Context: an optimization exercise on an open-source flow, tuned for small area. The choices shown serve that exercise and are no tape-out recipe. RTL that was checked went through simulation tests only; none was proved equivalent to the original. Some runs may be left out. An edit can pass the tests and still lose a function that they never use. The RTL of run 13 was laid out without a check of its function. Power and IR drop assume default switching activity.

## design/flow/design.v

```verilog
`timescale 1ns / 1ps
module filter (i_clk, i_rst_n, i_data, o_data);
	parameter INPUT_WIDTH = 18;
	input i_clk, i_rst_n;
	input  	   signed [INPUT_WIDTH - 1 : 0] i_data;
	output reg signed [INPUT_WIDTH - 1 : 0] o_data;
	reg [3 : 0] counter_r;
	reg 		ctrl_comp;
	reg signed [INPUT_WIDTH - 1 : 0] pipeline_r [0 : 10];
	reg signed [INPUT_WIDTH + 4 - 1 : 0] mux_out, term;
	reg signed [INPUT_WIDTH + 7 - 1 : 0] acc_r;
	wire sync_reset;
	integer i;
assign  sync_reset = (counter_r == 4'b1111) ? 1'b0 : 1'b1;
always @(posedge i_clk, negedge i_rst_n)
	if(!i_rst_n)
		counter_r <= 4'b0;
	else
		counter_r <= counter_r + 1'b1;
always @(posedge i_clk, negedge i_rst_n)
    if(!i_rst_n)
		for(i = 0 ; i < 11; i = i + 1)
			pipeline_r[i] <= {INPUT_WIDTH{1'b0}};
    else if (!sync_reset) 
		begin
			pipeline_r[0] <= i_data;
			for(i = 0 ; i < 10; i = i + 1)
				pipeline_r [i + 1] <= pipeline_r[i];
	        end
always @(*) begin
    case (counter_r)
        4'd0  : 
                begin
                    mux_out = pipeline_r[0];
                    ctrl_comp = 1'b1;
                end
        4'd1  : 
                begin
                    mux_out = pipeline_r[0] << 1;
                    ctrl_comp = 1'b1;
                end
        4'd2  : 
                begin
                    mux_out = pipeline_r[1] << 3;
                    ctrl_comp = 1'b1;
                end
        4'd3  : 
                begin
                    mux_out = pipeline_r[2] << 3;
                    ctrl_comp = 1'b1;
                end
        4'd4  : 
                begin
                    mux_out = pipeline_r[4] << 3;
                    ctrl_comp = 1'b0;
                end
        4'd5  : 
                begin
                    mux_out = pipeline_r[4] << 1;
                    ctrl_comp = 1'b0;
                end
        4'd6  : 
                begin 
                    mux_out = pipeline_r[4];
                    ctrl_comp = 1'b0;
                end
        4'd7  : 
                begin
                    mux_out = pipeline_r[5] << 4;
                    ctrl_comp = 1'b0;
                end
        4'd8  :
                begin 
                    mux_out = pipeline_r[6] << 3;
                    ctrl_comp = 1'b0;
                end
        4'd9  : 
                begin
                    mux_out = pipeline_r[6] << 1;
                    ctrl_comp = 1'b0;
                end
        4'd10 : 
                begin
                    mux_out = pipeline_r[6];
                    ctrl_comp = 1'b0;
                end
        4'd11 :
                begin 
                    mux_out = pipeline_r[8] << 3;
                    ctrl_comp = 1'b1;
                end
        4'd12 : 
                begin
                mux_out = pipeline_r[9] << 3;
                ctrl_comp = 1'b1;
                end
        4'd13 : 
                begin
                    mux_out = pipeline_r[10];
                    ctrl_comp = 1'b1;
                end                                      
        4'd14 : 
                begin
                    mux_out = pipeline_r[10] << 1;
                    ctrl_comp = 1'b1;
                end
	default:
		begin
		    mux_out = {INPUT_WIDTH + 4 {1'b0}};
		    ctrl_comp = 1'b0;
		end
    endcase
end
always @(*)
	if (ctrl_comp)
		term = ~ mux_out + 1'b1; 
	else
		term = mux_out;
always @(posedge i_clk, negedge i_rst_n)
	if (!i_rst_n)
		acc_r <= {(INPUT_WIDTH + 7){1'b0}};
	else if (!sync_reset)
		acc_r <= {(INPUT_WIDTH + 7){1'b0}};
	else
		acc_r <= term + acc_r;
always @(posedge i_clk, negedge i_rst_n)
	if(!i_rst_n)
		o_data <= {(INPUT_WIDTH){1'b0}};
	else if(sync_reset == 1'b0)
		if(((~(|acc_r[24:22])) || (&acc_r[24:22])) && !((acc_r[22:5] == 18'h1FFFF) && acc_r[4]))
			o_data <= acc_r[22:5] + {acc_r[4]&&(|acc_r[3:0]||acc_r[5])};
		else if(acc_r[24]) 
			o_data <= 18'h20000;
		else 
			o_data <= 18'h1FFFF;
endmodule
```

## design/flow/run.sh

```bash
#!/bin/bash
# synth_recipe.tcl (not shown) runs the flow's synth.tcl, then flattens the netlist and writes it again
# the make line also repeats each setting of config.mk as NAME=value (left out here)
make -C /OpenROAD-flow-scripts/flow DESIGN_CONFIG=/design/flow/config.mk WORK_HOME=/design/flow/orfs CLKGATE_MAP_FILE= SYNTH_SCRIPT=/design/flow/synth_recipe.tcl finish
```

## design/flow/config.mk

```make
export PLATFORM = sky130hd
export DESIGN_NAME = filter
export DESIGN_NICKNAME = filter
export VERILOG_FILES = /design/flow/design.v
export SDC_FILE = /design/flow/constraint.sdc
export NUM_CORES = 4
export LEC_CHECK = 0
export CAP_MARGIN = 20
export CORE_MARGIN = 2
export CORE_UTILIZATION = 40
export SLEW_MARGIN = 20
```

## design/flow/constraint.sdc

```tcl
create_clock -name core_clock -period 6.0 [get_ports {i_clk}]
set_input_delay 1.2000 -clock core_clock [delete_from_list [all_inputs] [get_ports {i_clk}]]
set_output_delay 1.2000 -clock core_clock [all_outputs]
set_load 0.01 [all_outputs]
```

==> reports/metrics.yaml, run 1 <==
setup_path:
  path_cells: "inv_1, ha_2, buf_4, nor3_1, nor3_1, nor2_1, buf_4, nor2_1, a21oi_1, inv_1, fa_1, nor2b_1, o31ai_1, a21oi_1, a31oi_1, o21ai_0, a31oi_1, o21ai_0, xnor3_1, nor2_1"
  slowest_stage: "o21ai_0"
  crit_type: "flip-flop to flip-flop"
  cp_data_arrival_time_ps: 5570
  critical_path.max_fanout: 30
  rr_worst_depth: 20
power_and_ir_drop:
  ir_drop_v: 0.000204
  p_per_area_nw_per_um2: 268
  p_leak_nw: 6.98
  netSwitchingPower_mw: 0.988
  p_seq_frac: 0.458
  totalPowerFinal_mw: 3.97
sta:
  setup_tns_ps: 0
  report.final.slew_viol_count: 0
  max_freq_mhz: 196
  finClkSkew_ps: 9.29
  setup_slack_ps: 894
  report.final.setup_viol: 0
  post-route-min-period_ps: 5110
clocking:
  ctsLongestPathBuffers: 3
  clk_latency_ps: 540
  htreeDepth: 1
  root_buffer: "clkbuf_16"
  cts.clk_slew.worst_paths_ps: 60
  post-cts-setup-buffers: 0
yosys:
  ys_seq_area_frac: 0.461
  synth_edf_count: 0
  yosys_register_bits: 245
  yosysWarnings: 2
  netlist_area_um2: 13300
  yosysTopAreaCell: "dfrtp_1"
  yosysTopAreaCellShare: 0.461
  yosysMostFrequentCell: "nand2_1"
  synth_nets: 1614
  synthArstFlopShare: 1.00
placed_design:
  numPlacedInstances: 1963
  io_buffers: 37
run_status:
  outcome: "no timing/DRC/antenna violations"
layout:
  final-clk-cell-share: 0.0594
  register_area_um2: 6140
  n_all_buffers: 58
  layout.nonclk_buf_frac: 0.0386
  nets: 1602
  layout.cells.non_filler: 2010
  multi_input_area_share: 0.445
  design_area_um2: 14800
global_routing:
  grt_max_degree: 149
  overflow: 0
  grt_usage: 0.200
detailed_routing:
  first_pass_iters: 9
  drt_iter0_drc: 951
die:
  coreArea_um2: 32600
  ios: 38
  tap-cell-count: 442
  die_area_um2: 34700
worst_hold_path:
  hp-class: "flip-flop to flip-flop"
[run 1: worst max-delay path, delay by kind of cell, from the launching register on]
kind,cells,cell delay (ps)
compound gates,7,1690
fa+ha+maj,2,790
buf+inv,4,770
flops,1,390
simple gates,6,1160
xor+xnor,1,240
[run 1: cell families (layout without fill, tap and decap cells)]
| kind of cell | Yosys count | in the layout | synth area share |
|---|---|---|---|
| buffers and inverters | 117 | 123 | 0.0449 |
| DFF | 245 | 245 | 0.461 |
| adders and majority gates | 32 | 32 | 0.0307 |
| AOI/OAI and AO/OA | 257 | 257 | 0.138 |
| and+or+nand+nor | 820 | 820 | 0.254 |
| xor gates and xnor gates | 54 | 54 | 0.0366 |
| muxes | 37 | 37 | 0.0345 |
[run 1: per-layer routing]
metal,GRT usage,routed length (um),vias up
met2,0.306,14700,281
met1,0.296,16700,5180
met3,0.0247,1650,59
met4,0.0605,901,0
li1,-,-,5249
met5,0,0,-
[run 1: power by group through the flow]
stage                     combinational, mW  clock [mW]  sequential [mW]
after floorplan                       0.250           0             1.86
after global routing                  0.557        1.75             1.83
after global placement                0.489           0             1.84
final                                 0.493        1.66             1.82
after detailed placement              0.497           0             1.85
after CTS                             0.498        1.69             1.82
[run 1: sequential cells by signal (all words and copies together), names as in the netlist]
| signal | cells |
|---|---|
| pipeline_r | 198 |
| o_data | 18 |
| acc_r | 25 |
| counter_r | 4 |
[run 1: worst min path at each step]
stage | startpoint | endpoint | slack, ps | cells after the start
after floorplan | pipeline_r[3][0] | pipeline_r[4][0] | 440 | 2
after global placement | pipeline_r[7][7] | pipeline_r[8][7] | 450 | 2
after detailed placement | pipeline_r[7][3] | pipeline_r[8][3] | 450 | 2
after CTS | pipeline_r[7][1] | pipeline_r[8][1] | 470 | 2
after global routing | pipeline_r[7][15] | pipeline_r[8][15] | 490 | 2
final | pipeline_r[7][3] | pipeline_r[8][3] | 460 | 2
[run 1: placed cells by master, fill, tap and decap left out, drive strengths merged, types with 13 or more instances in the layout]
master,instances
o21ai,37
a222oi,17
o22a,17
nand2,639
a21o,17
clkbuf,35
mux2i,21
and3,15
nor2b,14
dfrtp,245
a21oi,53
a31oi,13
clkdlybuf4s50,36
xor2,29
a22oi,35
ha,31
nand3,34
inv,19
a221oi,14
buf,22
xnor2,24
nor2,67
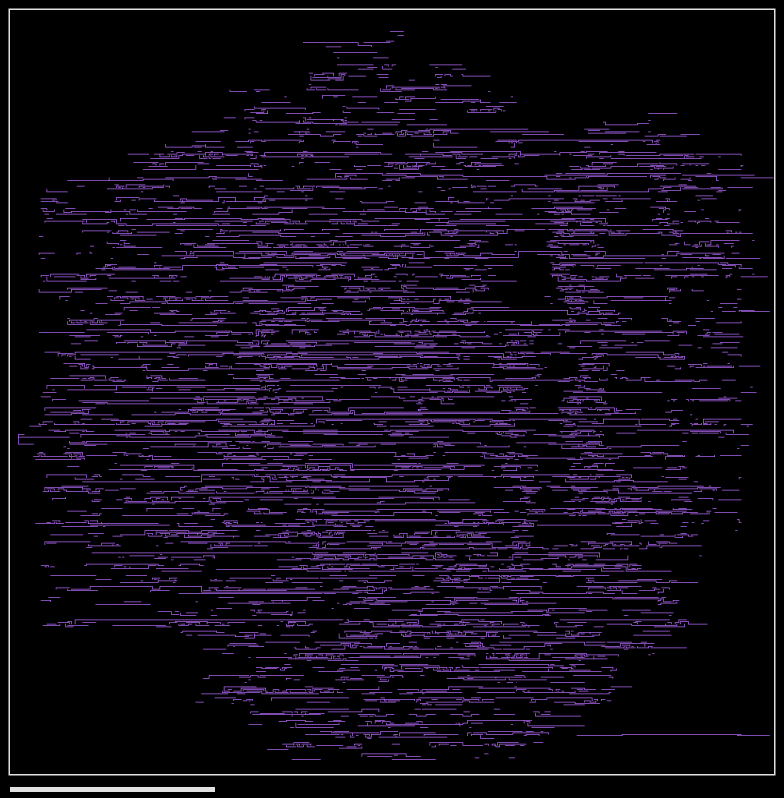
**Above:** run 1 (metal 1).
The bar under the picture is 50 um long.
wire length on this layer: 16700 um
share of all routed wire: 49%
main direction: horizontal
nets with wire on the layer: 1449

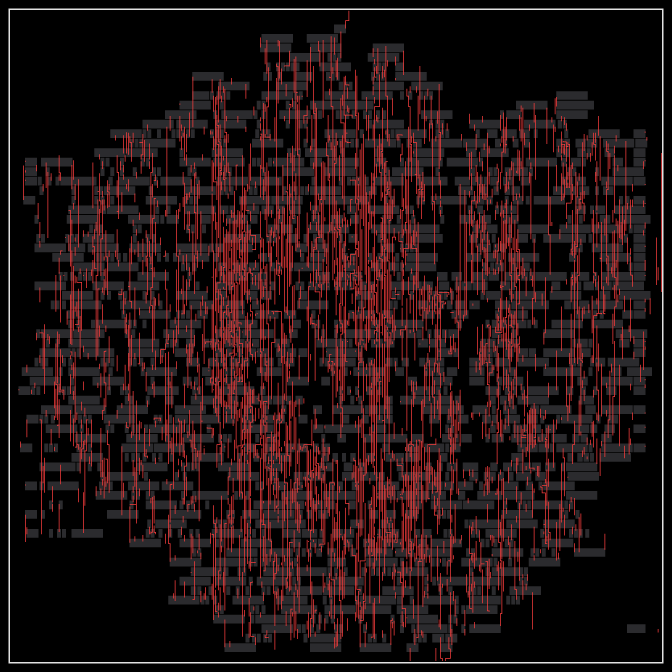
**Above:** run 1 (met2 routing).
Cells faint in the background.
wire length on this layer: 14700 um
nets with wire on the layer: 1163

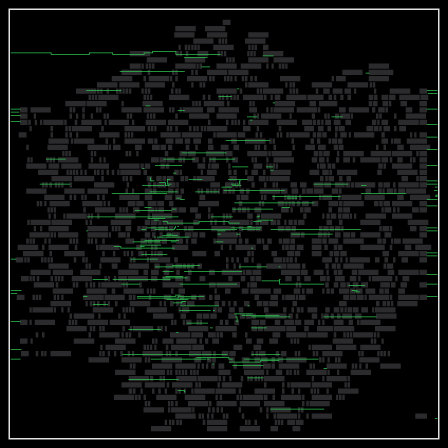
**Above:** run 1 (M3 wires).
Cells faint in the background.
nets with wire on the layer: 114
wire length on this layer: 1650 um
main direction: horizontal
longest straight run: 45.5 um
share of all routed wire: 4.9%
GR Layer Usage met3: 0.0247
final WL: 33.9 mm
vias: 10800

**Run 1: clock tree after CTS**

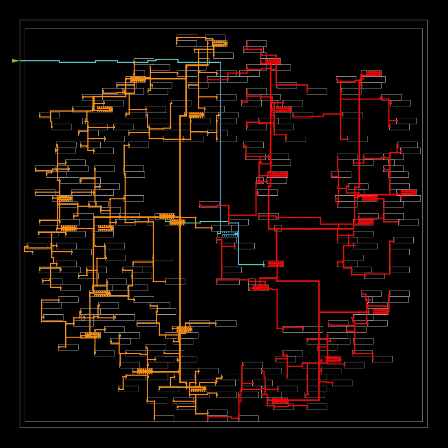

==> run 2, diff against run 1 <==
==> design/flow/design.v (replaced) <==
`timescale 1ns / 1ps
module filter (i_clk, i_rst_n, i_data, o_data);
	input i_clk, i_rst_n;
	input  signed [17:0] i_data;
	output reg signed [17:0] o_data;
	reg [3:0] cnt;
	reg started;
	reg [197:0] ring;
	reg [24:0] acc;
	wire ins = (cnt == 4'd15);
	wire [17:0] r10 = ring[197:180];
	wire [17:0] rd0 = ring[71:54];
	wire [17:0] rd1 = ring[143:126];
	wire [17:0] rd2 = ring[161:144];
	reg [2:0] sel;
	reg neg, dbl;
	always @(*) begin
		sel = 3'd0; neg = 1'b0; dbl = 1'b0;
		case (cnt)
			4'd15: begin sel[1] = 1'b1; end
			4'd0: begin sel[0] = 1'b1; end
			4'd1: begin sel[2] = 1'b1; neg = 1'b1; dbl = 1'b1; end
			4'd2: begin sel[0] = 1'b1; neg = 1'b1; end
			4'd3: begin sel[2] = 1'b1; neg = 1'b1; end
			4'd4: begin sel[0] = 1'b1; neg = 1'b1; end
			4'd5: begin sel[0] = 1'b1; end
			4'd6: begin sel[0] = 1'b1; neg = 1'b1; dbl = 1'b1; end
			4'd7: begin sel[1] = 1'b1; neg = 1'b1; end
			4'd8: begin sel[0] = 1'b1; neg = 1'b1; end
			4'd9: begin sel[1] = 1'b1; dbl = 1'b1; end
			4'd10: begin sel[2] = 1'b1; dbl = 1'b1; end
			4'd11: begin sel[2] = 1'b1; neg = 1'b1; end
			4'd13: begin sel[2] = 1'b1; end
			4'd14: begin sel[0] = 1'b1; end
			default: ;
		endcase
	end
	wire [17:0] word = ({18{sel[0]}} & rd0) | ({18{sel[1]}} & rd1) | ({18{sel[2]}} & rd2);
	wire [24:0] term = {{7{word[17]}}, word} ^ {25{neg}};
	wire [24:0] base = ins ? 25'd1 : (dbl ? {acc[23:0], 1'b0} : acc);
	wire [24:0] acc_nx = base + term + {24'd0, neg};
	wire ovf = ~((acc[24] == acc[23]) && (acc[24] == acc[22]));
	wire tie = ~|acc[4:0];
	wire [17:0] y = ovf ? {acc[24], {17{~acc[24]}}} : {acc[22:6], acc[5] & ~tie};
	always @(posedge i_clk, negedge i_rst_n)
		if (!i_rst_n) begin
			cnt <= 4'd0;
			started <= 1'b0;
			o_data <= 18'd0;
		end else begin
			cnt <= cnt + 4'd1;
			if (ins) started <= 1'b1;
			if (ins && started) o_data <= y;
		end
	always @(posedge i_clk) begin
		ring <= {ring[179:0], ins ? i_data : (started ? r10 : 18'd0)};
		acc <= acc_nx;
	end
endmodule
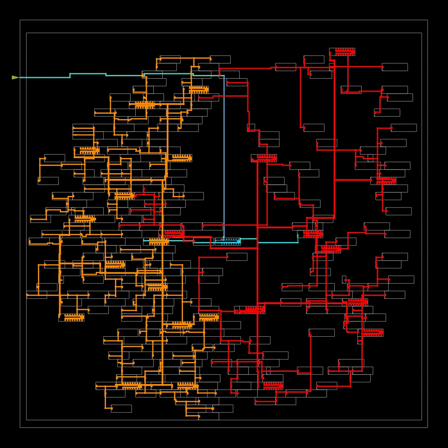
**Above:** run 2 (clock tree after CTS).
FFs & Latches: 246
CTS buffer count: 25
H-tree levels: 1

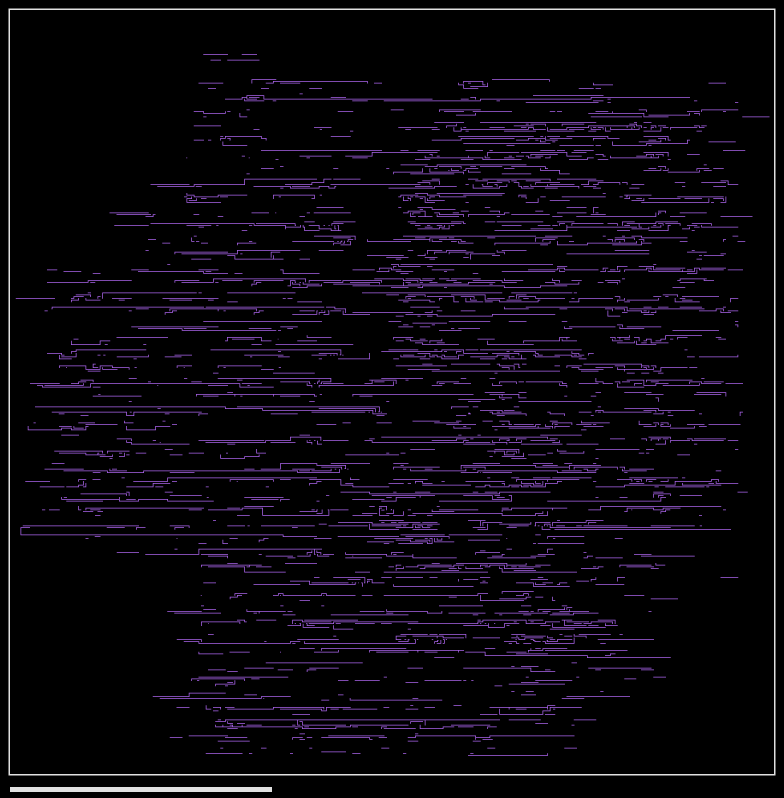
**Above:** run 2 (metal 1).
The bar under the picture is 50 um long.
wire length on this layer: 7630 um
main direction: horizontal
longest straight run: 52.4 um
share of all routed wire: 52%
nets with wire on the layer: 797

==> run 2 against run 1 <==
Critical endpoint is now acc[24]. Worst hold slack got worse by 150 ps. Critical path type unchanged. Sequential share of layout area increased by 12 points. Fmax increased by 7.4%.
==> reports/metrics.yaml, run 2 <==
setup_path:
  slowest_stage: "a222oi_1"
  critical_path.max_fanout: 18
power_and_ir_drop:
  p_seq_mw: 1.75
  pg_comb_mw: 0.211
  p_seq_frac: 0.516
  pg_clk_mw: 1.43
  netSwitchingPower_mw: 0.724
  p_leak_nw: 3.82
layout:
  largest_reg_flops: 198
  final_cell_mix: "dfxtp_1, nand2_1, o21ai_0, a21oi_1, nor2_1"
  layout.cells.non_filler: 1083
  nets: 856
  top_register: "ring"
clocking:
  ctsLongestPathBuffers: 3
  clk_latency_ps: 530
  post-cts-setup-buffers: 0
sta:
  post-route-min-period_ps: 4750
  report.final.setup_viol: 0
  max_freq_mhz: 210
  report.final.slew_viol_count: 0
  setup_slack_ps: 1250
  finClkSkew_ps: 21.8
  setup_tns_ps: 0
die:
  coreArea_um2: 19700
  die_area_um2: 21300
  ios: 38
yosys:
  yosysWarnings: 1
  synth_nets: 822
  yosysTopAreaCellShare: 0.553
  yosysTopAreaCell: "dfxtp_1"
placed_design:
  io_buffers: 37
  numPlacedInstances: 1042
global_routing:
  overflow: 0
run_status:
  outcome: "no timing/DRC/antenna violations"
detailed_routing:
  first_pass_iters: 5
  drt_iter0_drc: 325
worst_hold_path:
  hp-class: "flip-flop to flip-flop"
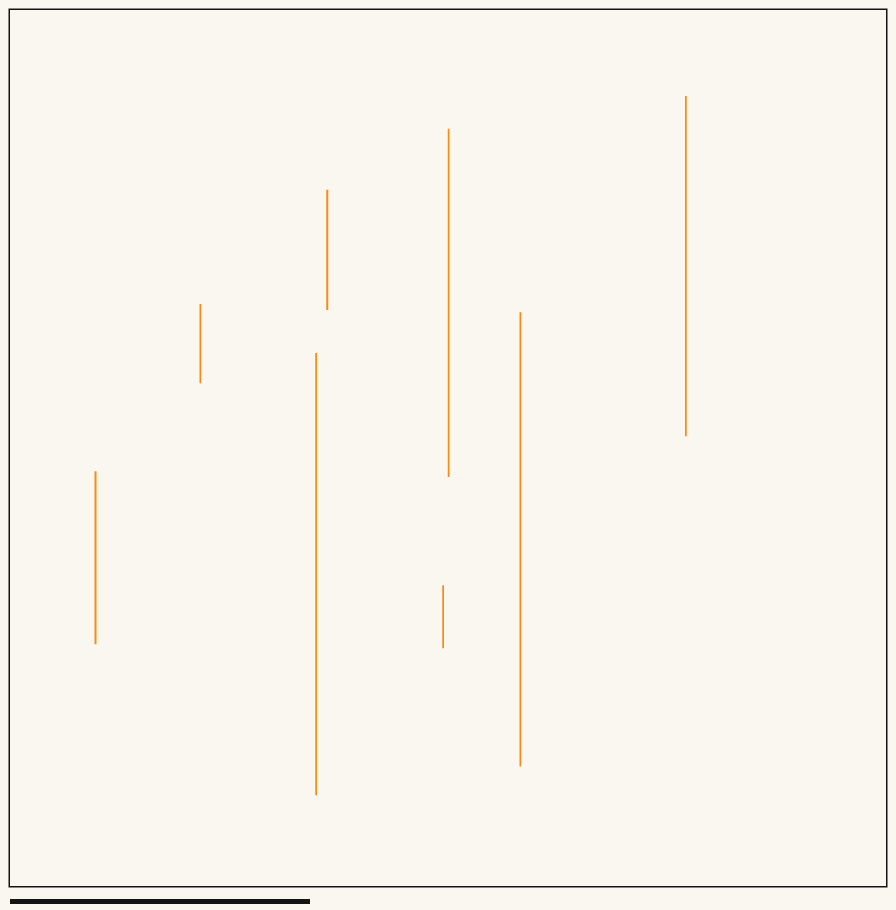
**Above:** run 2 (signal wires on met4).
The bar under the picture is 50 um long.
main direction: vertical
longest straight run: 75.5 um
wire length on this layer: 335 um
nets with wire on the layer: 4
share of all routed wire: 2.3%
final WL: 14.5 mm
vias: 5138

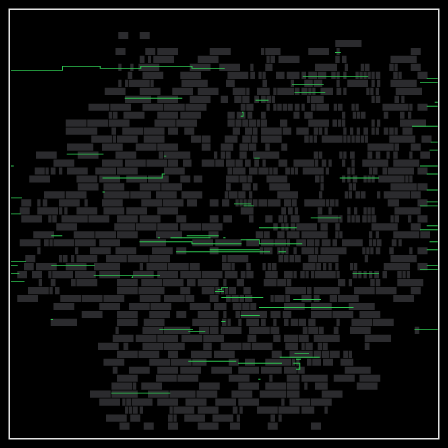
**Above:** run 2 (M3 wires).
Cells faint in the background.
nets with wire on the layer: 47
wire length on this layer: 672 um
share of all routed wire: 4.6%
GR Layer Usage met3: 0.0281

run 2: cell types whose count changed in the layout (fill, tap and decap cells not counted), sizes merged, moves of 17 or more:
cell   before  now
nand2     639  148
dfxtp       0  223
dfrtp     245   23
a22oi      35    0
o21ai      37   65
nand3      34    9
nor2       67   48
o22a       17    0
run 2: final cells by class:
type	instances	area [um2]	area share
clock buffers	30	654	0.0693
clock inverters	11	100	0.0106
inverters	9	33.8	0.00358
multi-input cells	479	2870	0.304
flip-flops and latches	246	5040	0.534
well taps	265	332	0.0351
repair buffers	43	410	0.0435
run 2: worst reg2reg max path, stage by stage (launching register included):
cell and delay, ps:
dfrtp_1 480, inv_2 100, ha_1 220, mux4_2 680, a222oi_1 690, mux2i_1 240, fa_1 460, a211oi_1 270
o21bai_1 180, a2111o_1 450, a31oi_1 210, nand3_1 140, a31o_2 250, a21oi_1 160, xor2_1 140
run 2: kinds of logic (layout without fill, tap and decap cells):
| group | after synthesis | after routing | share of synthesized area |
|---|---|---|---|
| AO/OA/AOI/OAI | 170 | 170 | 0.133 |
| flip-flops | 246 | 246 | 0.624 |
| XOR/XNOR | 40 | 40 | 0.0434 |
| AND/OR/NAND/NOR | 228 | 228 | 0.115 |
| adder cells (fa/ha/maj) | 32 | 32 | 0.0505 |
| multiplexers | 9 | 9 | 0.0133 |
| buffers and inverters | 45 | 93 | 0.0211 |
run 2: routing by layer:
metal  vias up  routed length, um  part of all wire  track usage
met5         -                  0                 0            0
met4         0                334             0.023       0.0359
met3        27                671             0.046       0.0281
met2       103               5910              0.41        0.206
met1      2322               7630              0.52        0.205
li1       2686                  -                 -            -
run 2: metrics by stage:
stage / cell area [um2] / total power, mW
final: 9440 / 3.39
after global routing: 9440 / 3.54
after CTS: 9440 / 3.44
after detailed placement: 8690 / 2.00
after global placement: 8690 / 1.99
after floorplan: 8070 / 1.85
run 2: final timing paths:
kind / start / endpoint / slack (ps)
max in group asynchronous: i_rst_n / o_data[16] / 4980
min reg2reg: ring[116] / ring[134] / 310
min: ring[116] / ring[134] / 310
min in group asynchronous: i_rst_n / cnt[3] / 650
max: cnt[0] / acc[24] / 1250
max reg2reg: cnt[0] / acc[24] / 1250
==> run 3, diff against run 2 <==
==> design/flow/design.v (replaced) <==
`timescale 1ns / 1ps
module filter (i_clk, i_rst_n, i_data, o_data);
	input i_clk, i_rst_n;
	input  signed [17:0] i_data;
	output reg signed [17:0] o_data;
	reg [3:0] cnt;           
	reg started;             
	reg [197:0] ring;        
	reg [9:0] lo;            
	reg [10:0] hi;            
	reg cy;                  
	reg z;                   
	wire ins = (cnt == 4'd15);
	wire keep = ~ins & started;
	wire [17:0] r10 = ring[197:180];
	wire [17:0] rd0 = ring[35:18];
	wire [17:0] rd1 = ring[107:90];
	wire [17:0] rd2 = ring[161:144];
	reg [2:0] sel_d;
	reg neg_d, sh_d;
	always @(*) begin
		sel_d = 3'd0; neg_d = 1'b0; sh_d = 1'b0;
		case (cnt + 4'd1)
			4'd15: begin sel_d[2] = 1'b1; end
			4'd0: begin sel_d[2] = 1'b1; end
			4'd1: begin sel_d[0] = 1'b1; neg_d = 1'b1; end
			4'd2: begin sel_d[2] = 1'b1; end
			4'd3: begin sel_d[0] = 1'b1; sh_d = 1'b1; end
			4'd4: begin sel_d[0] = 1'b1; end
			4'd5: begin sel_d[1] = 1'b1; neg_d = 1'b1; end
			4'd6: begin sel_d[0] = 1'b1; neg_d = 1'b1; sh_d = 1'b1; end
			4'd7: begin sel_d[2] = 1'b1; neg_d = 1'b1; sh_d = 1'b1; end
			4'd8: begin sel_d[1] = 1'b1; end
			4'd9: begin sel_d[2] = 1'b1; neg_d = 1'b1; end
			4'd10: begin sel_d[2] = 1'b1; end
			4'd11: begin sel_d[1] = 1'b1; neg_d = 1'b1; end
			4'd12: begin sel_d[2] = 1'b1; neg_d = 1'b1; end
			4'd13: begin sel_d[1] = 1'b1; sh_d = 1'b1; end
			default: ;
		endcase
	end
	reg [2:0] sel;
	reg neg, sh;
	always @(posedge i_clk) begin
		sel <= sel_d; neg <= neg_d; sh <= sh_d;
	end
	wire [17:0] word = ({18{sel[0]}} & rd0) | ({18{sel[1]}} & rd1) | ({18{sel[2]}} & rd2);
	wire [17:0] tw = word ^ {18{neg}};    
	wire ld = ins;
	wire hs = ~ins & sh;
	wire hp = ~ins & ~sh;
	wire [9:0] lo_b = ({10{hs}} & {hi[0] ^ cy, lo[9:1]}) | ({10{hp}} & lo) | {5'd0, ld, 4'd0};
	wire [10:0] hi_b = ({11{hs}} & {hi[10], hi[10:1]}) | ({11{hp}} & hi);
	wire hi_ci = (hs & hi[0] & cy) | (hp & cy);
	wire [9:0] lo_t = tw[9:0];
	wire [10:0] hi_t = {{3{tw[17]}}, tw[17:10]};
	wire [10:0] la_c;
	wire [9:0] la_s;
	assign la_c[0] = neg;
	genvar la_i;
	generate for (la_i = 0; la_i < 10; la_i = la_i + 1) begin : la_g
		assign la_s[la_i] = lo_b[la_i] ^ lo_t[la_i] ^ la_c[la_i];
		assign la_c[la_i + 1] = (lo_b[la_i] & lo_t[la_i]) | (la_c[la_i] & (lo_b[la_i] ^ lo_t[la_i]));
	end endgenerate
	wire [11:0] ha_c;
	wire [10:0] ha_s;
	assign ha_c[0] = hi_ci;
	genvar ha_i;
	generate for (ha_i = 0; ha_i < 11; ha_i = ha_i + 1) begin : ha_g
		assign ha_s[ha_i] = hi_b[ha_i] ^ hi_t[ha_i] ^ ha_c[ha_i];
		assign ha_c[ha_i + 1] = (hi_b[ha_i] & hi_t[ha_i]) | (ha_c[ha_i] & (hi_b[ha_i] ^ hi_t[ha_i]));
	end endgenerate
	wire [20:0] acc = {hi, lo};
	wire ovf = ~((acc[20] == acc[19]) && (acc[20] == acc[18]));
	wire tie = z & ~acc[0];
	wire en = ins & started;
	wire en_v = en & ~ovf;
	wire en_p = en & ovf & ~acc[20];    
	wire en_n = en & ovf & acc[20];     
	wire [17:0] val = {acc[18:2], acc[1] & ~tie};
	wire [17:0] o_nx = ({18{en_v}} & val) | {en_n, {17{en_p}}} | ({18{~en}} & o_data);
	always @(posedge i_clk, negedge i_rst_n)
		if (!i_rst_n) begin
			cnt <= 4'd0;
			started <= 1'b0;
			o_data <= 18'd0;
		end else begin
			cnt <= cnt + 4'd1;
			started <= started | ins;
			o_data <= o_nx;
		end
	always @(posedge i_clk) begin
		ring <= {ring[179:0], ({18{ins}} & i_data) | ({18{keep}} & r10)};
		lo <= la_s;
		cy <= la_c[10];
		hi <= ha_s;
		z <= ld | (z & ~(hs & lo[0]));
	end
endmodule
--- a/design/flow/config.mk
+++ b/design/flow/config.mk
@@ -8,4 +8,6 @@
 export CAP_MARGIN = 20
 export CORE_MARGIN = 2
 export CORE_UTILIZATION = 40
+export CTS_CLUSTER_DIAMETER = 60
+export CTS_CLUSTER_SIZE = 30
 export SLEW_MARGIN = 20
==> run 3 against run 2 <==
Die area is 12% lower. Critical path depth stayed put. Worst hold slack better by 19 ps. Largest cell class unchanged. Largest power group unchanged.
==> reports/metrics.yaml, run 3 <==
run_status:
  outcome: "no timing/DRC/antenna violations"
setup_path:
  critical_path.max_fanout: 7
  cp_top_family: "adder cells"
  cp_data_arrival_time_ps: 6140
  path_depth: 14
  crit_type: "flip-flop to flip-flop"
  path_cells: "ha_2, and3_4, nor2_1, fa_1, fa_1, fa_1, fa_1, fa_2, fa_2, fa_2, fa_1, fa_1, fa_1, xor3_1"
layout:
  largest_reg_flops: 198
  top_register: "ring"
  nets: 621
  multiInputGateArea_um2: 1840
  top_regs: "ring (198), o_data (18), hi (11)"
  mostFrequentLayoutCell: "dfxtp_1"
power_and_ir_drop:
  p_seq_frac: 0.570
  p_per_area_nw_per_um2: 378
placed_design:
  io_buffers: 37
detailed_routing:
  routed-wl-met3_um: 577
  drt_iter0_drc: 280
  first_pass_iters: 5
  wl_met2_mm: 5.25
yosys:
  yosysTopAreaCellShare: 0.637
  synth_nets: 585
  synthArstFlopShare: 0.0924
  netlist_area_um2: 7110
  yosysWarnings: 1
  ys_seq_area_frac: 0.718
  yosys_register_bits: 249
  yosysMostFrequentCell: "dfxtp_1"
global_routing:
  grt_max_degree: 36
  overflow: 0
  grt_usage: 0.132
die:
  coreArea_um2: 17400
  die_area_um2: 18800
sta:
  finClkSkew_ps: 16.2
  setup_tns_ps: 0
  setup_slack_ps: 225
  report.final.slew_viol_count: 0
  report.final.setup_viol: 0
clocking:
  htreeDepth: 1
  post-cts-setup-buffers: 0
worst_hold_path:
  hold_depth: 0
run 3: path summary, 6_finish.rpt:
path / slack [ps] / to / start
max: 230 / hi[10] / cnt[1]
min: 330 / ring[81] / ring[63]
max reg2reg: 230 / hi[10] / cnt[1]
min reg2reg: 330 / ring[81] / ring[63]
max in group asynchronous: 4960 / started / i_rst_n
min in group asynchronous: 690 / o_data[15] / i_rst_n
run 3: power by group through the flow:
stage                     Clock, mW  Combinational [mW]  Sequential, mW
final                          1.10               0.237            1.77
after detailed placement          0               0.242            1.81
after floorplan                   0              0.0592            1.84
after global routing           1.20               0.268            1.79
after global placement            0               0.240            1.81
after CTS                      1.13               0.242            1.78
run 3: cell type report:
type,instances,share of cell area
Sequential cell,249,0.619
Multi-Input combinational cell,251,0.223
Timing Repair Buffer,50,0.0562
Clock buffer,16,0.0472
Tap cell,225,0.0342
Clock inverter,7,0.0147
Inverter,13,0.00592
run 3: cell families after synthesis:
| group | Yosys count | synth area share |
|---|---|---|
| buffers and inverters | 43 | 0.0261 |
| AND/OR/NAND/NOR | 95 | 0.0546 |
| XOR/XNOR | 23 | 0.0305 |
| AO/OA/AOI/OAI | 88 | 0.0796 |
| multiplexers | 23 | 0.0329 |
| flip-flops | 249 | 0.718 |
| adder cells (fa/ha/maj) | 22 | 0.0588 |
run 3: per-layer routing:
layer / vias to the layer above / track usage
met3: 13 / 0.0261
met4: 0 / 0.0418
met5: - / 0
met1: 1749 / 0.184
li1: 1863 / -
met2: 85 / 0.207
run 3: through the flow:
| step | utilization | cells | instance area (um2) |
|---|---|---|---|
| after floorplan | - | 543 | 7140 |
| after global placement | 0.446 | 788 | 7730 |
| after detailed placement | 0.446 | 788 | 7730 |
| after CTS | 0.475 | 811 | 8250 |
| after global routing | 0.475 | 811 | 8240 |
| final | 0.475 | 811 | 8240 |
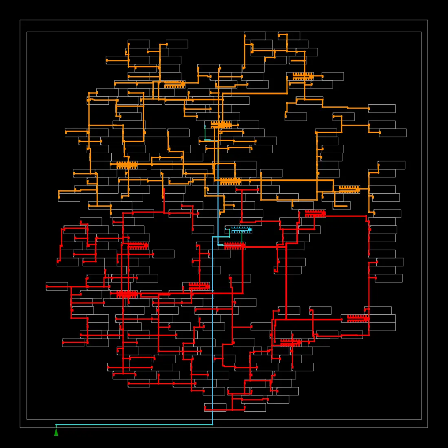
**Above:** run 3 (clock tree after CTS).
CTS buffer count: 14
CTS root buf: clkbuf_16

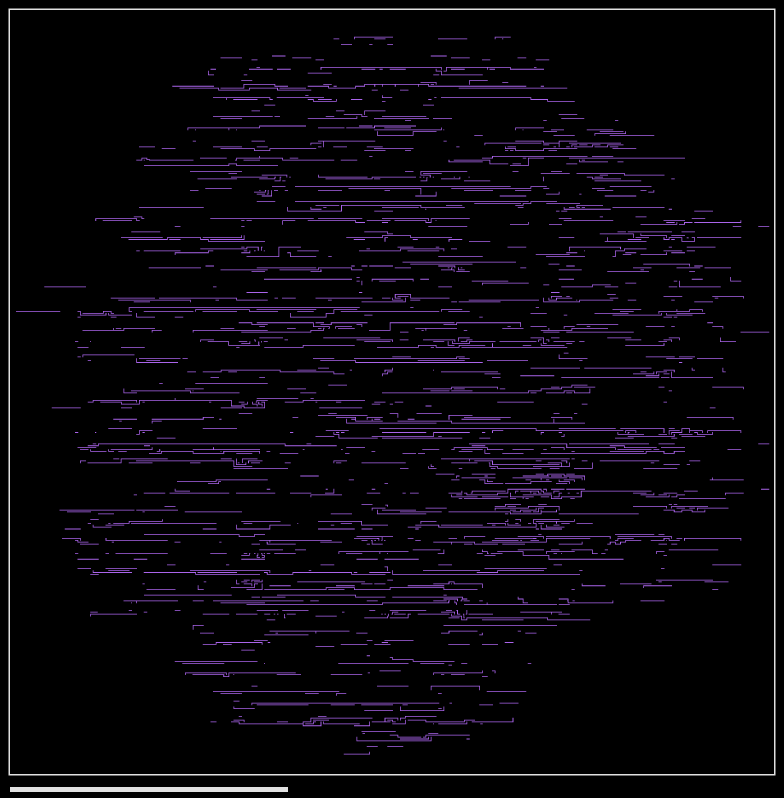
**Above:** run 3 (metal 1).
The bar under the picture is 50 um long.
share of all routed wire: 49%
main direction: horizontal
nets with wire on the layer: 581
longest straight run: 41.9 um

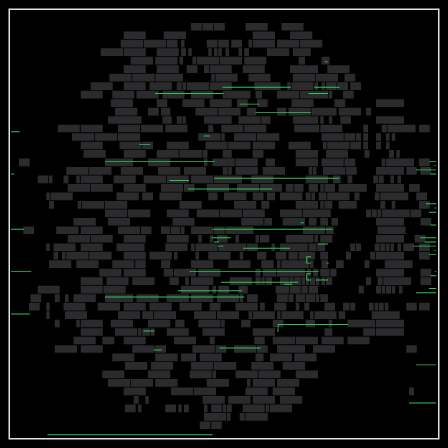
**Above:** run 3 (M3 wires).
Cells faint in the background.
share of all routed wire: 4.9%
main direction: horizontal
nets with wire on the layer: 44
GR Layer Usage met3: 0.0261
final WL: 11.9 mm
vias: 3710

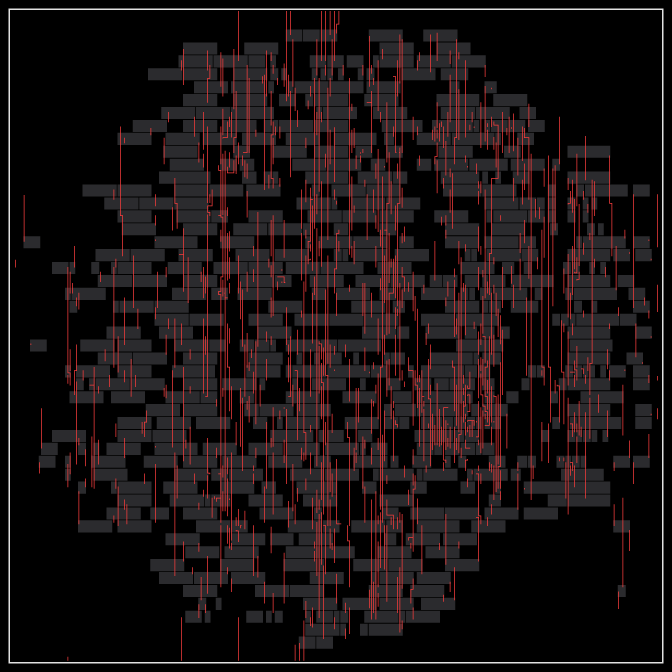
**Above:** run 3 (met2 routing).
Cells faint in the background.
share of all routed wire: 44%
longest straight run: 75.8 um
nets with wire on the layer: 507
wire length on this layer: 5250 um
main direction: vertical

==> run 4, diff against run 3 <==
--- a/design/flow/config.mk
+++ b/design/flow/config.mk
@@ -8,6 +8,6 @@
 export CAP_MARGIN = 20
 export CORE_MARGIN = 2
 export CORE_UTILIZATION = 40
-export CTS_CLUSTER_DIAMETER = 60
-export CTS_CLUSTER_SIZE = 30
+export CTS_CLUSTER_DIAMETER = 50
+export CTS_CLUSTER_SIZE = 20
 export SLEW_MARGIN = 20
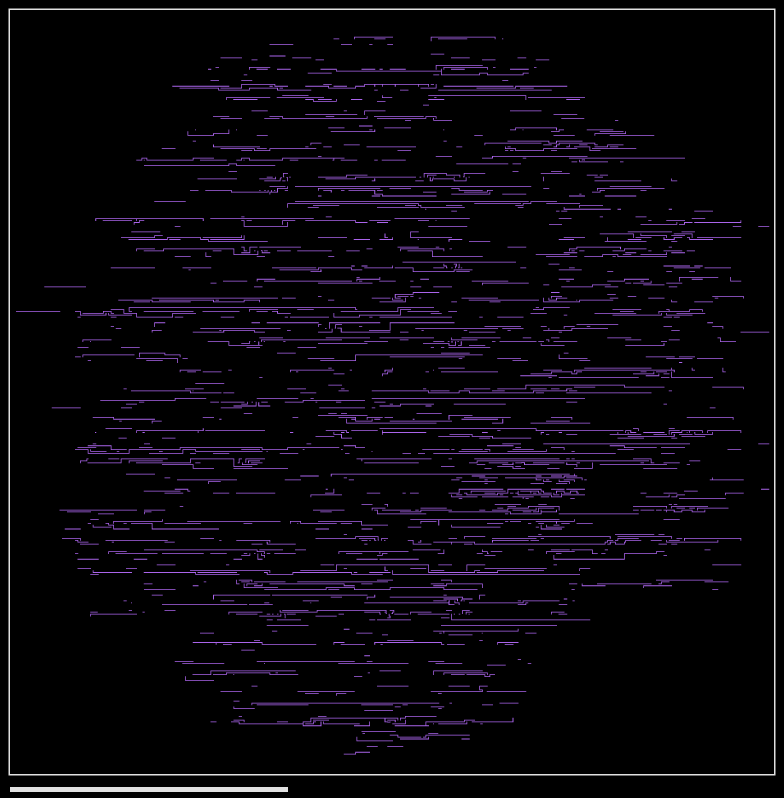
**Above:** run 4 (metal 1).
The bar under the picture is 50 um long.
wire length on this layer: 5880 um
share of all routed wire: 49%
nets with wire on the layer: 584
main direction: horizontal

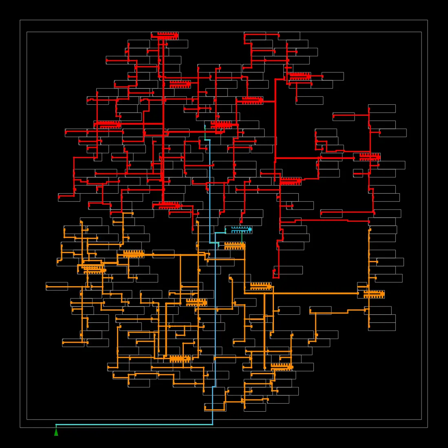
**Above:** run 4 (clock tree after CTS).
FFs & Latches: 249
clk sink count: 249
CTS buffer count: 18

==> run 4 against run 3 <==
Still clean on timing, DRC and antenna. Fmax grew 0.54%. Critical path depth shrank 1. Combinational power is essentially flat. Cell area grew 0.74%. First-iteration DRC count grew 5.7%. Largest power group unchanged.
==> reports/metrics.yaml, run 4 <==
run_status:
  outcome: "no timing/DRC/antenna violations"
setup_path:
  slowest_stage: "fa_1"
  cp_data_arrival_time_ps: 6100
  timing.rr.end: "hi[10]"
  critical_path.max_fanout: 2
  reg2reg_slack_ps: 260
  endpoint: "hi[10]"
  path_cells: "a222oi_1, xnor2_1, fa_1, fa_1, fa_1, fa_1, fa_2, fa_2, fa_2, fa_1, fa_1, fa_1, xor3_1"
  critical_path.startpoint: "ring[28]"
  rr_worst_depth: 13
  crit_type: "flip-flop to flip-flop"
  cp_num_buf_inv: 0
  cp_top_family: "adder cells"
  crit-reg2reg-launch: "ring[28]"
  path_depth: 13
clocking:
  ctsLongestPathBuffers: 3
  post-cts-setup-buffers: 0
  root_buffer: "clkbuf_16"
  cts.clk_slew.worst_paths_ps: 80
  htreeDepth: 1
  clk_latency_ps: 480
sta:
  report.final.slew_viol_count: 0
  max_freq_mhz: 174
  post-route-min-period_ps: 5740
  rsz0062_at_grt: "false"
  setup_tns_ps: 0
  finClkSkew_ps: 10.6
  report.final.setup_viol: 0
  hold_viol: 0
  setup_slack_ps: 256
die:
  ios: 38
  coreArea_um2: 17400
  die_area_um2: 18800
global_routing:
  grt_usage: 0.132
  grt_max_degree: 36
  overflow: 0
  antenna_found_initial: 0
yosys:
  yosysWarnings: 1
  ys_seq_area_frac: 0.718
  synth_edf_count: 0
  yosysTopAreaCell: "dfxtp_1"
  yosysMostFrequentCell: "dfxtp_1"
  synthArstFlopShare: 0.0924
  yosys_register_bits: 249
  yosysTopAreaCellShare: 0.637
power_and_ir_drop:
  totalPowerFinal_mw: 3.19
  p_leak_nw: 3.33
  p_per_area_nw_per_um2: 384
detailed_routing:
  route.detailed.drc: 0
  first_pass_iters: 7
layout:
  largest_reg_flops: 198
  top_register: "ring"
  mostFrequentLayoutCell: "dfxtp_1"
  top_regs: "ring (198), o_data (18), hi (11)"
worst_hold_path:
  hp-class: "flip-flop to flip-flop"
  hp-start: "ring[116]"
placed_design:
  hpwl_mm: 7.97
  io_buffers: 37
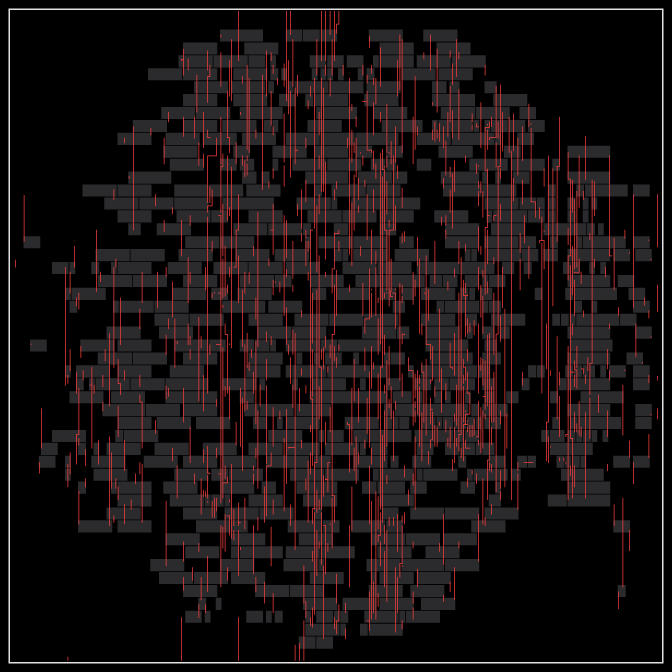
**Above:** run 4 (met2 routing).
Cells faint in the background.
main direction: vertical
share of all routed wire: 45%
wire length on this layer: 5320 um
nets with wire on the layer: 511
final WL: 11.9 mm
vias: 3704
met2 global-route usage: 0.208

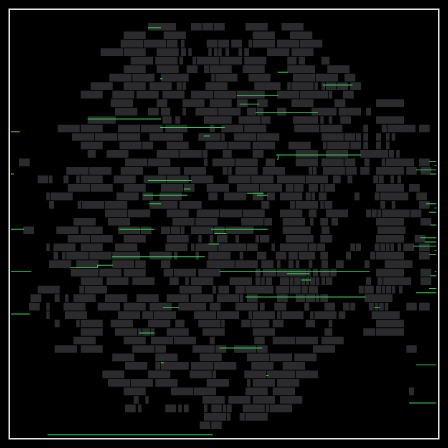
**Above:** run 4 (M3 wires).
Cells faint in the background.
share of all routed wire: 4.2%
nets with wire on the layer: 41
wire length on this layer: 501 um

==> run 4: cell counts after synthesis <==
Identical to the previous run, type by type.
==> run 4: cell families (layout without fill, tap and decap cells) <==
family                   Yosys count  in the layout  share of synthesized area
buffers and inverters             43             91                     0.0261
multiplexers                      23             23                     0.0329
flip-flops                       249            249                      0.718
XOR/XNOR                          23             23                     0.0305
AND/OR/NAND/NOR                   95             95                     0.0546
AO/OA/AOI/OAI                     88             88                     0.0796
adder cells (fa/ha/maj)           22             22                     0.0588
==> run 4: worst register-to-register path, cell delays in order (launching register included) <==
cell	delay [ps]
dfxtp_1	320
a222oi_1	440
xnor2_1	150
fa_1	430
fa_1	460
fa_1	460
fa_1	470
fa_2	410
fa_2	410
fa_2	400
fa_1	450
fa_1	460
fa_1	420
xor3_1	350
==> run 4: worst min-delay path by stage <==
stage / endpoint / slack (ps)
2_1_floorplan: ring[100] / 310
3_3_place_gp: ring[154] / 310
3_5_place_dp: ring[100] / 310
4_1_cts: ring[134] / 320
5_1_grt: ring[134] / 320
6_report: ring[134] / 320
==> run 4: stage by stage <==
step / utilization / instance area, um2 / cells
final: 0.478 / 8300 / 816
after global routing: 0.478 / 8300 / 816
after CTS: 0.479 / 8310 / 816
after detailed placement: 0.446 / 7730 / 788
after global placement: 0.446 / 7730 / 788
after floorplan: - / 7140 / 543
==> run 4: area by class of cell <==
| type | instances | area [um2] | share of cell area |
|---|---|---|---|
| clock buffer | 19 | 475 | 0.0573 |
| clock inverter | 9 | 95.1 | 0.0115 |
| inverter | 13 | 48.8 | 0.00588 |
| multi-input combinational | 251 | 1840 | 0.221 |
| sequential | 249 | 5100 | 0.614 |
| tap | 225 | 282 | 0.0339 |
| timing repair buffer | 50 | 463 | 0.0558 |
==> run 4: power breakdown <==
| part | total, mW | internal (mW) | switching, mW |
|---|---|---|---|
| Clock | 1.18 | 0.627 | 0.549 |
| Combinational | 0.238 | 0.145 | 0.0927 |
| Sequential | 1.77 | 1.73 | 0.0384 |
| Total | 3.19 | 2.51 | 0.680 |
==> run 4: routing by layer <==
metal	vias up	share of wire	global-route usage
li1	1877	-	-
met5	-	0	0
met1	1730	0.49	0.188
met3	16	0.042	0.0232
met2	81	0.45	0.208
met4	0	0.019	0.0389
==> run 4: what timing repair did <==
action	in CTS	in global routing
setup endpoints to repair	0	1
resized for setup	0	1
hold buffers	0	0
==> run 5, diff against run 4 <==
==> design/flow/flow/run.sh (new file) <==
#!/bin/bash
# Own layout flow: the standard flow (standard synthesis unchanged), with
#  - the smallest buffer (buf_1) on the ports instead of the default choice,
#  - clock tree sink clusters sized for this design, without dummy loads,
#  - power recovery (downsizing of cells off the critical paths) after global
#    routing.
# The make output goes to standard.log in this folder; ORFS's own per-step
# logs are under orfs/logs.
set -euo pipefail
bash standard.sh \
  "BUFFER_PORTS_ARGS=-buffer_cell sky130_fd_sc_hd__buf_1" \
  "CTS_ARGS=-sink_clustering_enable -repair_clock_nets -dont_use_dummy_load -sink_clustering_size 30 -sink_clustering_max_diameter 60" \
  "RECOVER_POWER=100" \
  finish > standard.log 2>&1
==> design/flow/standard.sh (new file) <==
#!/bin/bash
# synth_recipe.tcl (not shown) runs the flow's synth.tcl, then flattens the netlist and writes it again
# the make line also repeats each setting of config.mk as NAME=value (left out here)
make -C /OpenROAD-flow-scripts/flow DESIGN_CONFIG=/design/flow/config.mk WORK_HOME=/design/flow/orfs CLKGATE_MAP_FILE= SYNTH_SCRIPT=/design/flow/synth_recipe.tcl "${@:-finish}"
--- a/design/flow/config.mk
+++ b/design/flow/config.mk
@@ -8,6 +8,6 @@
 export CAP_MARGIN = 20
 export CORE_MARGIN = 2
 export CORE_UTILIZATION = 40
-export CTS_CLUSTER_DIAMETER = 50
-export CTS_CLUSTER_SIZE = 20
+export CTS_CLUSTER_DIAMETER = 60
+export CTS_CLUSTER_SIZE = 30
 export SLEW_MARGIN = 20
removed: design/flow/run.sh
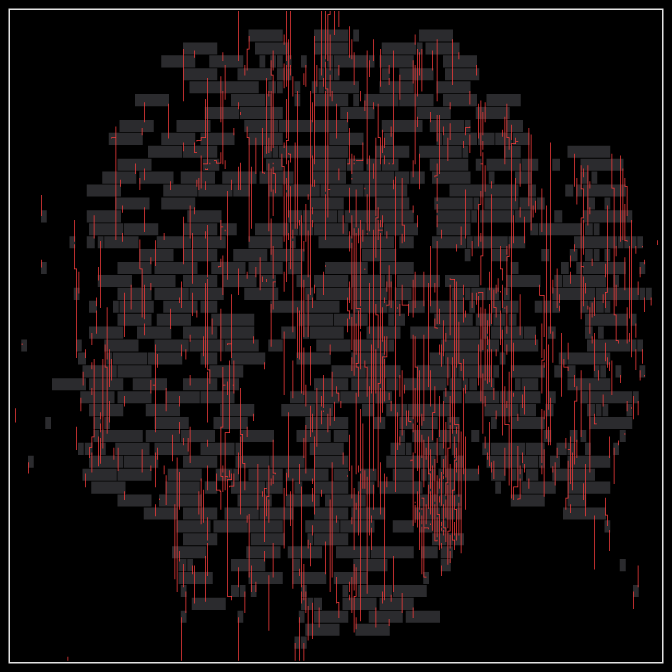
**Above:** run 5 (met2 routing).
Cells faint in the background.
main direction: vertical
share of all routed wire: 45%
wire length on this layer: 5410 um
nets with wire on the layer: 513
vias: 3730
final WL: 11.9 mm
met2 global-route usage: 0.215

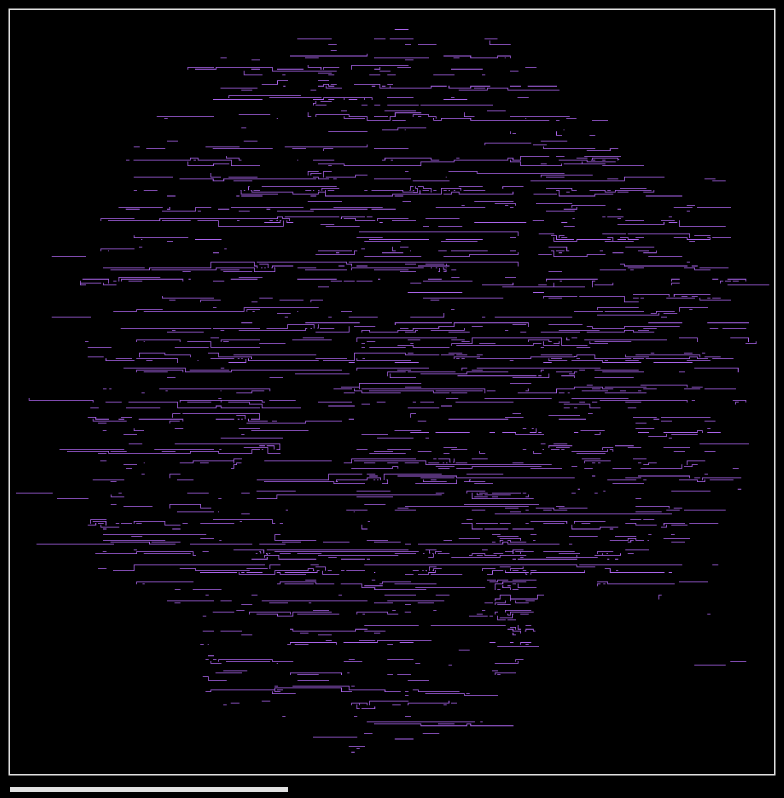
**Above:** run 5 (metal 1).
The bar under the picture is 50 um long.
share of all routed wire: 48%
longest straight run: 38.2 um
met1 Track Usage GR: 0.183

==> run 5 against run 4 <==
Highest routed layer unchanged. Synthesized cell count did not move. Die area did not move. Largest cell class unchanged. Still clean. Largest power group unchanged. Worst hold slack worse by 46 ps.
==> reports/metrics.yaml, run 5 <==
yosys:
  synth_nets: 585
  yosysTopAreaCell: "dfxtp_1"
  netlist_area_um2: 7110
  yosysWarnings: 1
  ys_seq_area_frac: 0.718
  synth_edf_count: 0
  yosys_register_bits: 249
setup_path:
  crit-reg2reg-launch: "cnt[1]"
  crit_type: "flip-flop to flip-flop"
  rr_worst_depth: 14
  slowest_stage: "fa_1"
detailed_routing:
  first_pass_iters: 5
  route.detailed.drc: 0
layout:
  largest_reg_flops: 198
  mostFrequentLayoutCell: "dfxtp_1"
  top_register: "ring"
  final_cell_mix: "dfxtp_1, nand2_1, o21ai_0, buf_1, dfrtp_1"
  top_regs: "ring (198), o_data (18), hi (11)"
global_routing:
  grt_usage: 0.133
  antenna_found_initial: 0
  grt_max_degree: 36
die:
  die_area_um2: 18800
  coreArea_um2: 17400
  ios: 38
clocking:
  htreeDepth: 1
  post-cts-setup-buffers: 0
  cts.clk_slew.worst_paths_ps: 100
  cts_num_sinks: 249
  ctsLongestPathBuffers: 3
power_and_ir_drop:
  p_leak_nw: 3.13
  ir_drop_v: 0.000158
  p_per_area_nw_per_um2: 362
sta:
  report.final.slew_viol_count: 0
  rsz0062_at_grt: "false"
  max_freq_mhz: 174
  post-route-min-period_ps: 5730
  hold_viol: 0
  setup_tns_ps: 0
run_status:
  outcome: "no timing/DRC/antenna violations"
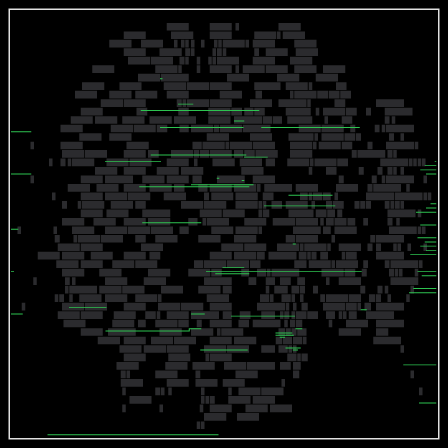
**Above:** run 5 (M3 wires).
Cells faint in the background.
longest straight run: 54.5 um
wire length on this layer: 607 um
share of all routed wire: 5.1%
main direction: horizontal
GR Layer Usage met3: 0.0213

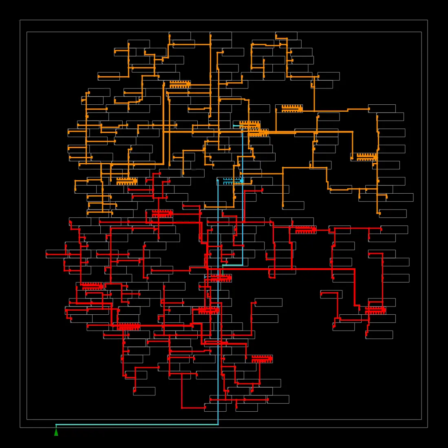
**Above:** run 5 (clock tree after CTS).
CTS buffer count: 15

==> run 5: metal layers <==
| layer | wire, um | part of all wire | GRT usage |
|---|---|---|---|
| met5 | 0 | 0 | 0 |
| met1 | 5700 | 0.48 | 0.183 |
| met3 | 606 | 0.051 | 0.0213 |
| met2 | 5410 | 0.45 | 0.215 |
| met4 | 208 | 0.017 | 0.0435 |
==> run 5: layout make-up <==
cell class / count / area [um2] / area share
Sequential cell: 249 / 5100 / 0.647
Multi-Input combinational cell: 251 / 1840 / 0.233
Clock buffer: 15 / 375 / 0.0476
Tap cell: 225 / 282 / 0.0357
Timing Repair Buffer: 52 / 236 / 0.0300
Inverter: 13 / 48.8 / 0.00619
==> run 5: through the flow <==
step / worst slack [ps] / cell area, um2 / power, mW / util / cells
floorplan: 33.6 / 7140 / 1.90 / - / 543
global placement: 229 / 7520 / 1.97 / 0.433 / 790
detailed placement: 177 / 7520 / 1.97 / 0.433 / 790
CTS: 151 / 7890 / 2.89 / 0.455 / 805
global route: 23.2 / 7880 / 2.98 / 0.454 / 805
finish: 266 / 7880 / 2.85 / 0.454 / 805
==> run 5: where the power goes <==
part | internal (mW) | switching [mW] | leakage, nW | total, mW
sequential | 1.74 | 0.0380 | 2.13 | 1.77
combinational | 0.0605 | 0.0950 | 0.811 | 0.155
clock | 0.446 | 0.479 | 0.185 | 0.925
==> run 5: worst max-delay path: cells and delay by family, from the launching register on <==
kind	cells	cell delay (ps)
and+or+nand+nor	2	280
DFF	1	450
xor gates and xnor gates	1	350
adders and majority gates	11	4510
==> run 5: cells by family after synthesis <==
kind of cell	Yosys count	synth area share
adder cells (fa/ha/maj)	22	0.0588
XOR/XNOR	23	0.0305
buffers and inverters	43	0.0261
AO/OA/AOI/OAI	88	0.0796
flip-flops	249	0.718
AND/OR/NAND/NOR	95	0.0546
multiplexers	23	0.0329
==> run 5: worst paths after layout <==
kind,to,slack (ps)
max in group asynchronous,o_data[15],4090
max,hi[10],270
min reg2reg,ring[56],280
min in group asynchronous,cnt[2],1080
min,ring[56],280
max reg2reg,hi[10],270
==> run 6, diff against run 5 <==
==> design/flow/flow/run.sh (replaced) <==
#!/bin/bash
# Own layout flow: the standard flow (standard synthesis unchanged), with
#  - the smallest buffer (buf_1) on the ports instead of the default choice,
#  - clock tree of clkbuf_8 with sink clusters sized for this design, without dummy loads,
#  - power recovery (downsizing of cells off the critical paths) after global
#    routing.
# The make output goes to standard.log in this folder; ORFS's own per-step
# logs are under orfs/logs.
set -euo pipefail
bash standard.sh \
  "BUFFER_PORTS_ARGS=-buffer_cell sky130_fd_sc_hd__buf_1" \
  "CTS_ARGS=-sink_clustering_enable -repair_clock_nets -dont_use_dummy_load -buf_list sky130_fd_sc_hd__clkbuf_8 -sink_clustering_size 20 -sink_clustering_max_diameter 60" \
  "RECOVER_POWER=100" \
  finish > standard.log 2>&1
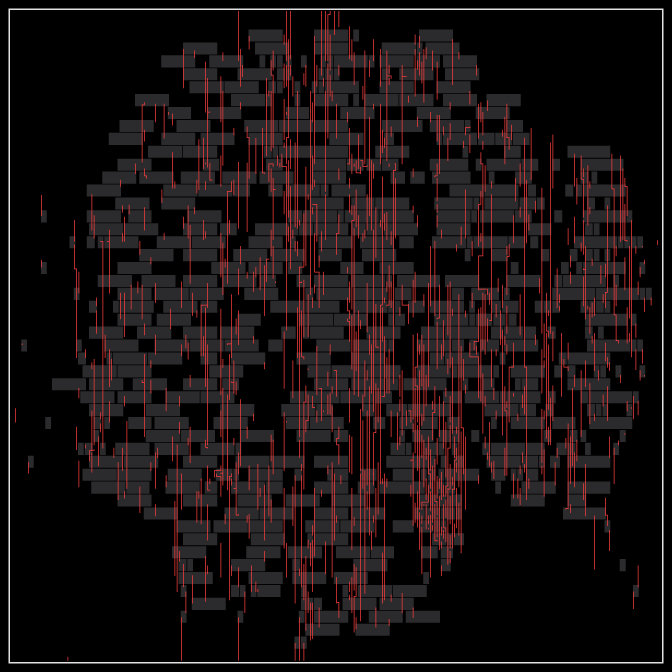
**Above:** run 6 (met2 routing).
Cells faint in the background.
wire length on this layer: 5390 um
main direction: vertical
nets with wire on the layer: 512
longest straight run: 48.2 um

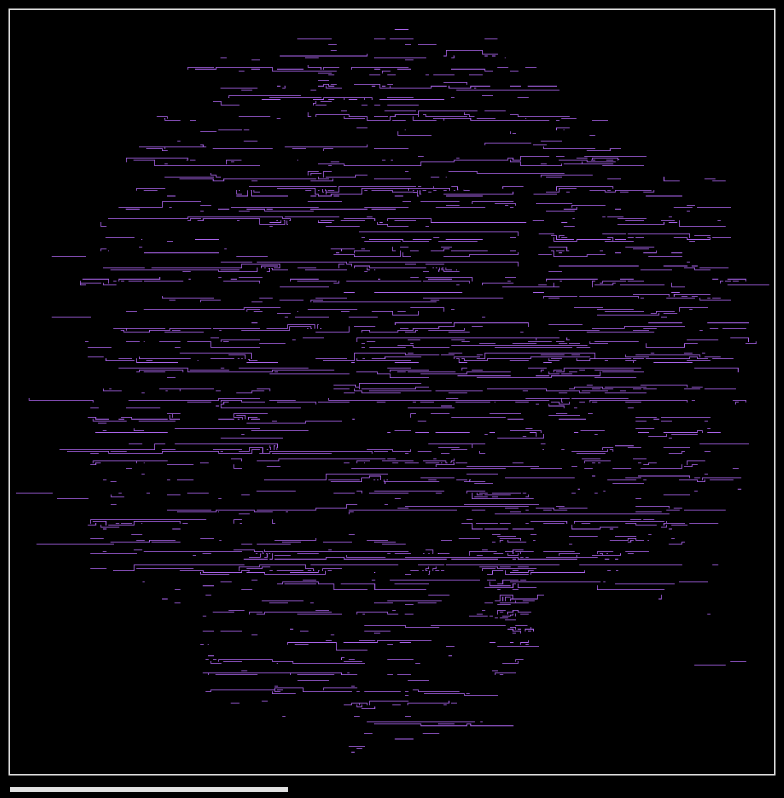
**Above:** run 6 (metal 1).
The bar under the picture is 50 um long.
wire length on this layer: 5790 um
main direction: horizontal
longest straight run: 39.6 um
nets with wire on the layer: 577
vias: 3698
final WL: 11.9 mm
met1 Track Usage GR: 0.184

==> run 6 against run 5 <==
Core utilization fell by 0.82 points. Count of clock-buffer cells in the layout is 2 higher. Register-to-register slack about the same. Area after synthesis did not move. Clock skew down 27 ps. Synthesized cell count unchanged. Clock power fell by 23%. Wire length decreased by 0.29%. First-iteration DRC count decreased by 1.3%. Critical path depth stayed put. Highest routed layer unchanged. Worst hold slack gained 24 ps. Still clean.
==> reports/metrics.yaml, run 6 <==
die:
  die_area_um2: 18800
  coreArea_um2: 17400
  ios: 38
detailed_routing:
  route.detailed.drc: 0
yosys:
  synth_edf_count: 0
  yosysTopAreaCellShare: 0.637
  yosysWarnings: 1
  yosysTopAreaCell: "dfxtp_1"
  yosysMostFrequentCell: "dfxtp_1"
  netlist_area_um2: 7110
  yosys_register_bits: 249
  synthArstFlopShare: 0.0924
global_routing:
  grt_max_degree: 36
  antenna_found_initial: 0
  grt_usage: 0.133
placed_design:
  io_buffers: 37
  place_ws_ps: 177
power_and_ir_drop:
  totalPowerFinal_mw: 2.64
  p_leak_nw: 3.06
  p_per_area_nw_per_um2: 341
sta:
  finClkSkew_ps: 45.7
  rsz0062_at_grt: "false"
  post-route-min-period_ps: 5750
  max_freq_mhz: 174
  setup_tns_ps: 0
  hold_viol: 0
layout:
  largest_reg_flops: 198
  top_regs: "ring (198), o_data (18), hi (11)"
  final_cell_mix: "dfxtp_1, nand2_1, o21ai_0, buf_1"
  nets: 626
  post-route-util: 0.446
clocking:
  cts.clk_slew.worst_paths_ps: 120
  holdBufCountCts: 0
  ctsLongestPathBuffers: 3
setup_path:
  path_cells: "ha_1, and3_4, nor2_1, fa_1, fa_1, fa_1, fa_1, fa_2, fa_2, fa_2, fa_1, fa_1, fa_1, xor3_1"
  cp_num_buf_inv: 0
  crit-reg2reg-launch: "cnt[1]"
  cp_top_family: "adder cells"
  crit_type: "flip-flop to flip-flop"
  timing.rr.end: "hi[10]"
  path_depth: 14
  rr_worst_depth: 14
  endpoint: "hi[10]"
  slowest_stage: "fa_1"
  cp_data_arrival_time_ps: 6120
worst_hold_path:
  hp-class: "flip-flop to flip-flop"
  hp-start: "ring[54]"
run_status:
  outcome: "no timing/DRC/antenna violations"
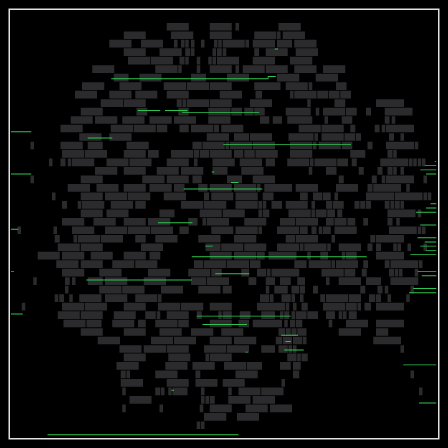
**Above:** run 6 (M3 wires).
Cells faint in the background.
main direction: horizontal
share of all routed wire: 4.3%
longest straight run: 61.0 um

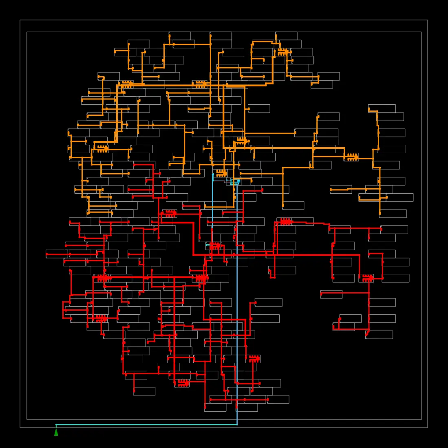
**Above:** run 6 (clock tree after CTS).
CTS buffer count: 17
CTS root buf: clkbuf_8

[run 6: cell counts after synthesis]
Identical to the previous run, type by type.
[run 6: layout make-up]
type                       instances  area (um2)  area share
multi-input combinational        251        1830       0.237
inverter                          13        48.8     0.00631
clock buffer                      17         234      0.0302
tap                              225         282      0.0364
sequential                       249        5100       0.659
timing repair buffer              52         236      0.0306
[run 6: timing repair]
| item | 4_1_cts | 5_1_grt |
|---|---|---|
| endpoints found under the setup margin | 0 | 1 |
| hold endpoints to repair | 0 | 0 |
| setup buffers | 0 | 0 |
| resized for setup | 0 | 1 |
[run 6: worst min path at each step]
stage / slack, ps / to / cells past startpoint
2_1_floorplan: 310 / ring[100] / 0
3_3_place_gp: 310 / ring[81] / 0
3_5_place_dp: 310 / ring[146] / 0
4_1_cts: 300 / ring[72] / 0
5_1_grt: 290 / ring[72] / 0
6_report: 300 / ring[72] / 0
[run 6: logic make-up after synthesis]
| family | count (synthesis) | synth area share |
|---|---|---|
| XOR/XNOR | 23 | 0.0305 |
| flip-flops | 249 | 0.718 |
| adder cells (fa/ha/maj) | 22 | 0.0588 |
| AO/OA/AOI/OAI | 88 | 0.0796 |
| multiplexers | 23 | 0.0329 |
| AND/OR/NAND/NOR | 95 | 0.0546 |
| buffers and inverters | 43 | 0.0261 |
[run 6: metal layers]
metal,vias to the layer above,share of wire,global-route usage
li1,1860,-,-
met1,1758,0.49,0.184
met2,64,0.45,0.214
met3,16,0.043,0.0221
met4,0,0.017,0.0424
met5,-,0,0
[run 6: through the flow]
| stage | instances | hold slack, ps | instance area [um2] |
|---|---|---|---|
| after floorplan | 543 | 310 | 7140 |
| after global placement | 790 | 310 | 7520 |
| after detailed placement | 790 | 312 | 7520 |
| after CTS | 807 | 299 | 7750 |
| after global routing | 807 | 293 | 7740 |
| final | 807 | 299 | 7740 |
[run 6: power breakdown]
part / internal, mW / switching (mW) / leakage, nW
Clock: 0.257 / 0.452 / 0.122
Combinational: 0.0605 / 0.0948 / 0.813
Sequential: 1.74 / 0.0380 / 2.13
Total: 2.05 / 0.584 / 3.06
==> run 7, diff against run 6 <==
==> design/flow/config.mk (replaced) <==
export PLATFORM = sky130hd
export DESIGN_NAME = filter
export DESIGN_NICKNAME = filter
export VERILOG_FILES = /design/flow/design.v
export SDC_FILE = /design/flow/constraint.sdc
export NUM_CORES = 4
export LEC_CHECK = 0
export CAP_MARGIN = 5
export CORE_MARGIN = 2
export CORE_UTILIZATION = 40
export CTS_CLUSTER_DIAMETER = 60
export CTS_CLUSTER_SIZE = 20
export SLEW_MARGIN = 5
==> run 7 against run 6 <==
Critical endpoint unchanged. Still clean on timing, DRC and antenna. First-iteration DRC count unchanged. Core utilization unchanged. Synthesized cell count unchanged. Die area is the same. Flip-flop and latch count unchanged. Via count unchanged. Global-route usage stayed put. Critical path depth did not move. Wire length unchanged.
==> reports/metrics.yaml, run 7 <==
run_status:
  outcome: "no timing/DRC/antenna violations"
power_and_ir_drop:
  ir_drop_v: 0.000128
setup_path:
  slowest_stage: "fa_1"
  rr_worst_depth: 14
  reg2reg_slack_ps: 250
  crit_type: "flip-flop to flip-flop"
  timing.rr.end: "hi[10]"
  cp_data_arrival_time_ps: 6120
layout:
  final_cell_mix: "dfxtp_1, nand2_1, o21ai_0, buf_1"
  nets: 626
  top_regs: "ring (198), o_data (18), hi (11)"
  post-route-util: 0.446
sta:
  setup_slack_ps: 254
  setup_tns_ps: 0
  max_freq_mhz: 174
  hold_viol: 0
yosys:
  yosysTopAreaCellShare: 0.637
  synthArstFlopShare: 0.0924
  netlist_area_um2: 7110
  yosysTopAreaCell: "dfxtp_1"
  synth_nets: 585
die:
  ios: 38
worst_hold_path:
  min_to: "ring[72]"
  hold_depth: 0
  hp-start: "ring[54]"
global_routing:
  grt_usage: 0.133
  antenna_found_initial: 0
clocking:
  ctsLongestPathBuffers: 3
  htreeDepth: 1
detailed_routing:
  drt_iter0_drc: 231
## run 7: cell counts after synthesis
No cell type changed its count.
## run 7: final cells by class
class	instances	share of cell area
sequential	249	0.659
multi-input combinational	251	0.237
tap	225	0.0364
timing repair buffer	52	0.0306
clock buffer	17	0.0302
inverter	13	0.00631
## run 7: layer usage
metal,vias up,global-route usage,share of wire
met1,1758,0.184,0.49
li1,1860,-,-
met4,0,0.0424,0.017
met5,-,0,0
met2,64,0.214,0.45
met3,16,0.0221,0.043
## run 7: stage by stage
stage	hold slack (ps)	cells
after global placement	310	790
after detailed placement	312	790
after CTS	299	807
after global routing	293	807
final	299	807
after floorplan	310	543
## run 7: kinds of logic after synthesis
group / share of synthesized area
compound gates: 0.0796
simple gates: 0.0546
xor+xnor: 0.0305
buf+inv: 0.0261
mux: 0.0329
fa+ha+maj: 0.0588
flops: 0.718
## run 7: report_power, final
group          switching, mW  leakage [nW]  internal, mW
Clock                  0.452         0.122         0.257
Combinational         0.0948         0.813        0.0605
Sequential            0.0380          2.13          1.74
Total                  0.584          3.06          2.05
## run 7: timing repair
item / in CTS / in global routing
buffers inserted: 0 / 0
endpoints found under the setup margin: 0 / 1
resized for setup: 0 / 1
## run 7: worst max path at each step
stage	endpoint	cells past startpoint
CTS	hi[10]	14
finish	hi[10]	14
global route	hi[10]	13
detailed placement	hi[10]	14
global placement	hi[10]	14
floorplan	hi[10]	16
==> run 8, diff against run 7 <==
--- a/design/flow/design.v
+++ b/design/flow/design.v
@@ -20,7 +20,7 @@
 	reg neg_d, sh_d;
 	always @(*) begin
 		sel_d = 3'd0; neg_d = 1'b0; sh_d = 1'b0;
-		case (cnt + 4'd1)
+		case (cnt)
 			4'd15: begin sel_d[2] = 1'b1; end
 			4'd0: begin sel_d[2] = 1'b1; end
 			4'd1: begin sel_d[0] = 1'b1; neg_d = 1'b1; end
@@ -39,11 +39,9 @@
 			default: ;
 		endcase
 	end
-	reg [2:0] sel;
-	reg neg, sh;
-	always @(posedge i_clk) begin
-		sel <= sel_d; neg <= neg_d; sh <= sh_d;
-	end
+	wire [2:0] sel = sel_d;
+	wire neg = neg_d;
+	wire sh = sh_d;
 	wire [17:0] word = ({18{sel[0]}} & rd0) | ({18{sel[1]}} & rd1) | ({18{sel[2]}} & rd2);
 	wire [17:0] tw = word ^ {18{neg}};    
 	wire ld = ins;
==> design/flow/config.mk (replaced) <==
export PLATFORM = sky130hd
export DESIGN_NAME = filter
export DESIGN_NICKNAME = filter
export VERILOG_FILES = /design/flow/design.v
export SDC_FILE = /design/flow/constraint.sdc
export NUM_CORES = 4
export LEC_CHECK = 0
export CAP_MARGIN = 20
export CORE_MARGIN = 2
export CORE_UTILIZATION = 40
export CTS_CLUSTER_DIAMETER = 60
export CTS_CLUSTER_SIZE = 30
export SLEW_MARGIN = 20
==> run 8 against run 7 <==
Non-clock buffer count is 5 lower. Setup slack worse by 63 ps. Flip-flop and latch count is 5 lower. Worst hold slack better by 22 ps. Critical endpoint unchanged.
==> reports/metrics.yaml, run 8 <==
run_status:
  outcome: "no timing/DRC/antenna violations"
layout:
  nets: 594
  top_regs: "ring (198), o_data (18), hi (11)"
  largest_reg_flops: 198
  final_cell_mix: "dfxtp_1, nand2_1, buf_1, o21ai_0, dfrtp_1"
  layout.cells.non_filler: 770
  post-route-util: 0.452
  top_register: "ring"
  design_area_um2: 7520
setup_path:
  critical_path.startpoint: "cnt[0]"
  cp_data_arrival_time_ps: 6190
  critical_path.max_fanout: 6
yosys:
  synth_xor_area_frac: 0.0320
  synth-compound-area-share: 0.0995
  yosysTopAreaCell: "dfxtp_1"
  yosys.area_share.simple: 0.0497
  synth_edf_count: 0
  synthMuxAreaShare: 0.00694
  synthAdderAreaFrac: 0.0610
  yosys_register_bits: 244
  synth_nets: 550
  ys_seq_area_frac: 0.730
  yosysWarnings: 1
  yosysMostFrequentCell: "dfxtp_1"
sta:
  rsz0062_at_grt: "true"
  post-route-min-period_ps: 5810
  report.final.setup_viol: 0
  hold_viol: 0
  report.final.slew_viol_count: 0
placed_design:
  hpwl_mm: 7.69
  place_ws_ps: 42.1
global_routing:
  antenna_found_initial: 0
  overflow: 0
  grt_usage: 0.133
clocking:
  root_buffer: "clkbuf_8"
  clk_latency_ps: 510
  ctsLongestPathBuffers: 3
  cts.clk_slew.worst_paths_ps: 120
worst_hold_path:
  hp-class: "flip-flop to flip-flop"
die:
  coreArea_um2: 16600
  ios: 38
detailed_routing:
  route.detailed.drc: 0
  first_pass_iters: 6
  drt_iter0_drc: 227
power_and_ir_drop:
  p_per_area_nw_per_um2: 343
==> run 8: area by class of cell <==
cell class,instances,area [um2]
Fill cell,1508,9130
Sequential cell,244,5000
Multi-Input combinational cell,230,1750
Tap cell,220,275
Clock buffer,16,220
Timing Repair Buffer,47,214
Inverter,13,51.3
==> run 8: where the power goes <==
| group | internal [mW] | switching [mW] | total, mW |
|---|---|---|---|
| clock | 0.243 | 0.444 | 0.687 |
| sequential | 1.70 | 0.0380 | 1.74 |
| combinational | 0.0611 | 0.0932 | 0.154 |
| total | 2.01 | 0.575 | 2.58 |
==> run 8: per-layer routing <==
| layer | GRT usage | share of wire |
|---|---|---|
| met5 | 0 | 0 |
| met4 | 0.0462 | 0.024 |
| met1 | 0.182 | 0.49 |
| met3 | 0.0244 | 0.042 |
| met2 | 0.214 | 0.45 |
==> run 8: final timing paths <==
kind	to	cells after the start
max in group asynchronous	o_data[6]	2
setup reg to reg	hi[10]	19
hold reg to reg	ring[153]	0
hold / removal	ring[153]	0
min in group asynchronous	o_data[5]	2
setup / recovery	hi[10]	19
==> run 8: logic make-up after synthesis <==
family          Yosys count
flops                   244
compound gates           99
simple gates             80
buf+inv                  34
xor+xnor                 25
fa+ha+maj                22
mux                       4
==> run 8: critical path: stages (launching register included) <==
cell,delay [ps]
dfrtp_2,460
inv_4,70
ha_4,280
nor2b_4,40
mux2_4,270
a222oi_1,320
xnor2_1,130
fa_2,360
fa_2,360
fa_2,390
fa_2,360
fa_2,390
fa_2,350
fa_2,400
fa_2,350
fa_2,370
fa_2,380
xnor2_2,150
xnor2_1,140
xnor2_1,130
==> run 8: repair_timing <==
item | 4_1_cts | 5_1_grt
buffers inserted | 0 | 1
setup endpoints to repair | 0 | 3
gates resized for setup | 0 | 5
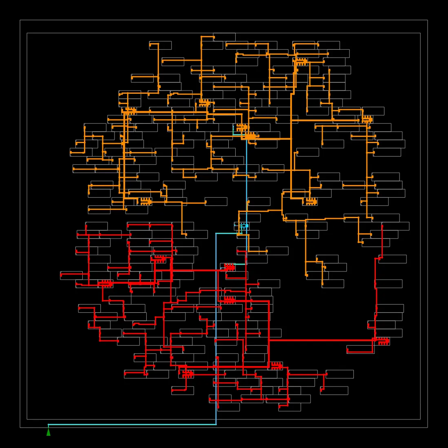
**Above:** run 8 (clock tree after CTS).
clk sink count: 244
CTS buffer count: 16

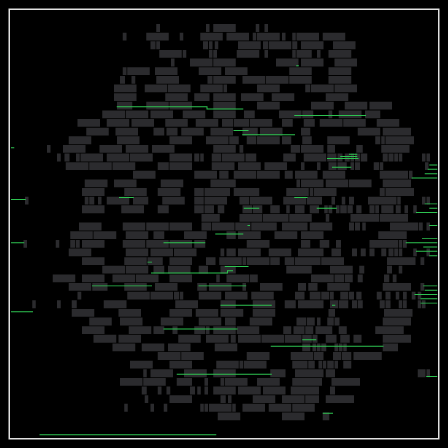
**Above:** run 8 (M3 wires).
Cells faint in the background.
nets with wire on the layer: 36
share of all routed wire: 4.2%
vias: 3560
GR Layer Usage met3: 0.0244
final WL: 11.6 mm

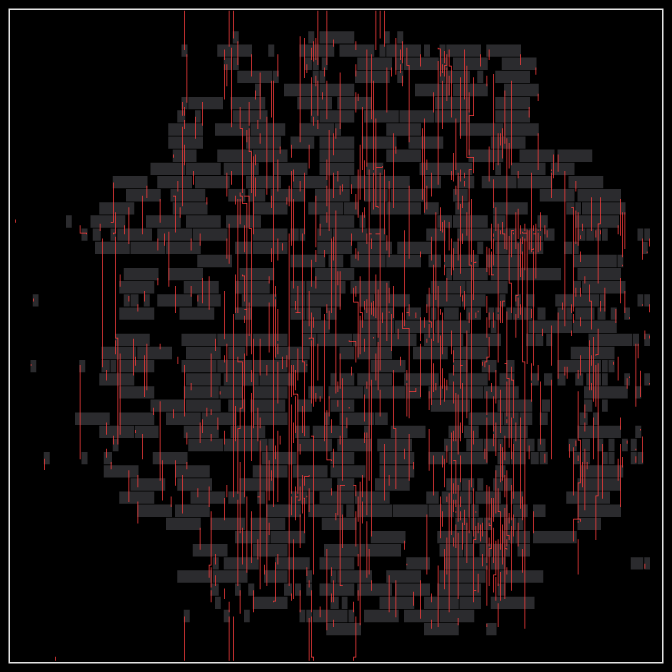
**Above:** run 8 (met2 routing).
Cells faint in the background.
wire length on this layer: 5200 um
nets with wire on the layer: 514
longest straight run: 88.1 um
share of all routed wire: 45%
main direction: vertical
met2 global-route usage: 0.214

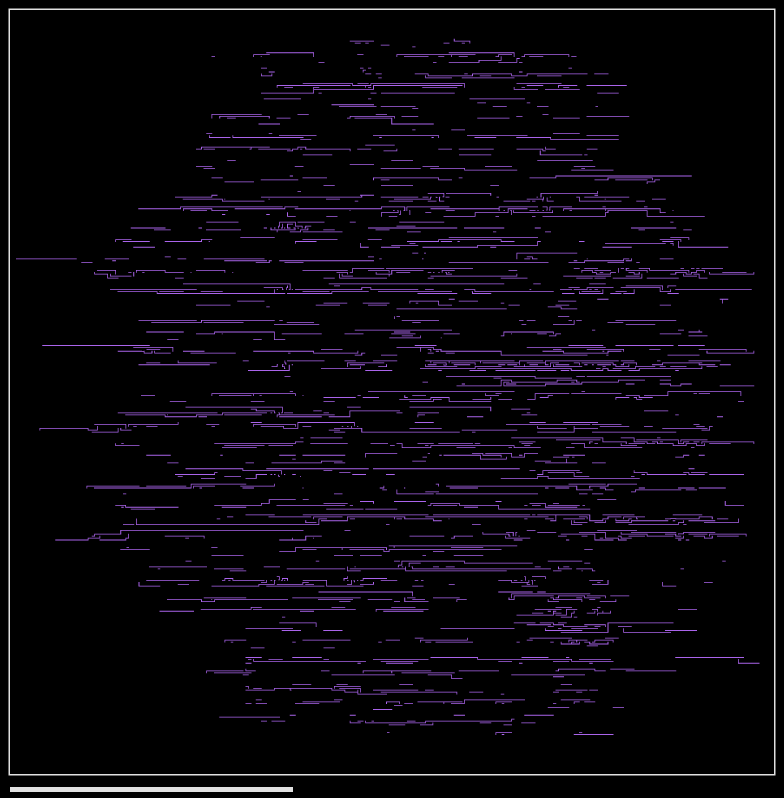
**Above:** run 8 (metal 1).
The bar under the picture is 50 um long.
wire length on this layer: 5620 um
longest straight run: 32.2 um
met1 Track Usage GR: 0.182

==> run 9, diff against run 8 <==
==> design/flow/flow/run.sh (replaced) <==
#!/bin/bash
# Own layout flow: the standard flow (standard synthesis unchanged), with
#  - the smallest buffer (buf_1) on the ports instead of the default choice,
#  - clock tree of clkbuf_8 with sink clusters sized for this design, without dummy loads,
# The make output goes to standard.log in this folder; ORFS's own per-step
# logs are under orfs/logs.
set -euo pipefail
bash standard.sh \
  "BUFFER_PORTS_ARGS=-buffer_cell sky130_fd_sc_hd__buf_1" \
  "CTS_ARGS=-sink_clustering_enable -repair_clock_nets -dont_use_dummy_load -buf_list sky130_fd_sc_hd__clkbuf_8 -sink_clustering_size 20 -sink_clustering_max_diameter 60" \
  finish > standard.log 2>&1
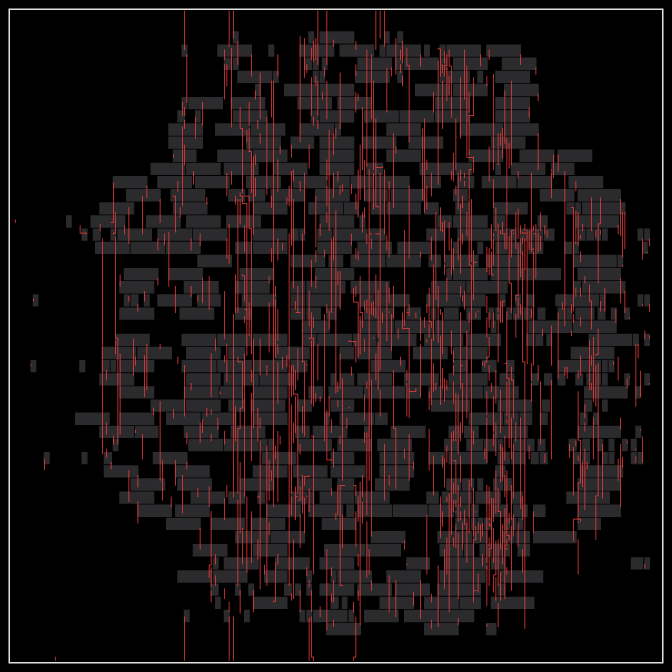
**Above:** run 9 (met2 routing).
Cells faint in the background.
nets with wire on the layer: 514
share of all routed wire: 45%
main direction: vertical
final WL: 11.6 mm
vias: 3559

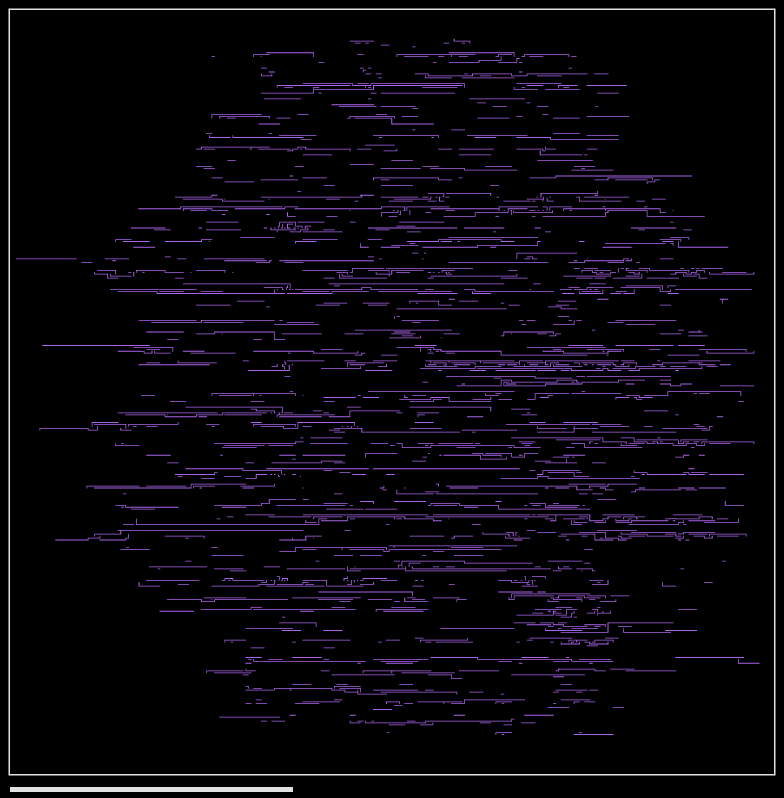
**Above:** run 9 (metal 1).
The bar under the picture is 50 um long.
main direction: horizontal
wire length on this layer: 5620 um

==> run 9 against run 8 <==
Via count hardly changed. Count of clock-buffer cells in the layout stayed put. Sequential share of layout area stayed put. Critical path depth stayed put. Fmax stayed put. Clock power hardly changed. Register-to-register slack hardly changed. Cell area stayed put. Sequential power hardly changed. Power hardly changed. Largest cell class unchanged. Largest power group unchanged.
==> reports/metrics.yaml, run 9 <==
power_and_ir_drop:
  p_per_area_nw_per_um2: 343
  ir_drop_v: 0.000156
global_routing:
  overflow: 0
worst_hold_path:
  hp-start: "ring[135]"
  hp-class: "flip-flop to flip-flop"
  min_to: "ring[153]"
  hold_depth: 0
yosys:
  yosysTopAreaCell: "dfxtp_1"
  yosysTopAreaCellShare: 0.646
  synthAdderAreaFrac: 0.0610
  yosysMostFrequentCell: "dfxtp_1"
  yosys_register_bits: 244
setup_path:
  reg2reg_slack_ps: 190
  crit-reg2reg-launch: "cnt[0]"
  critical_path.max_fanout: 6
  cp_data_arrival_time_ps: 6190
layout:
  multiInputGateArea_um2: 1750
  final_cell_mix: "dfxtp_1, nand2_1, buf_1, o21ai_0, dfrtp_1"
  nets: 594
  mostFrequentLayoutCell: "dfxtp_1"
  register_area_um2: 5000
  largest_reg_flops: 198
  num-fill-cells: 1508
sta:
  worst_hold_slack_ps: 321
  max_freq_mhz: 172
  report.final.slew_viol_count: 0
  setup_slack_ps: 191
  post-route-min-period_ps: 5810
  hold_viol: 0
run_status:
  outcome: "no timing/DRC/antenna violations"
placed_design:
  io_buffers: 37
  hpwl_mm: 7.69
clocking:
  root_buffer: "clkbuf_8"
  cts_num_sinks: 244
die:
  coreArea_um2: 16600
  ios: 38
[run 9: cell counts in the layout (fill, tap and decap cells not counted)]
Identical to the previous run, type by type.
[run 9: how the worst max path moves through the flow]
| stage | from | end | slack, ps | cells past startpoint |
|---|---|---|---|---|
| global route | cnt[0] | hi[10] | -70 | 19 |
| finish | cnt[0] | hi[10] | 190 | 19 |
| floorplan | cnt[0] | hi[10] | 30 | 20 |
| detailed placement | cnt[0] | hi[10] | 40 | 19 |
| global placement | cnt[0] | hi[10] | 130 | 19 |
| CTS | cnt[0] | hi[10] | 30 | 19 |
[run 9: logic make-up (layout without fill, tap and decap cells)]
group,count (synthesis),count (layout)
compound gates,99,99
simple gates,80,80
buf+inv,34,76
xor+xnor,25,25
fa+ha+maj,22,22
flops,244,244
mux,4,4
[run 9: critical path: stages, from the launching register on]
cell	delay, ps
dfrtp_2	460
inv_4	70
ha_4	280
nor2b_4	40
mux2_4	270
a222oi_1	320
xnor2_1	130
fa_2	360
fa_2	360
fa_2	390
fa_2	360
fa_2	390
fa_2	350
fa_2	400
fa_2	350
fa_2	370
fa_2	380
xnor2_2	150
xnor2_1	140
xnor2_1	130
[run 9: cell type report]
| class | instances | share of cell area |
|---|---|---|
| Sequential cell | 244 | 0.665 |
| Multi-Input combinational cell | 230 | 0.233 |
| Tap cell | 220 | 0.0366 |
| Clock buffer | 16 | 0.0293 |
| Timing Repair Buffer | 47 | 0.0285 |
| Inverter | 13 | 0.00683 |
[run 9: routing by layer]
layer,vias up,track usage,part of all wire
met2,69,0.214,0.45
li1,1771,-,-
met1,1699,0.182,0.49
met5,-,0,0
met4,0,0.0462,0.024
met3,20,0.0244,0.042
[run 9: what timing repair did]
item / in CTS / in global routing
buffers inserted: 0 / 1
resized for setup: 0 / 5
endpoints found under the setup margin: 0 / 3
[run 9: through the flow]
stage	utilization	power (mW)	setup TNS (ps)	std cells	cell area, um2
global route	0.452	2.71	-72.0	770	7520
detailed placement	0.437	1.94	0	753	7280
CTS	0.450	2.61	0	769	7500
floorplan	-	1.86	0	508	6890
global placement	0.437	1.93	0	753	7280
finish	0.452	2.58	0	770	7520
[run 9: report_power, final]
part	internal, mW	leakage, nW	switching, mW
registers	1.70	2.09	0.0380
clock network	0.243	0.115	0.444
logic	0.0611	0.775	0.0932
==> run 10, diff against run 9 <==
--- a/design/flow/config.mk
+++ b/design/flow/config.mk
@@ -7,7 +7,9 @@
 export LEC_CHECK = 0
 export CAP_MARGIN = 20
 export CORE_MARGIN = 2
-export CORE_UTILIZATION = 40
+export CORE_UTILIZATION = 60
 export CTS_CLUSTER_DIAMETER = 60
-export CTS_CLUSTER_SIZE = 30
+export CTS_CLUSTER_SIZE = 20
+export GPL_TIMING_DRIVEN = 0
+export PLACE_DENSITY = 0.7
 export SLEW_MARGIN = 20
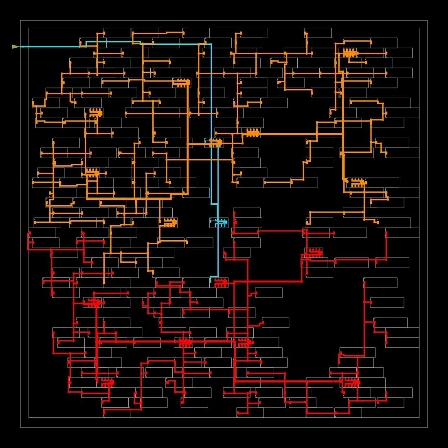
**Above:** run 10 (clock tree after CTS).
FFs & Latches: 244

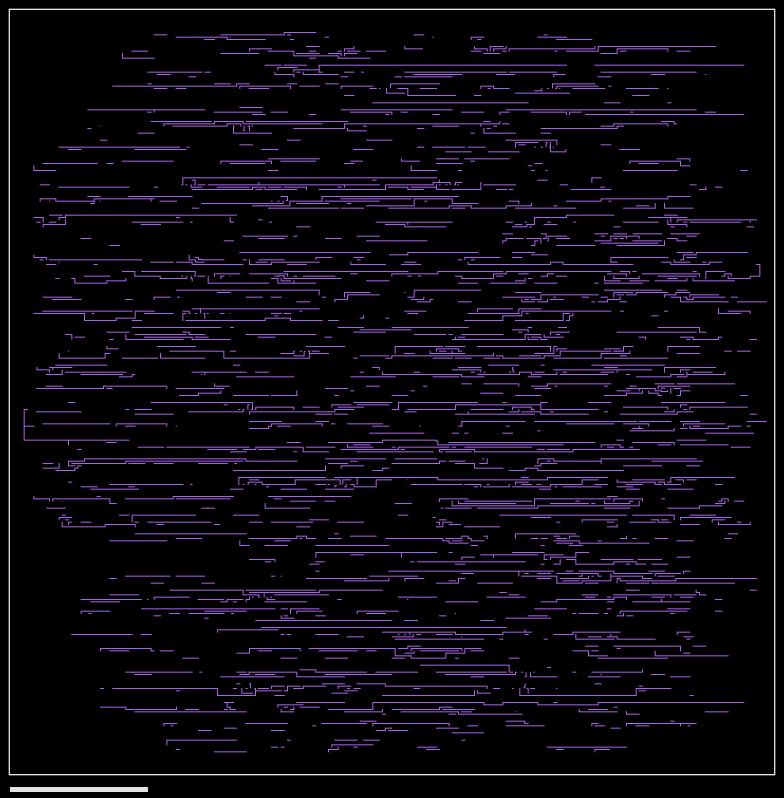
**Above:** run 10 (metal 1).
The bar under the picture is 20 um long.
nets with wire on the layer: 572
share of all routed wire: 48%
wire length on this layer: 5650 um
met1 Track Usage GR: 0.296
vias: 3740
final WL: 11.9 mm

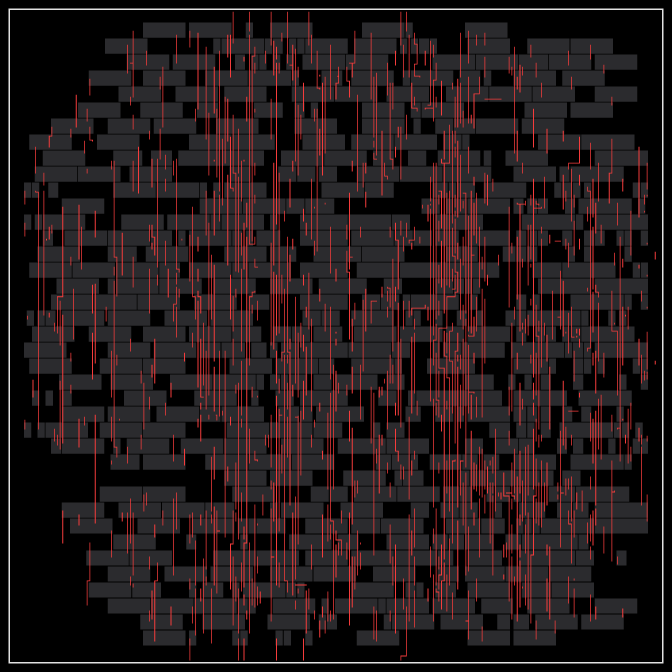
**Above:** run 10 (met2 routing).
Cells faint in the background.
main direction: vertical
wire length on this layer: 5280 um
longest straight run: 52.0 um
nets with wire on the layer: 527
share of all routed wire: 44%

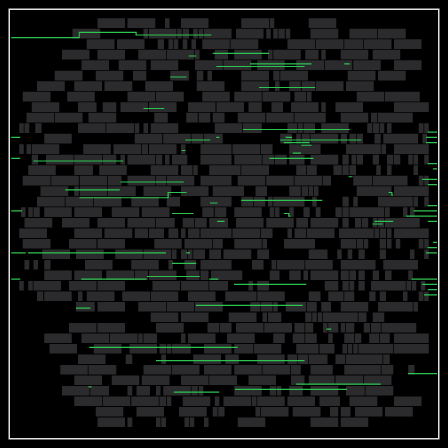
**Above:** run 10 (M3 wires).
Cells faint in the background.
share of all routed wire: 5.6%
longest straight run: 38.2 um
nets with wire on the layer: 53
main direction: horizontal
GR Layer Usage met3: 0.0290

==> run 10 against run 9 <==
Count of clock-buffer cells in the layout is the same. Largest cell class unchanged. Largest power group unchanged. Setup slack worse by 130 ps. Flip-flop and latch count stayed put. Global-route usage is 6.4 points higher. Critical path type unchanged. Via count increased by 5.1%. Fmax fell by 2.2%. Die area is 32% lower. Non-clock buffer count increased by 24.
==> reports/metrics.yaml, run 10 <==
yosys:
  synthMuxAreaShare: 0.00694
  yosysTopAreaCell: "dfxtp_1"
  yosys.area_share.simple: 0.0497
  yosys_register_bits: 244
  synth_xor_area_frac: 0.0320
  synth_nets: 550
  yosysMostFrequentCell: "dfxtp_1"
  synthAdderAreaFrac: 0.0610
  netlist_area_um2: 6850
  yosysTopAreaCellShare: 0.646
  synthArstFlopShare: 0.0943
  synth-compound-area-share: 0.0995
  synth_edf_count: 0
layout:
  layout.cells.non_filler: 717
  largest_reg_flops: 198
  top_regs: "ring (198), o_data (18), hi (11)"
  nets: 618
  mostFrequentLayoutCell: "dfxtp_1"
  top_register: "ring"
clocking:
  cts.clk_slew.worst_paths_ps: 110
  cts_buffers: 16
  holdBufCountCts: 0
  clk_latency_ps: 490
  cts_num_sinks: 244
  root_buffer: "clkbuf_8"
placed_design:
  hpwl_mm: 7.91
  io_buffers: 37
  place_ws_ps: -459
  numPlacedInstances: 688
sta:
  report.final.setup_viol: 0
  setup_slack_ps: 58.4
  post-route-min-period_ps: 5940
  hold_viol: 0
  finClkSkew_ps: 52.9
detailed_routing:
  first_pass_iters: 6
global_routing:
  grt_usage: 0.198
  overflow: 0
  grt_max_degree: 24
  antenna_found_initial: 0
power_and_ir_drop:
  totalPowerFinal_mw: 2.58
  p_leak_nw: 3.07
  p_per_area_nw_per_um2: 339
setup_path:
  rr_worst_depth: 21
  cp_data_arrival_time_ps: 6310
  timing.rr.end: "hi[10]"
  crit_top_cell: "fa_2"
  slowest_delay_ps: 480
  slowest_stage: "dfrtp_2"
worst_hold_path:
  min_to: "ring[101]"
  hp-class: "flip-flop to flip-flop"
die:
  die_area_um2: 12300
  coreArea_um2: 11300
run_status:
  outcome: "no timing/DRC/antenna violations"
## run 10: cell counts after synthesis
Identical to the previous run, type by type.
## run 10: power by group
| group | switching [mW] | internal [mW] |
|---|---|---|
| clock | 0.441 | 0.243 |
| sequential | 0.0368 | 1.70 |
| combinational | 0.0986 | 0.0621 |
| total | 0.576 | 2.01 |
## run 10: cell type report
class	count	area, um2	share of cell area
Buffer	20	101	0.0133
Tap cell	143	179	0.0235
Sequential cell	244	5000	0.657
Multi-Input combinational cell	230	1810	0.237
Clock buffer	16	220	0.0289
Inverter	13	51.3	0.00674
Timing Repair Buffer	51	249	0.0327
## run 10: cell families (layout without fill, tap and decap cells)
logic type	Yosys count	count (layout)
xor+xnor	25	25
mux	4	4
fa+ha+maj	22	22
flops	244	244
compound gates	99	99
simple gates	80	80
buf+inv	34	100
## run 10: repair_timing
action,in CTS,in global routing
gates resized for setup,18,5
endpoints found under the setup margin,3,3
setup buffers,11,3
pin swaps,12,12
## run 10: critical path, delay by kind of cell, from the launching register on
kind / cells / cell delay (ps)
AO/OA/AOI/OAI: 3 / 580
adder cells (fa/ha/maj): 11 / 3830
AND/OR/NAND/NOR: 1 / 140
XOR/XNOR: 4 / 610
buffers and inverters: 2 / 210
flip-flops: 1 / 480
## run 10: per-stage QoR
step	util	instance area [um2]	hold WS, ps
after detailed placement	0.640	7210	312
after floorplan	-	6890	310
after global routing	0.675	7610	319
after CTS	0.672	7570	314
final	0.675	7610	315
after global placement	0.640	7210	310
## run 10: layer usage
layer | track usage | vias up | part of all wire
li1 | - | 1821 | -
met1 | 0.296 | 1790 | 0.48
met2 | 0.300 | 107 | 0.44
met3 | 0.0290 | 22 | 0.056
met4 | 0.0633 | 0 | 0.023
met5 | 0 | - | 0
## run 10: worst max path at each step
stage,cells after the start,slack (ps),endpoint
floorplan,20,30,hi[10]
global placement,21,-440,hi[10]
detailed placement,21,-460,hi[10]
CTS,21,-50,hi[10]
global route,21,-210,hi[10]
finish,21,60,hi[10]
==> run 11, diff against run 10 <==
--- a/design/flow/config.mk
+++ b/design/flow/config.mk
@@ -10,6 +10,5 @@
 export CORE_UTILIZATION = 60
 export CTS_CLUSTER_DIAMETER = 60
 export CTS_CLUSTER_SIZE = 20
-export GPL_TIMING_DRIVEN = 0
 export PLACE_DENSITY = 0.7
 export SLEW_MARGIN = 20
==> run 11 against run 10 <==
Core utilization decreased by 1.6 points. Synthesized cell count did not move. Final cell count shrank 3.2%. Critical path depth is 2 lower. Worst hold slack lost 34 ps. Sequential share of layout area rose by 1.6 points. Flip-flop and latch count unchanged. Clock power shrank 1%. Register-to-register slack improved by 170 ps. Wire length decreased by 9.5%. Fmax increased by 2.9%. Highest routed layer unchanged.
==> reports/metrics.yaml, run 11 <==
run_status:
  outcome: "no timing/DRC/antenna violations"
clocking:
  cts.clk_slew.worst_paths_ps: 120
  ctsLongestPathBuffers: 3
  clk_latency_ps: 510
  holdBufCountCts: 0
  cts_buffers: 16
  cts_num_sinks: 244
power_and_ir_drop:
  top_power_group: "registers"
  ir_drop_v: 0.000291
  pg_comb_mw: 0.154
  clkPwrFrac: 0.263
  pwr-share-comb: 0.060
  p_per_area_nw_per_um2: 346
  p_seq_frac: 0.677
yosys:
  synth_nets: 550
  netlist_area_um2: 6850
  synth_edf_count: 0
  ys_seq_area_frac: 0.730
  yosysTopAreaCellShare: 0.646
  yosysTopAreaCell: "dfxtp_1"
  synthArstFlopShare: 0.0943
  yosys_register_bits: 244
detailed_routing:
  drt_iter0_drc: 231
  first_pass_iters: 8
setup_path:
  cp_data_arrival_time_ps: 6170
  crit_top_cell: "fa_2"
sta:
  report.final.slew_viol_count: 0
  setup_slack_ps: 224
  hold_viol: 0
  max_freq_mhz: 173
  post-route-min-period_ps: 5780
  finClkSkew_ps: 53.3
  rsz0062_at_grt: "true"
placed_design:
  hpwl_mm: 7.09
global_routing:
  overflow: 0
  grt_max_degree: 42
  grt_usage: 0.182
layout:
  top_register: "ring"
## run 11: worst max-delay path, delay by kind of cell, from the launching register on
| kind | cells | cell delay, ps |
|---|---|---|
| buf+inv | 1 | 70 |
| compound gates | 1 | 320 |
| mux | 1 | 280 |
| flops | 1 | 450 |
| xor+xnor | 4 | 540 |
| fa+ha+maj | 11 | 3990 |
| simple gates | 1 | 40 |
## run 11: logic make-up (layout without fill, tap and decap cells)
| logic type | Yosys count | after routing | synth area share |
|---|---|---|---|
| AOI/OAI and AO/OA | 99 | 99 | 0.0995 |
| DFF | 244 | 244 | 0.730 |
| adders and majority gates | 22 | 22 | 0.0610 |
| muxes | 4 | 4 | 0.00694 |
| buffers and inverters | 34 | 77 | 0.0212 |
| and+or+nand+nor | 80 | 80 | 0.0497 |
| xor gates and xnor gates | 25 | 25 | 0.0320 |
## run 11: layer usage
metal | up-vias | wire (um) | share of wire
met4 | 0 | 256 | 0.024
met1 | 1671 | 5460 | 0.51
met3 | 18 | 399 | 0.037
li1 | 1772 | - | -
met2 | 64 | 4630 | 0.43
met5 | - | 0 | 0
## run 11: timing repair
action,in CTS,in global routing
setup endpoints to repair,0,3
resized for setup,0,6
hold endpoints to repair,0,0
buffers inserted,0,1
## run 11: cell type report
cell class / count / area (um2) / share of cell area
inverter: 13 / 51.3 / 0.00691
tap: 143 / 179 / 0.0241
multi-input combinational: 230 / 1750 / 0.235
clock buffer: 16 / 220 / 0.0297
timing repair buffer: 48 / 226 / 0.0305
sequential: 244 / 5000 / 0.674
## run 11: per-stage QoR
| stage | area, um2 | setup TNS [ps] | cells | total power, mW |
|---|---|---|---|---|
| 2_1_floorplan | 6890 | 0 | 508 | 1.86 |
| 3_3_place_gp | 7190 | 0 | 677 | 1.93 |
| 3_5_place_dp | 7190 | 0 | 677 | 1.94 |
| 4_1_cts | 7410 | 0 | 693 | 2.60 |
| 5_1_grt | 7430 | -70.7 | 694 | 2.69 |
| 6_report | 7430 | 0 | 694 | 2.57 |
## run 11: path summary, 6_finish.rpt
path	startpoint	to	slack [ps]	depth (start not counted)
max in group asynchronous	i_rst_n	cnt[0]	4960	1
setup / recovery	cnt[0]	hi[10]	220	19
hold / removal	ring[66]	ring[84]	280	0
setup reg to reg	cnt[0]	hi[10]	220	19
min in group asynchronous	i_rst_n	o_data[17]	680	1
hold reg to reg	ring[66]	ring[84]	280	0
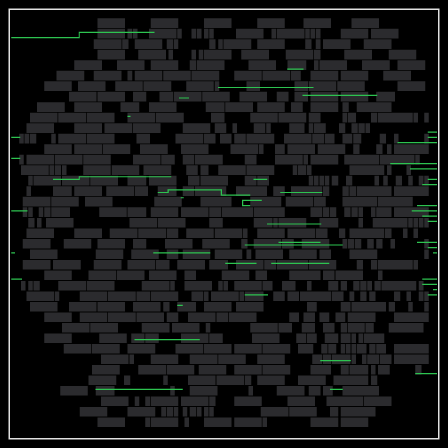
**Above:** run 11 (M3 wires).
Cells faint in the background.
main direction: horizontal
longest straight run: 25.1 um
share of all routed wire: 3.7%
nets with wire on the layer: 33
wire length on this layer: 399 um
GR Layer Usage met3: 0.0279
vias: 3525
final WL: 10.7 mm

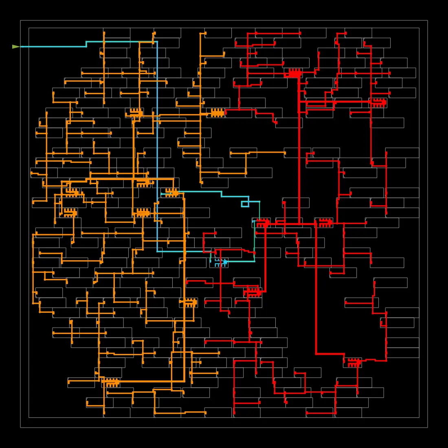
**Above:** run 11 (clock tree after CTS).

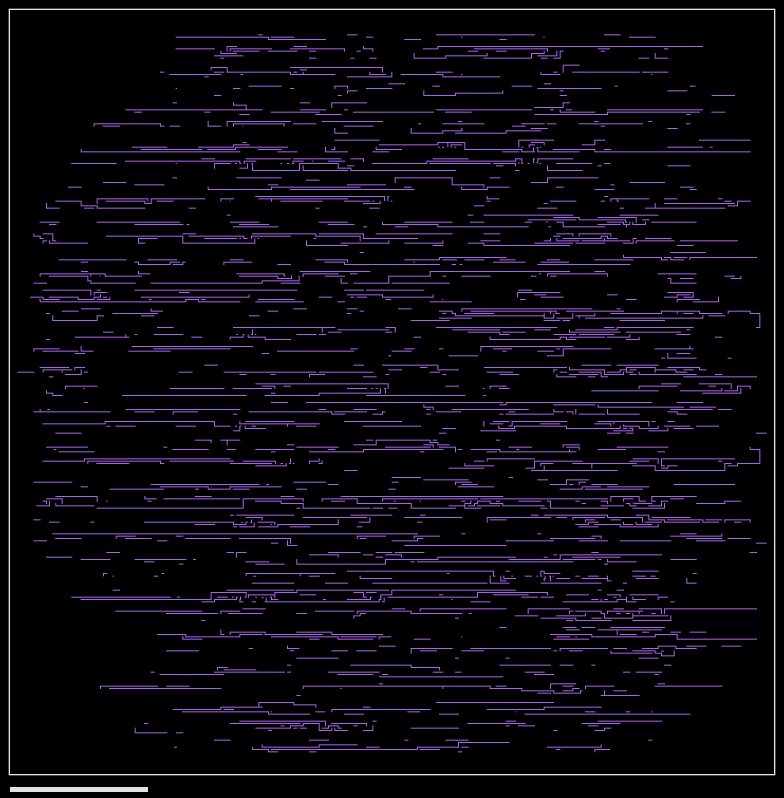
**Above:** run 11 (metal 1).
The bar under the picture is 20 um long.
nets with wire on the layer: 544
wire length on this layer: 5460 um
main direction: horizontal
share of all routed wire: 51%
longest straight run: 52.9 um
met1 Track Usage GR: 0.276

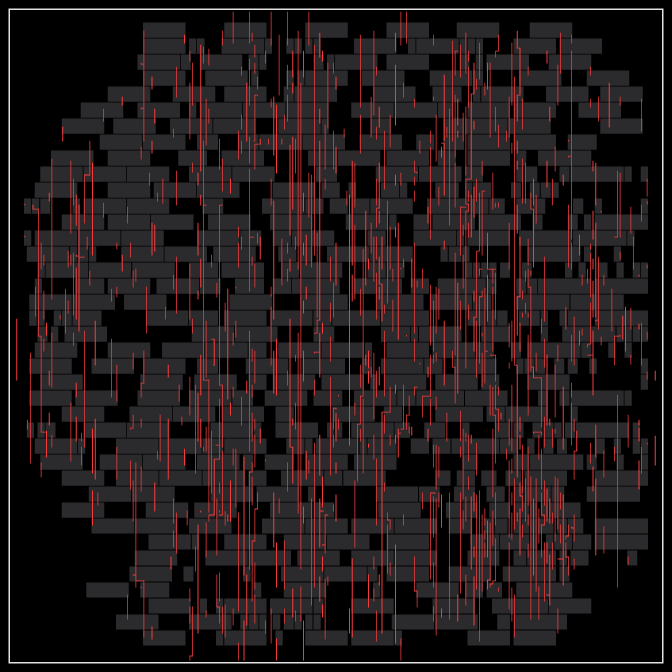
**Above:** run 11 (met2 routing).
Cells faint in the background.
main direction: vertical
wire length on this layer: 4630 um

==> run 12, diff against run 11 <==
--- a/design/flow/config.mk
+++ b/design/flow/config.mk
@@ -7,8 +7,8 @@
 export LEC_CHECK = 0
 export CAP_MARGIN = 20
 export CORE_MARGIN = 2
-export CORE_UTILIZATION = 60
+export CORE_UTILIZATION = 70
 export CTS_CLUSTER_DIAMETER = 60
 export CTS_CLUSTER_SIZE = 20
-export PLACE_DENSITY = 0.7
+export PLACE_DENSITY = 0.8
 export SLEW_MARGIN = 20
==> run 12 against run 11 <==
Combinational power about the same. Global-route usage grew 3.6 points. Register-to-register slack got worse by 120 ps. Area after synthesis did not move. Count of clock-buffer cells in the layout unchanged. Core utilization grew 11 points. Via count rose by 3.4%. Still clean on timing, DRC and antenna.
==> reports/metrics.yaml, run 12 <==
setup_path:
  crit_type: "flip-flop to flip-flop"
  timing.rr.end: "hi[10]"
  cp_data_arrival_time_ps: 6290
  rr_worst_depth: 19
  critical_path.max_fanout: 5
  endpoint: "hi[10]"
  critical_path.startpoint: "cnt[1]"
  reg2reg_slack_ps: 100
  crit-reg2reg-launch: "cnt[1]"
yosys:
  yosysTopAreaCell: "dfxtp_1"
  synth_nets: 550
  netlist_area_um2: 6850
  synthArstFlopShare: 0.0943
  yosysMostFrequentCell: "dfxtp_1"
  yosysTopAreaCellShare: 0.646
  yosysWarnings: 1
  yosys_register_bits: 244
  ys_seq_area_frac: 0.730
  synth_edf_count: 0
layout:
  largest_reg_flops: 198
  final_cell_mix: "dfxtp_1, nand2_1, buf_1, o21ai_0, dfrtp_1"
  top_regs: "ring (198), o_data (18), hi (11)"
  nets: 594
power_and_ir_drop:
  pwr-share-comb: 0.060
  p_leak_nw: 2.99
  p_per_area_nw_per_um2: 347
  p_int_mw: 2.01
  totalPowerFinal_mw: 2.57
  switching_share: 0.220
  clkPwrFrac: 0.264
  p_seq_frac: 0.676
die:
  die_area_um2: 10600
  coreArea_um2: 9640
global_routing:
  grt_max_degree: 42
  antenna_found_initial: 0
  grt_usage: 0.218
clocking:
  root_buffer: "clkbuf_8"
  cts.clk_slew.worst_paths_ps: 120
  htreeDepth: 1
  clk_latency_ps: 510
  holdBufCountCts: 0
  ctsLongestPathBuffers: 3
  cts_num_sinks: 244
  cts_buffers: 16
placed_design:
  dpl_cell_area_um2: 7170
  io_buffers: 37
  hpwl_mm: 7.33
sta:
  setup_tns_ps: 0
  hold_viol: 0
  report.final.setup_viol: 0
  finClkSkew_ps: 76.6
  post-route-min-period_ps: 5900
  worst_hold_slack_ps: 307
worst_hold_path:
  hold_depth: 0
  hp-class: "flip-flop to flip-flop"
detailed_routing:
  drt_iter0_drc: 201
  route.detailed.drc: 0
  first_pass_iters: 5
run_status:
  outcome: "no timing/DRC/antenna violations"
-- run 12: cell counts after synthesis --
Identical to the previous run, type by type.
-- run 12: cell families after synthesis --
group | synth area share
multiplexers | 0.00694
adder cells (fa/ha/maj) | 0.0610
AO/OA/AOI/OAI | 0.0995
flip-flops | 0.730
AND/OR/NAND/NOR | 0.0497
XOR/XNOR | 0.0320
buffers and inverters | 0.0212
-- run 12: timing repair --
action	in CTS	in global routing
pin swaps	0	6
buffers inserted	0	1
gates cloned	0	0
gates resized for setup	1	5
endpoints found under the setup margin	1	1
-- run 12: layer usage --
metal | global-route usage | routed length, um | vias up
met5 | 0 | 0 | -
met4 | 0.0516 | 223 | 0
met3 | 0.0359 | 511 | 18
met2 | 0.340 | 5020 | 95
met1 | 0.324 | 5250 | 1767
li1 | - | - | 1764
-- run 12: power by group through the flow --
stage          combinational [mW]  clock, mW  sequential [mW]
2_1_floorplan              0.0590          0             1.80
3_3_place_gp                0.151          0             1.77
3_5_place_dp                0.157          0             1.78
4_1_cts                     0.157      0.698             1.74
5_1_grt                     0.182      0.758             1.75
6_report                    0.154      0.679             1.74
-- run 12: through the flow --
step / setup slack, ps / utilization / std cells
finish: 99.6 / 0.769 / 683
global route: -132 / 0.769 / 683
CTS: 2.92 / 0.767 / 682
detailed placement: -54.4 / 0.744 / 666
global placement: 130 / 0.744 / 666
floorplan: 27.8 / - / 508
-- run 12: cell type report --
| class | instances | area [um2] |
|---|---|---|
| Tap cell | 133 | 166 |
| Clock buffer | 16 | 220 |
| Timing Repair Buffer | 47 | 215 |
| Multi-Input combinational cell | 230 | 1760 |
| Fill cell | 626 | 2220 |
| Sequential cell | 244 | 5000 |
| Inverter | 13 | 51.3 |
-- run 12: critical path, stage by stage, from the launching register on --
cell      delay [ps]
dfrtp_1          450
inv_2             80
ha_4             290
nor2b_4           40
mux2_4           270
a222oi_1         360
xnor2_1          150
fa_2             360
fa_2             340
fa_2             350
fa_2             390
fa_2             350
fa_2             410
fa_2             410
fa_2             350
fa_2             370
fa_2             400
xnor2_2          160
xnor2_2          150
xnor2_1          130
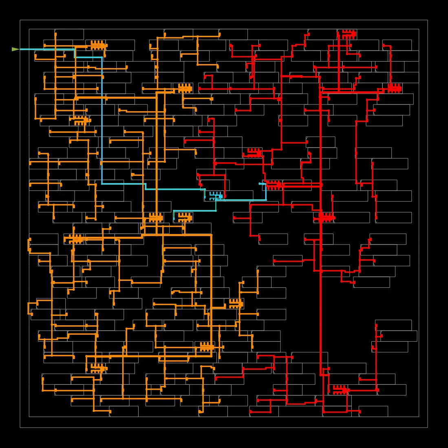
**Above:** run 12 (clock tree after CTS).

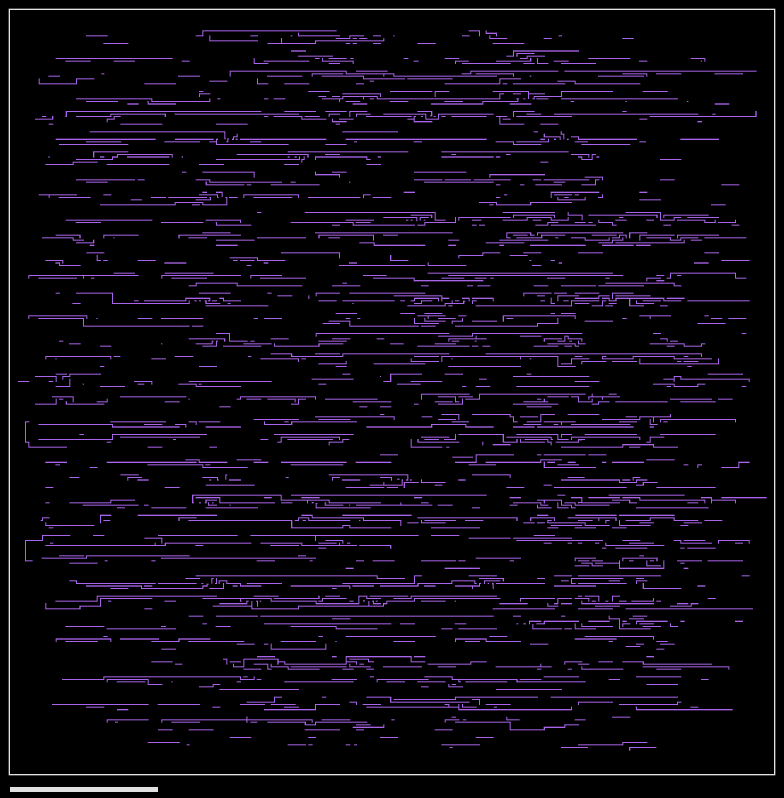
**Above:** run 12 (metal 1).
The bar under the picture is 20 um long.
longest straight run: 31.3 um
main direction: horizontal

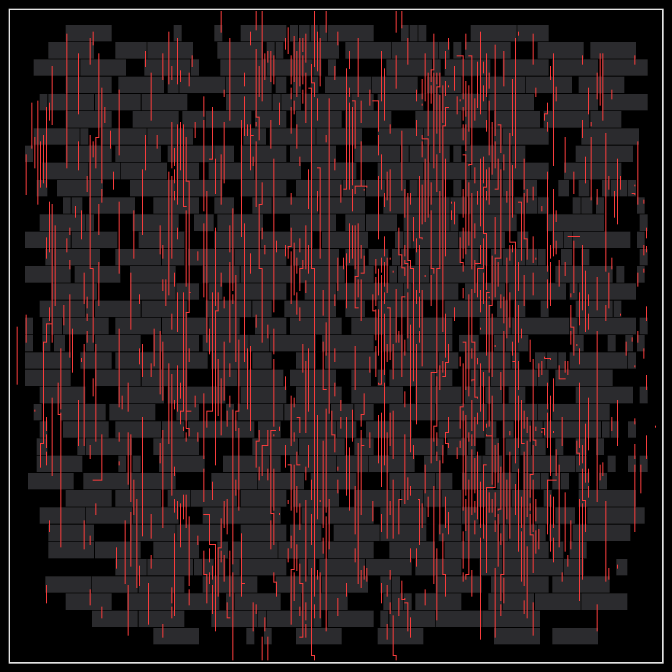
**Above:** run 12 (met2 routing).
Cells faint in the background.
main direction: vertical
share of all routed wire: 46%
nets with wire on the layer: 518
wire length on this layer: 5020 um
longest straight run: 51.7 um

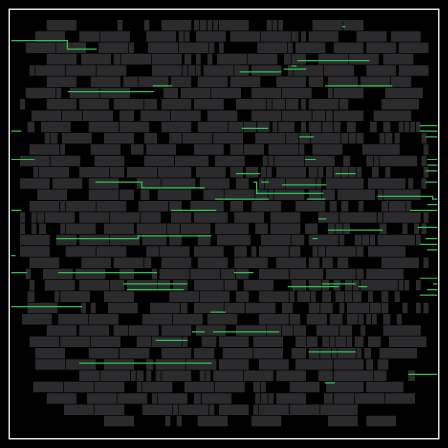
**Above:** run 12 (M3 wires).
Cells faint in the background.
longest straight run: 31.5 um
wire length on this layer: 511 um
vias: 3644
final WL: 11.0 mm
GR Layer Usage met3: 0.0359

==> run 13, diff against run 12 <==
--- a/design/flow/design.v
+++ b/design/flow/design.v
@@ -76,7 +76,7 @@
 	wire en_p = en & ovf & ~acc[20];    
 	wire en_n = en & ovf & acc[20];     
 	wire [17:0] val = {acc[18:2], acc[1] & ~tie};
-	wire [17:0] o_nx = ({18{en_v}} & val) | {en_n, {17{en_p}}} | ({18{~en}} & o_data);
+	wire [17:0] o_nx = en ? (ovf ? {acc[20], {17{~acc[20]}}} : val) : o_data;
 	always @(posedge i_clk, negedge i_rst_n)
 		if (!i_rst_n) begin
 			cnt <= 4'd0;
--- a/design/flow/config.mk
+++ b/design/flow/config.mk
@@ -7,8 +7,8 @@
 export LEC_CHECK = 0
 export CAP_MARGIN = 20
 export CORE_MARGIN = 2
-export CORE_UTILIZATION = 70
+export CORE_UTILIZATION = 60
 export CTS_CLUSTER_DIAMETER = 60
 export CTS_CLUSTER_SIZE = 20
-export PLACE_DENSITY = 0.8
+export PLACE_DENSITY = 0.7
 export SLEW_MARGIN = 20
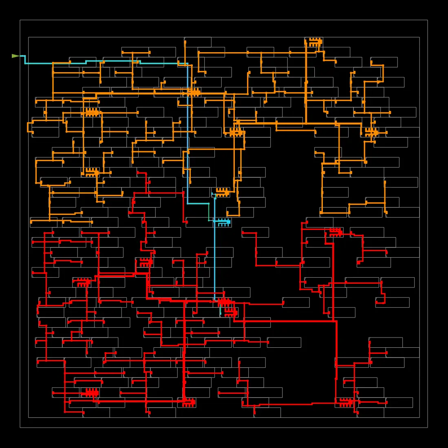
**Above:** run 13 (clock tree after CTS).

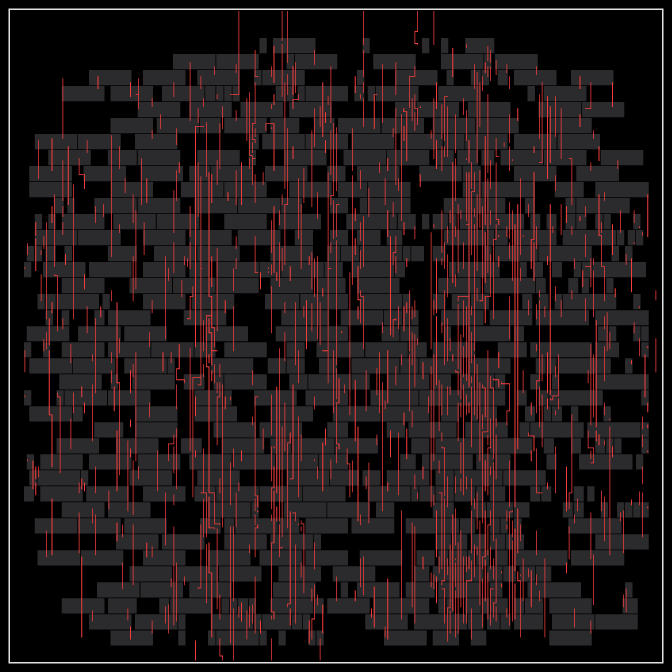
**Above:** run 13 (met2 routing).
Cells faint in the background.
main direction: vertical
wire length on this layer: 4560 um
longest straight run: 47.9 um
nets with wire on the layer: 500
share of all routed wire: 43%
met2 global-route usage: 0.261
vias: 3605
final WL: 10.7 mm

==> run 13 against run 12 <==
Final cell count increased by 1.6%. First-iteration DRC count up 36%. Core utilization fell by 9.2 points.
==> reports/metrics.yaml, run 13 <==
power_and_ir_drop:
  pwr-share-comb: 0.060
  p_int_mw: 2.00
  netSwitchingPower_mw: 0.568
  p_per_area_nw_per_um2: 346
  p_seq_mw: 1.74
  top_power_group: "registers"
  p_seq_frac: 0.676
  clkPwrFrac: 0.264
  switching_share: 0.221
  ir_drop_v: 0.000228
yosys:
  yosysWarnings: 1
  yosysTopAreaCell: "dfxtp_1"
  yosysMostFrequentCell: "dfxtp_1"
  synth_edf_count: 0
setup_path:
  critical_path.max_fanout: 17
  slowest_stage: "fa_1"
  timing.rr.end: "lo[9]"
  crit_top_cell: "fa_1"
placed_design:
  numPlacedInstances: 677
  io_buffers: 37
run_status:
  outcome: "no timing/DRC/antenna violations"
die:
  coreArea_um2: 11000
  die_area_um2: 12300
clocking:
  cts_buffers: 16
  ctsLongestPathBuffers: 3
  htreeDepth: 1
layout:
  nets: 598
  post-route-util: 0.677
  top_register: "ring"
  mostFrequentLayoutCell: "dfxtp_1"
global_routing:
  overflow: 0
  grt_usage: 0.179
worst_hold_path:
  hp-class: "flip-flop to flip-flop"
sta:
  post-route-min-period_ps: 5740
  report.final.slew_viol_count: 0
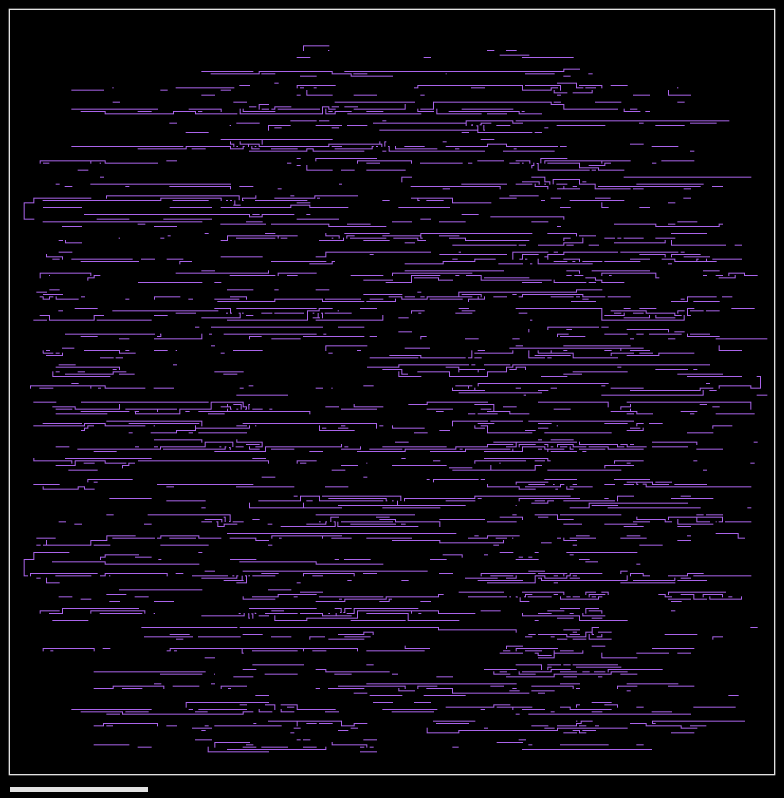
**Above:** run 13 (metal 1).
The bar under the picture is 20 um long.
share of all routed wire: 51%
nets with wire on the layer: 547
wire length on this layer: 5500 um

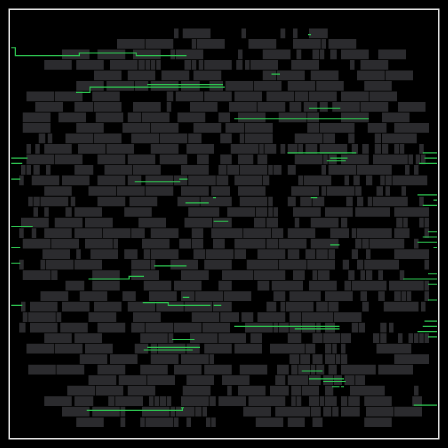
**Above:** run 13 (M3 wires).
Cells faint in the background.
wire length on this layer: 448 um
share of all routed wire: 4.2%
GR Layer Usage met3: 0.0301

run 13: what timing repair did:
action                     CTS  global route
hold buffers                 0             0
setup endpoints to repair    1             1
pin swaps                    2            14
resized for setup            3             2
buffers inserted             1             0
run 13: layer usage:
metal / up-vias / global-route usage / share of wire
li1: 1783 / - / -
met1: 1723 / 0.277 / 0.51
met2: 81 / 0.261 / 0.43
met3: 18 / 0.0301 / 0.042
met4: 0 / 0.0508 / 0.018
met5: - / 0 / 0
run 13: worst max-delay path: cells and delay by family (launching register included):
kind,cells,cell delay (ps)
flops,1,410
buf+inv,7,610
mux,2,550
fa+ha+maj,10,3550
compound gates,1,510
simple gates,1,40
run 13: logic make-up (layout without fill, tap and decap cells):
group	Yosys count	in the layout	share of synthesized area
flops	244	244	0.731
compound gates	100	100	0.0994
simple gates	77	77	0.0479
buf+inv	35	82	0.0214
xor+xnor	25	25	0.0320
fa+ha+maj	22	22	0.0611
mux	4	4	0.00695
run 13: worst min path at each step:
stage	start	to	slack (ps)	cells after the start
6_report	ring[36]	ring[54]	310	0
5_1_grt	ring[135]	ring[153]	330	0
4_1_cts	ring[36]	ring[54]	310	0
3_5_place_dp	ring[64]	ring[82]	310	0
3_3_place_gp	ring[110]	ring[128]	310	0
2_1_floorplan	ring[82]	ring[100]	310	0
run 13: final cells by class:
type                            count  area, um2
Multi-Input combinational cell    228       1740
Timing Repair Buffer               52        251
Inverter                           14       52.6
Sequential cell                   244       5000
Clock buffer                       16        220
Tap cell                          140        175
Fill cell                         792       3540

## port drivers added, routing unchanged
The results above use ideal ports. As a check the final layouts listed here were re-extracted and re-timed, cells and wires unchanged.
Step 1 assumes that a clkbuf_16 drives the clock port and a buf_2 every other input.
Step 2 moves the port delays by t, midway between the first and last clock arrival at a register: inputs arrive t later, outputs are due t later. That takes back most of the time a late clock gives input paths.
Slacks: ideal / step 1 / step 2; pairs: ideal / step 1.
run | t (ns) | setup slack, ns | slew at the worst register clock pin (ns) | worst data-port slew with drivers (ns)
run 1 | 0.588 | 0.894 / 0.894 / 0.894 | 0.07 / 0.07 | 0.05
run 2 | 0.567 | 1.248 / 1.248 / 1.248 | 0.06 / 0.06 | 0.03
run 3 | 0.510 | 0.225 / 0.225 / 0.225 | 0.10 / 0.10 | 0.04
run 4 | 0.514 | 0.256 / 0.256 / 0.256 | 0.08 / 0.08 | 0.04
run 5 | 0.507 | 0.266 / 0.266 / 0.266 | 0.10 / 0.10 | 0.04
run 6 | 0.522 | 0.254 / 0.254 / 0.254 | 0.12 / 0.12 | 0.04
run 7 | 0.522 | 0.254 / 0.254 / 0.254 | 0.12 / 0.12 | 0.04
run 8 | 0.510 | 0.191 / 0.191 / 0.191 | 0.12 / 0.12 | 0.04
run 9 | 0.510 | 0.191 / 0.191 / 0.191 | 0.12 / 0.12 | 0.04
run 10 | 0.502 | 0.058 / 0.058 / 0.058 | 0.12 / 0.12 | 0.03
run 11 | 0.516 | 0.224 / 0.224 / 0.224 | 0.12 / 0.12 | 0.04
run 12 | 0.502 | 0.100 / 0.100 / 0.100 | 0.12 / 0.12 | 0.03
run 13 | 0.518 | 0.261 / 0.261 / 0.261 | 0.11 / 0.11 | 0.04
After both steps every run listed still meets setup and hold.
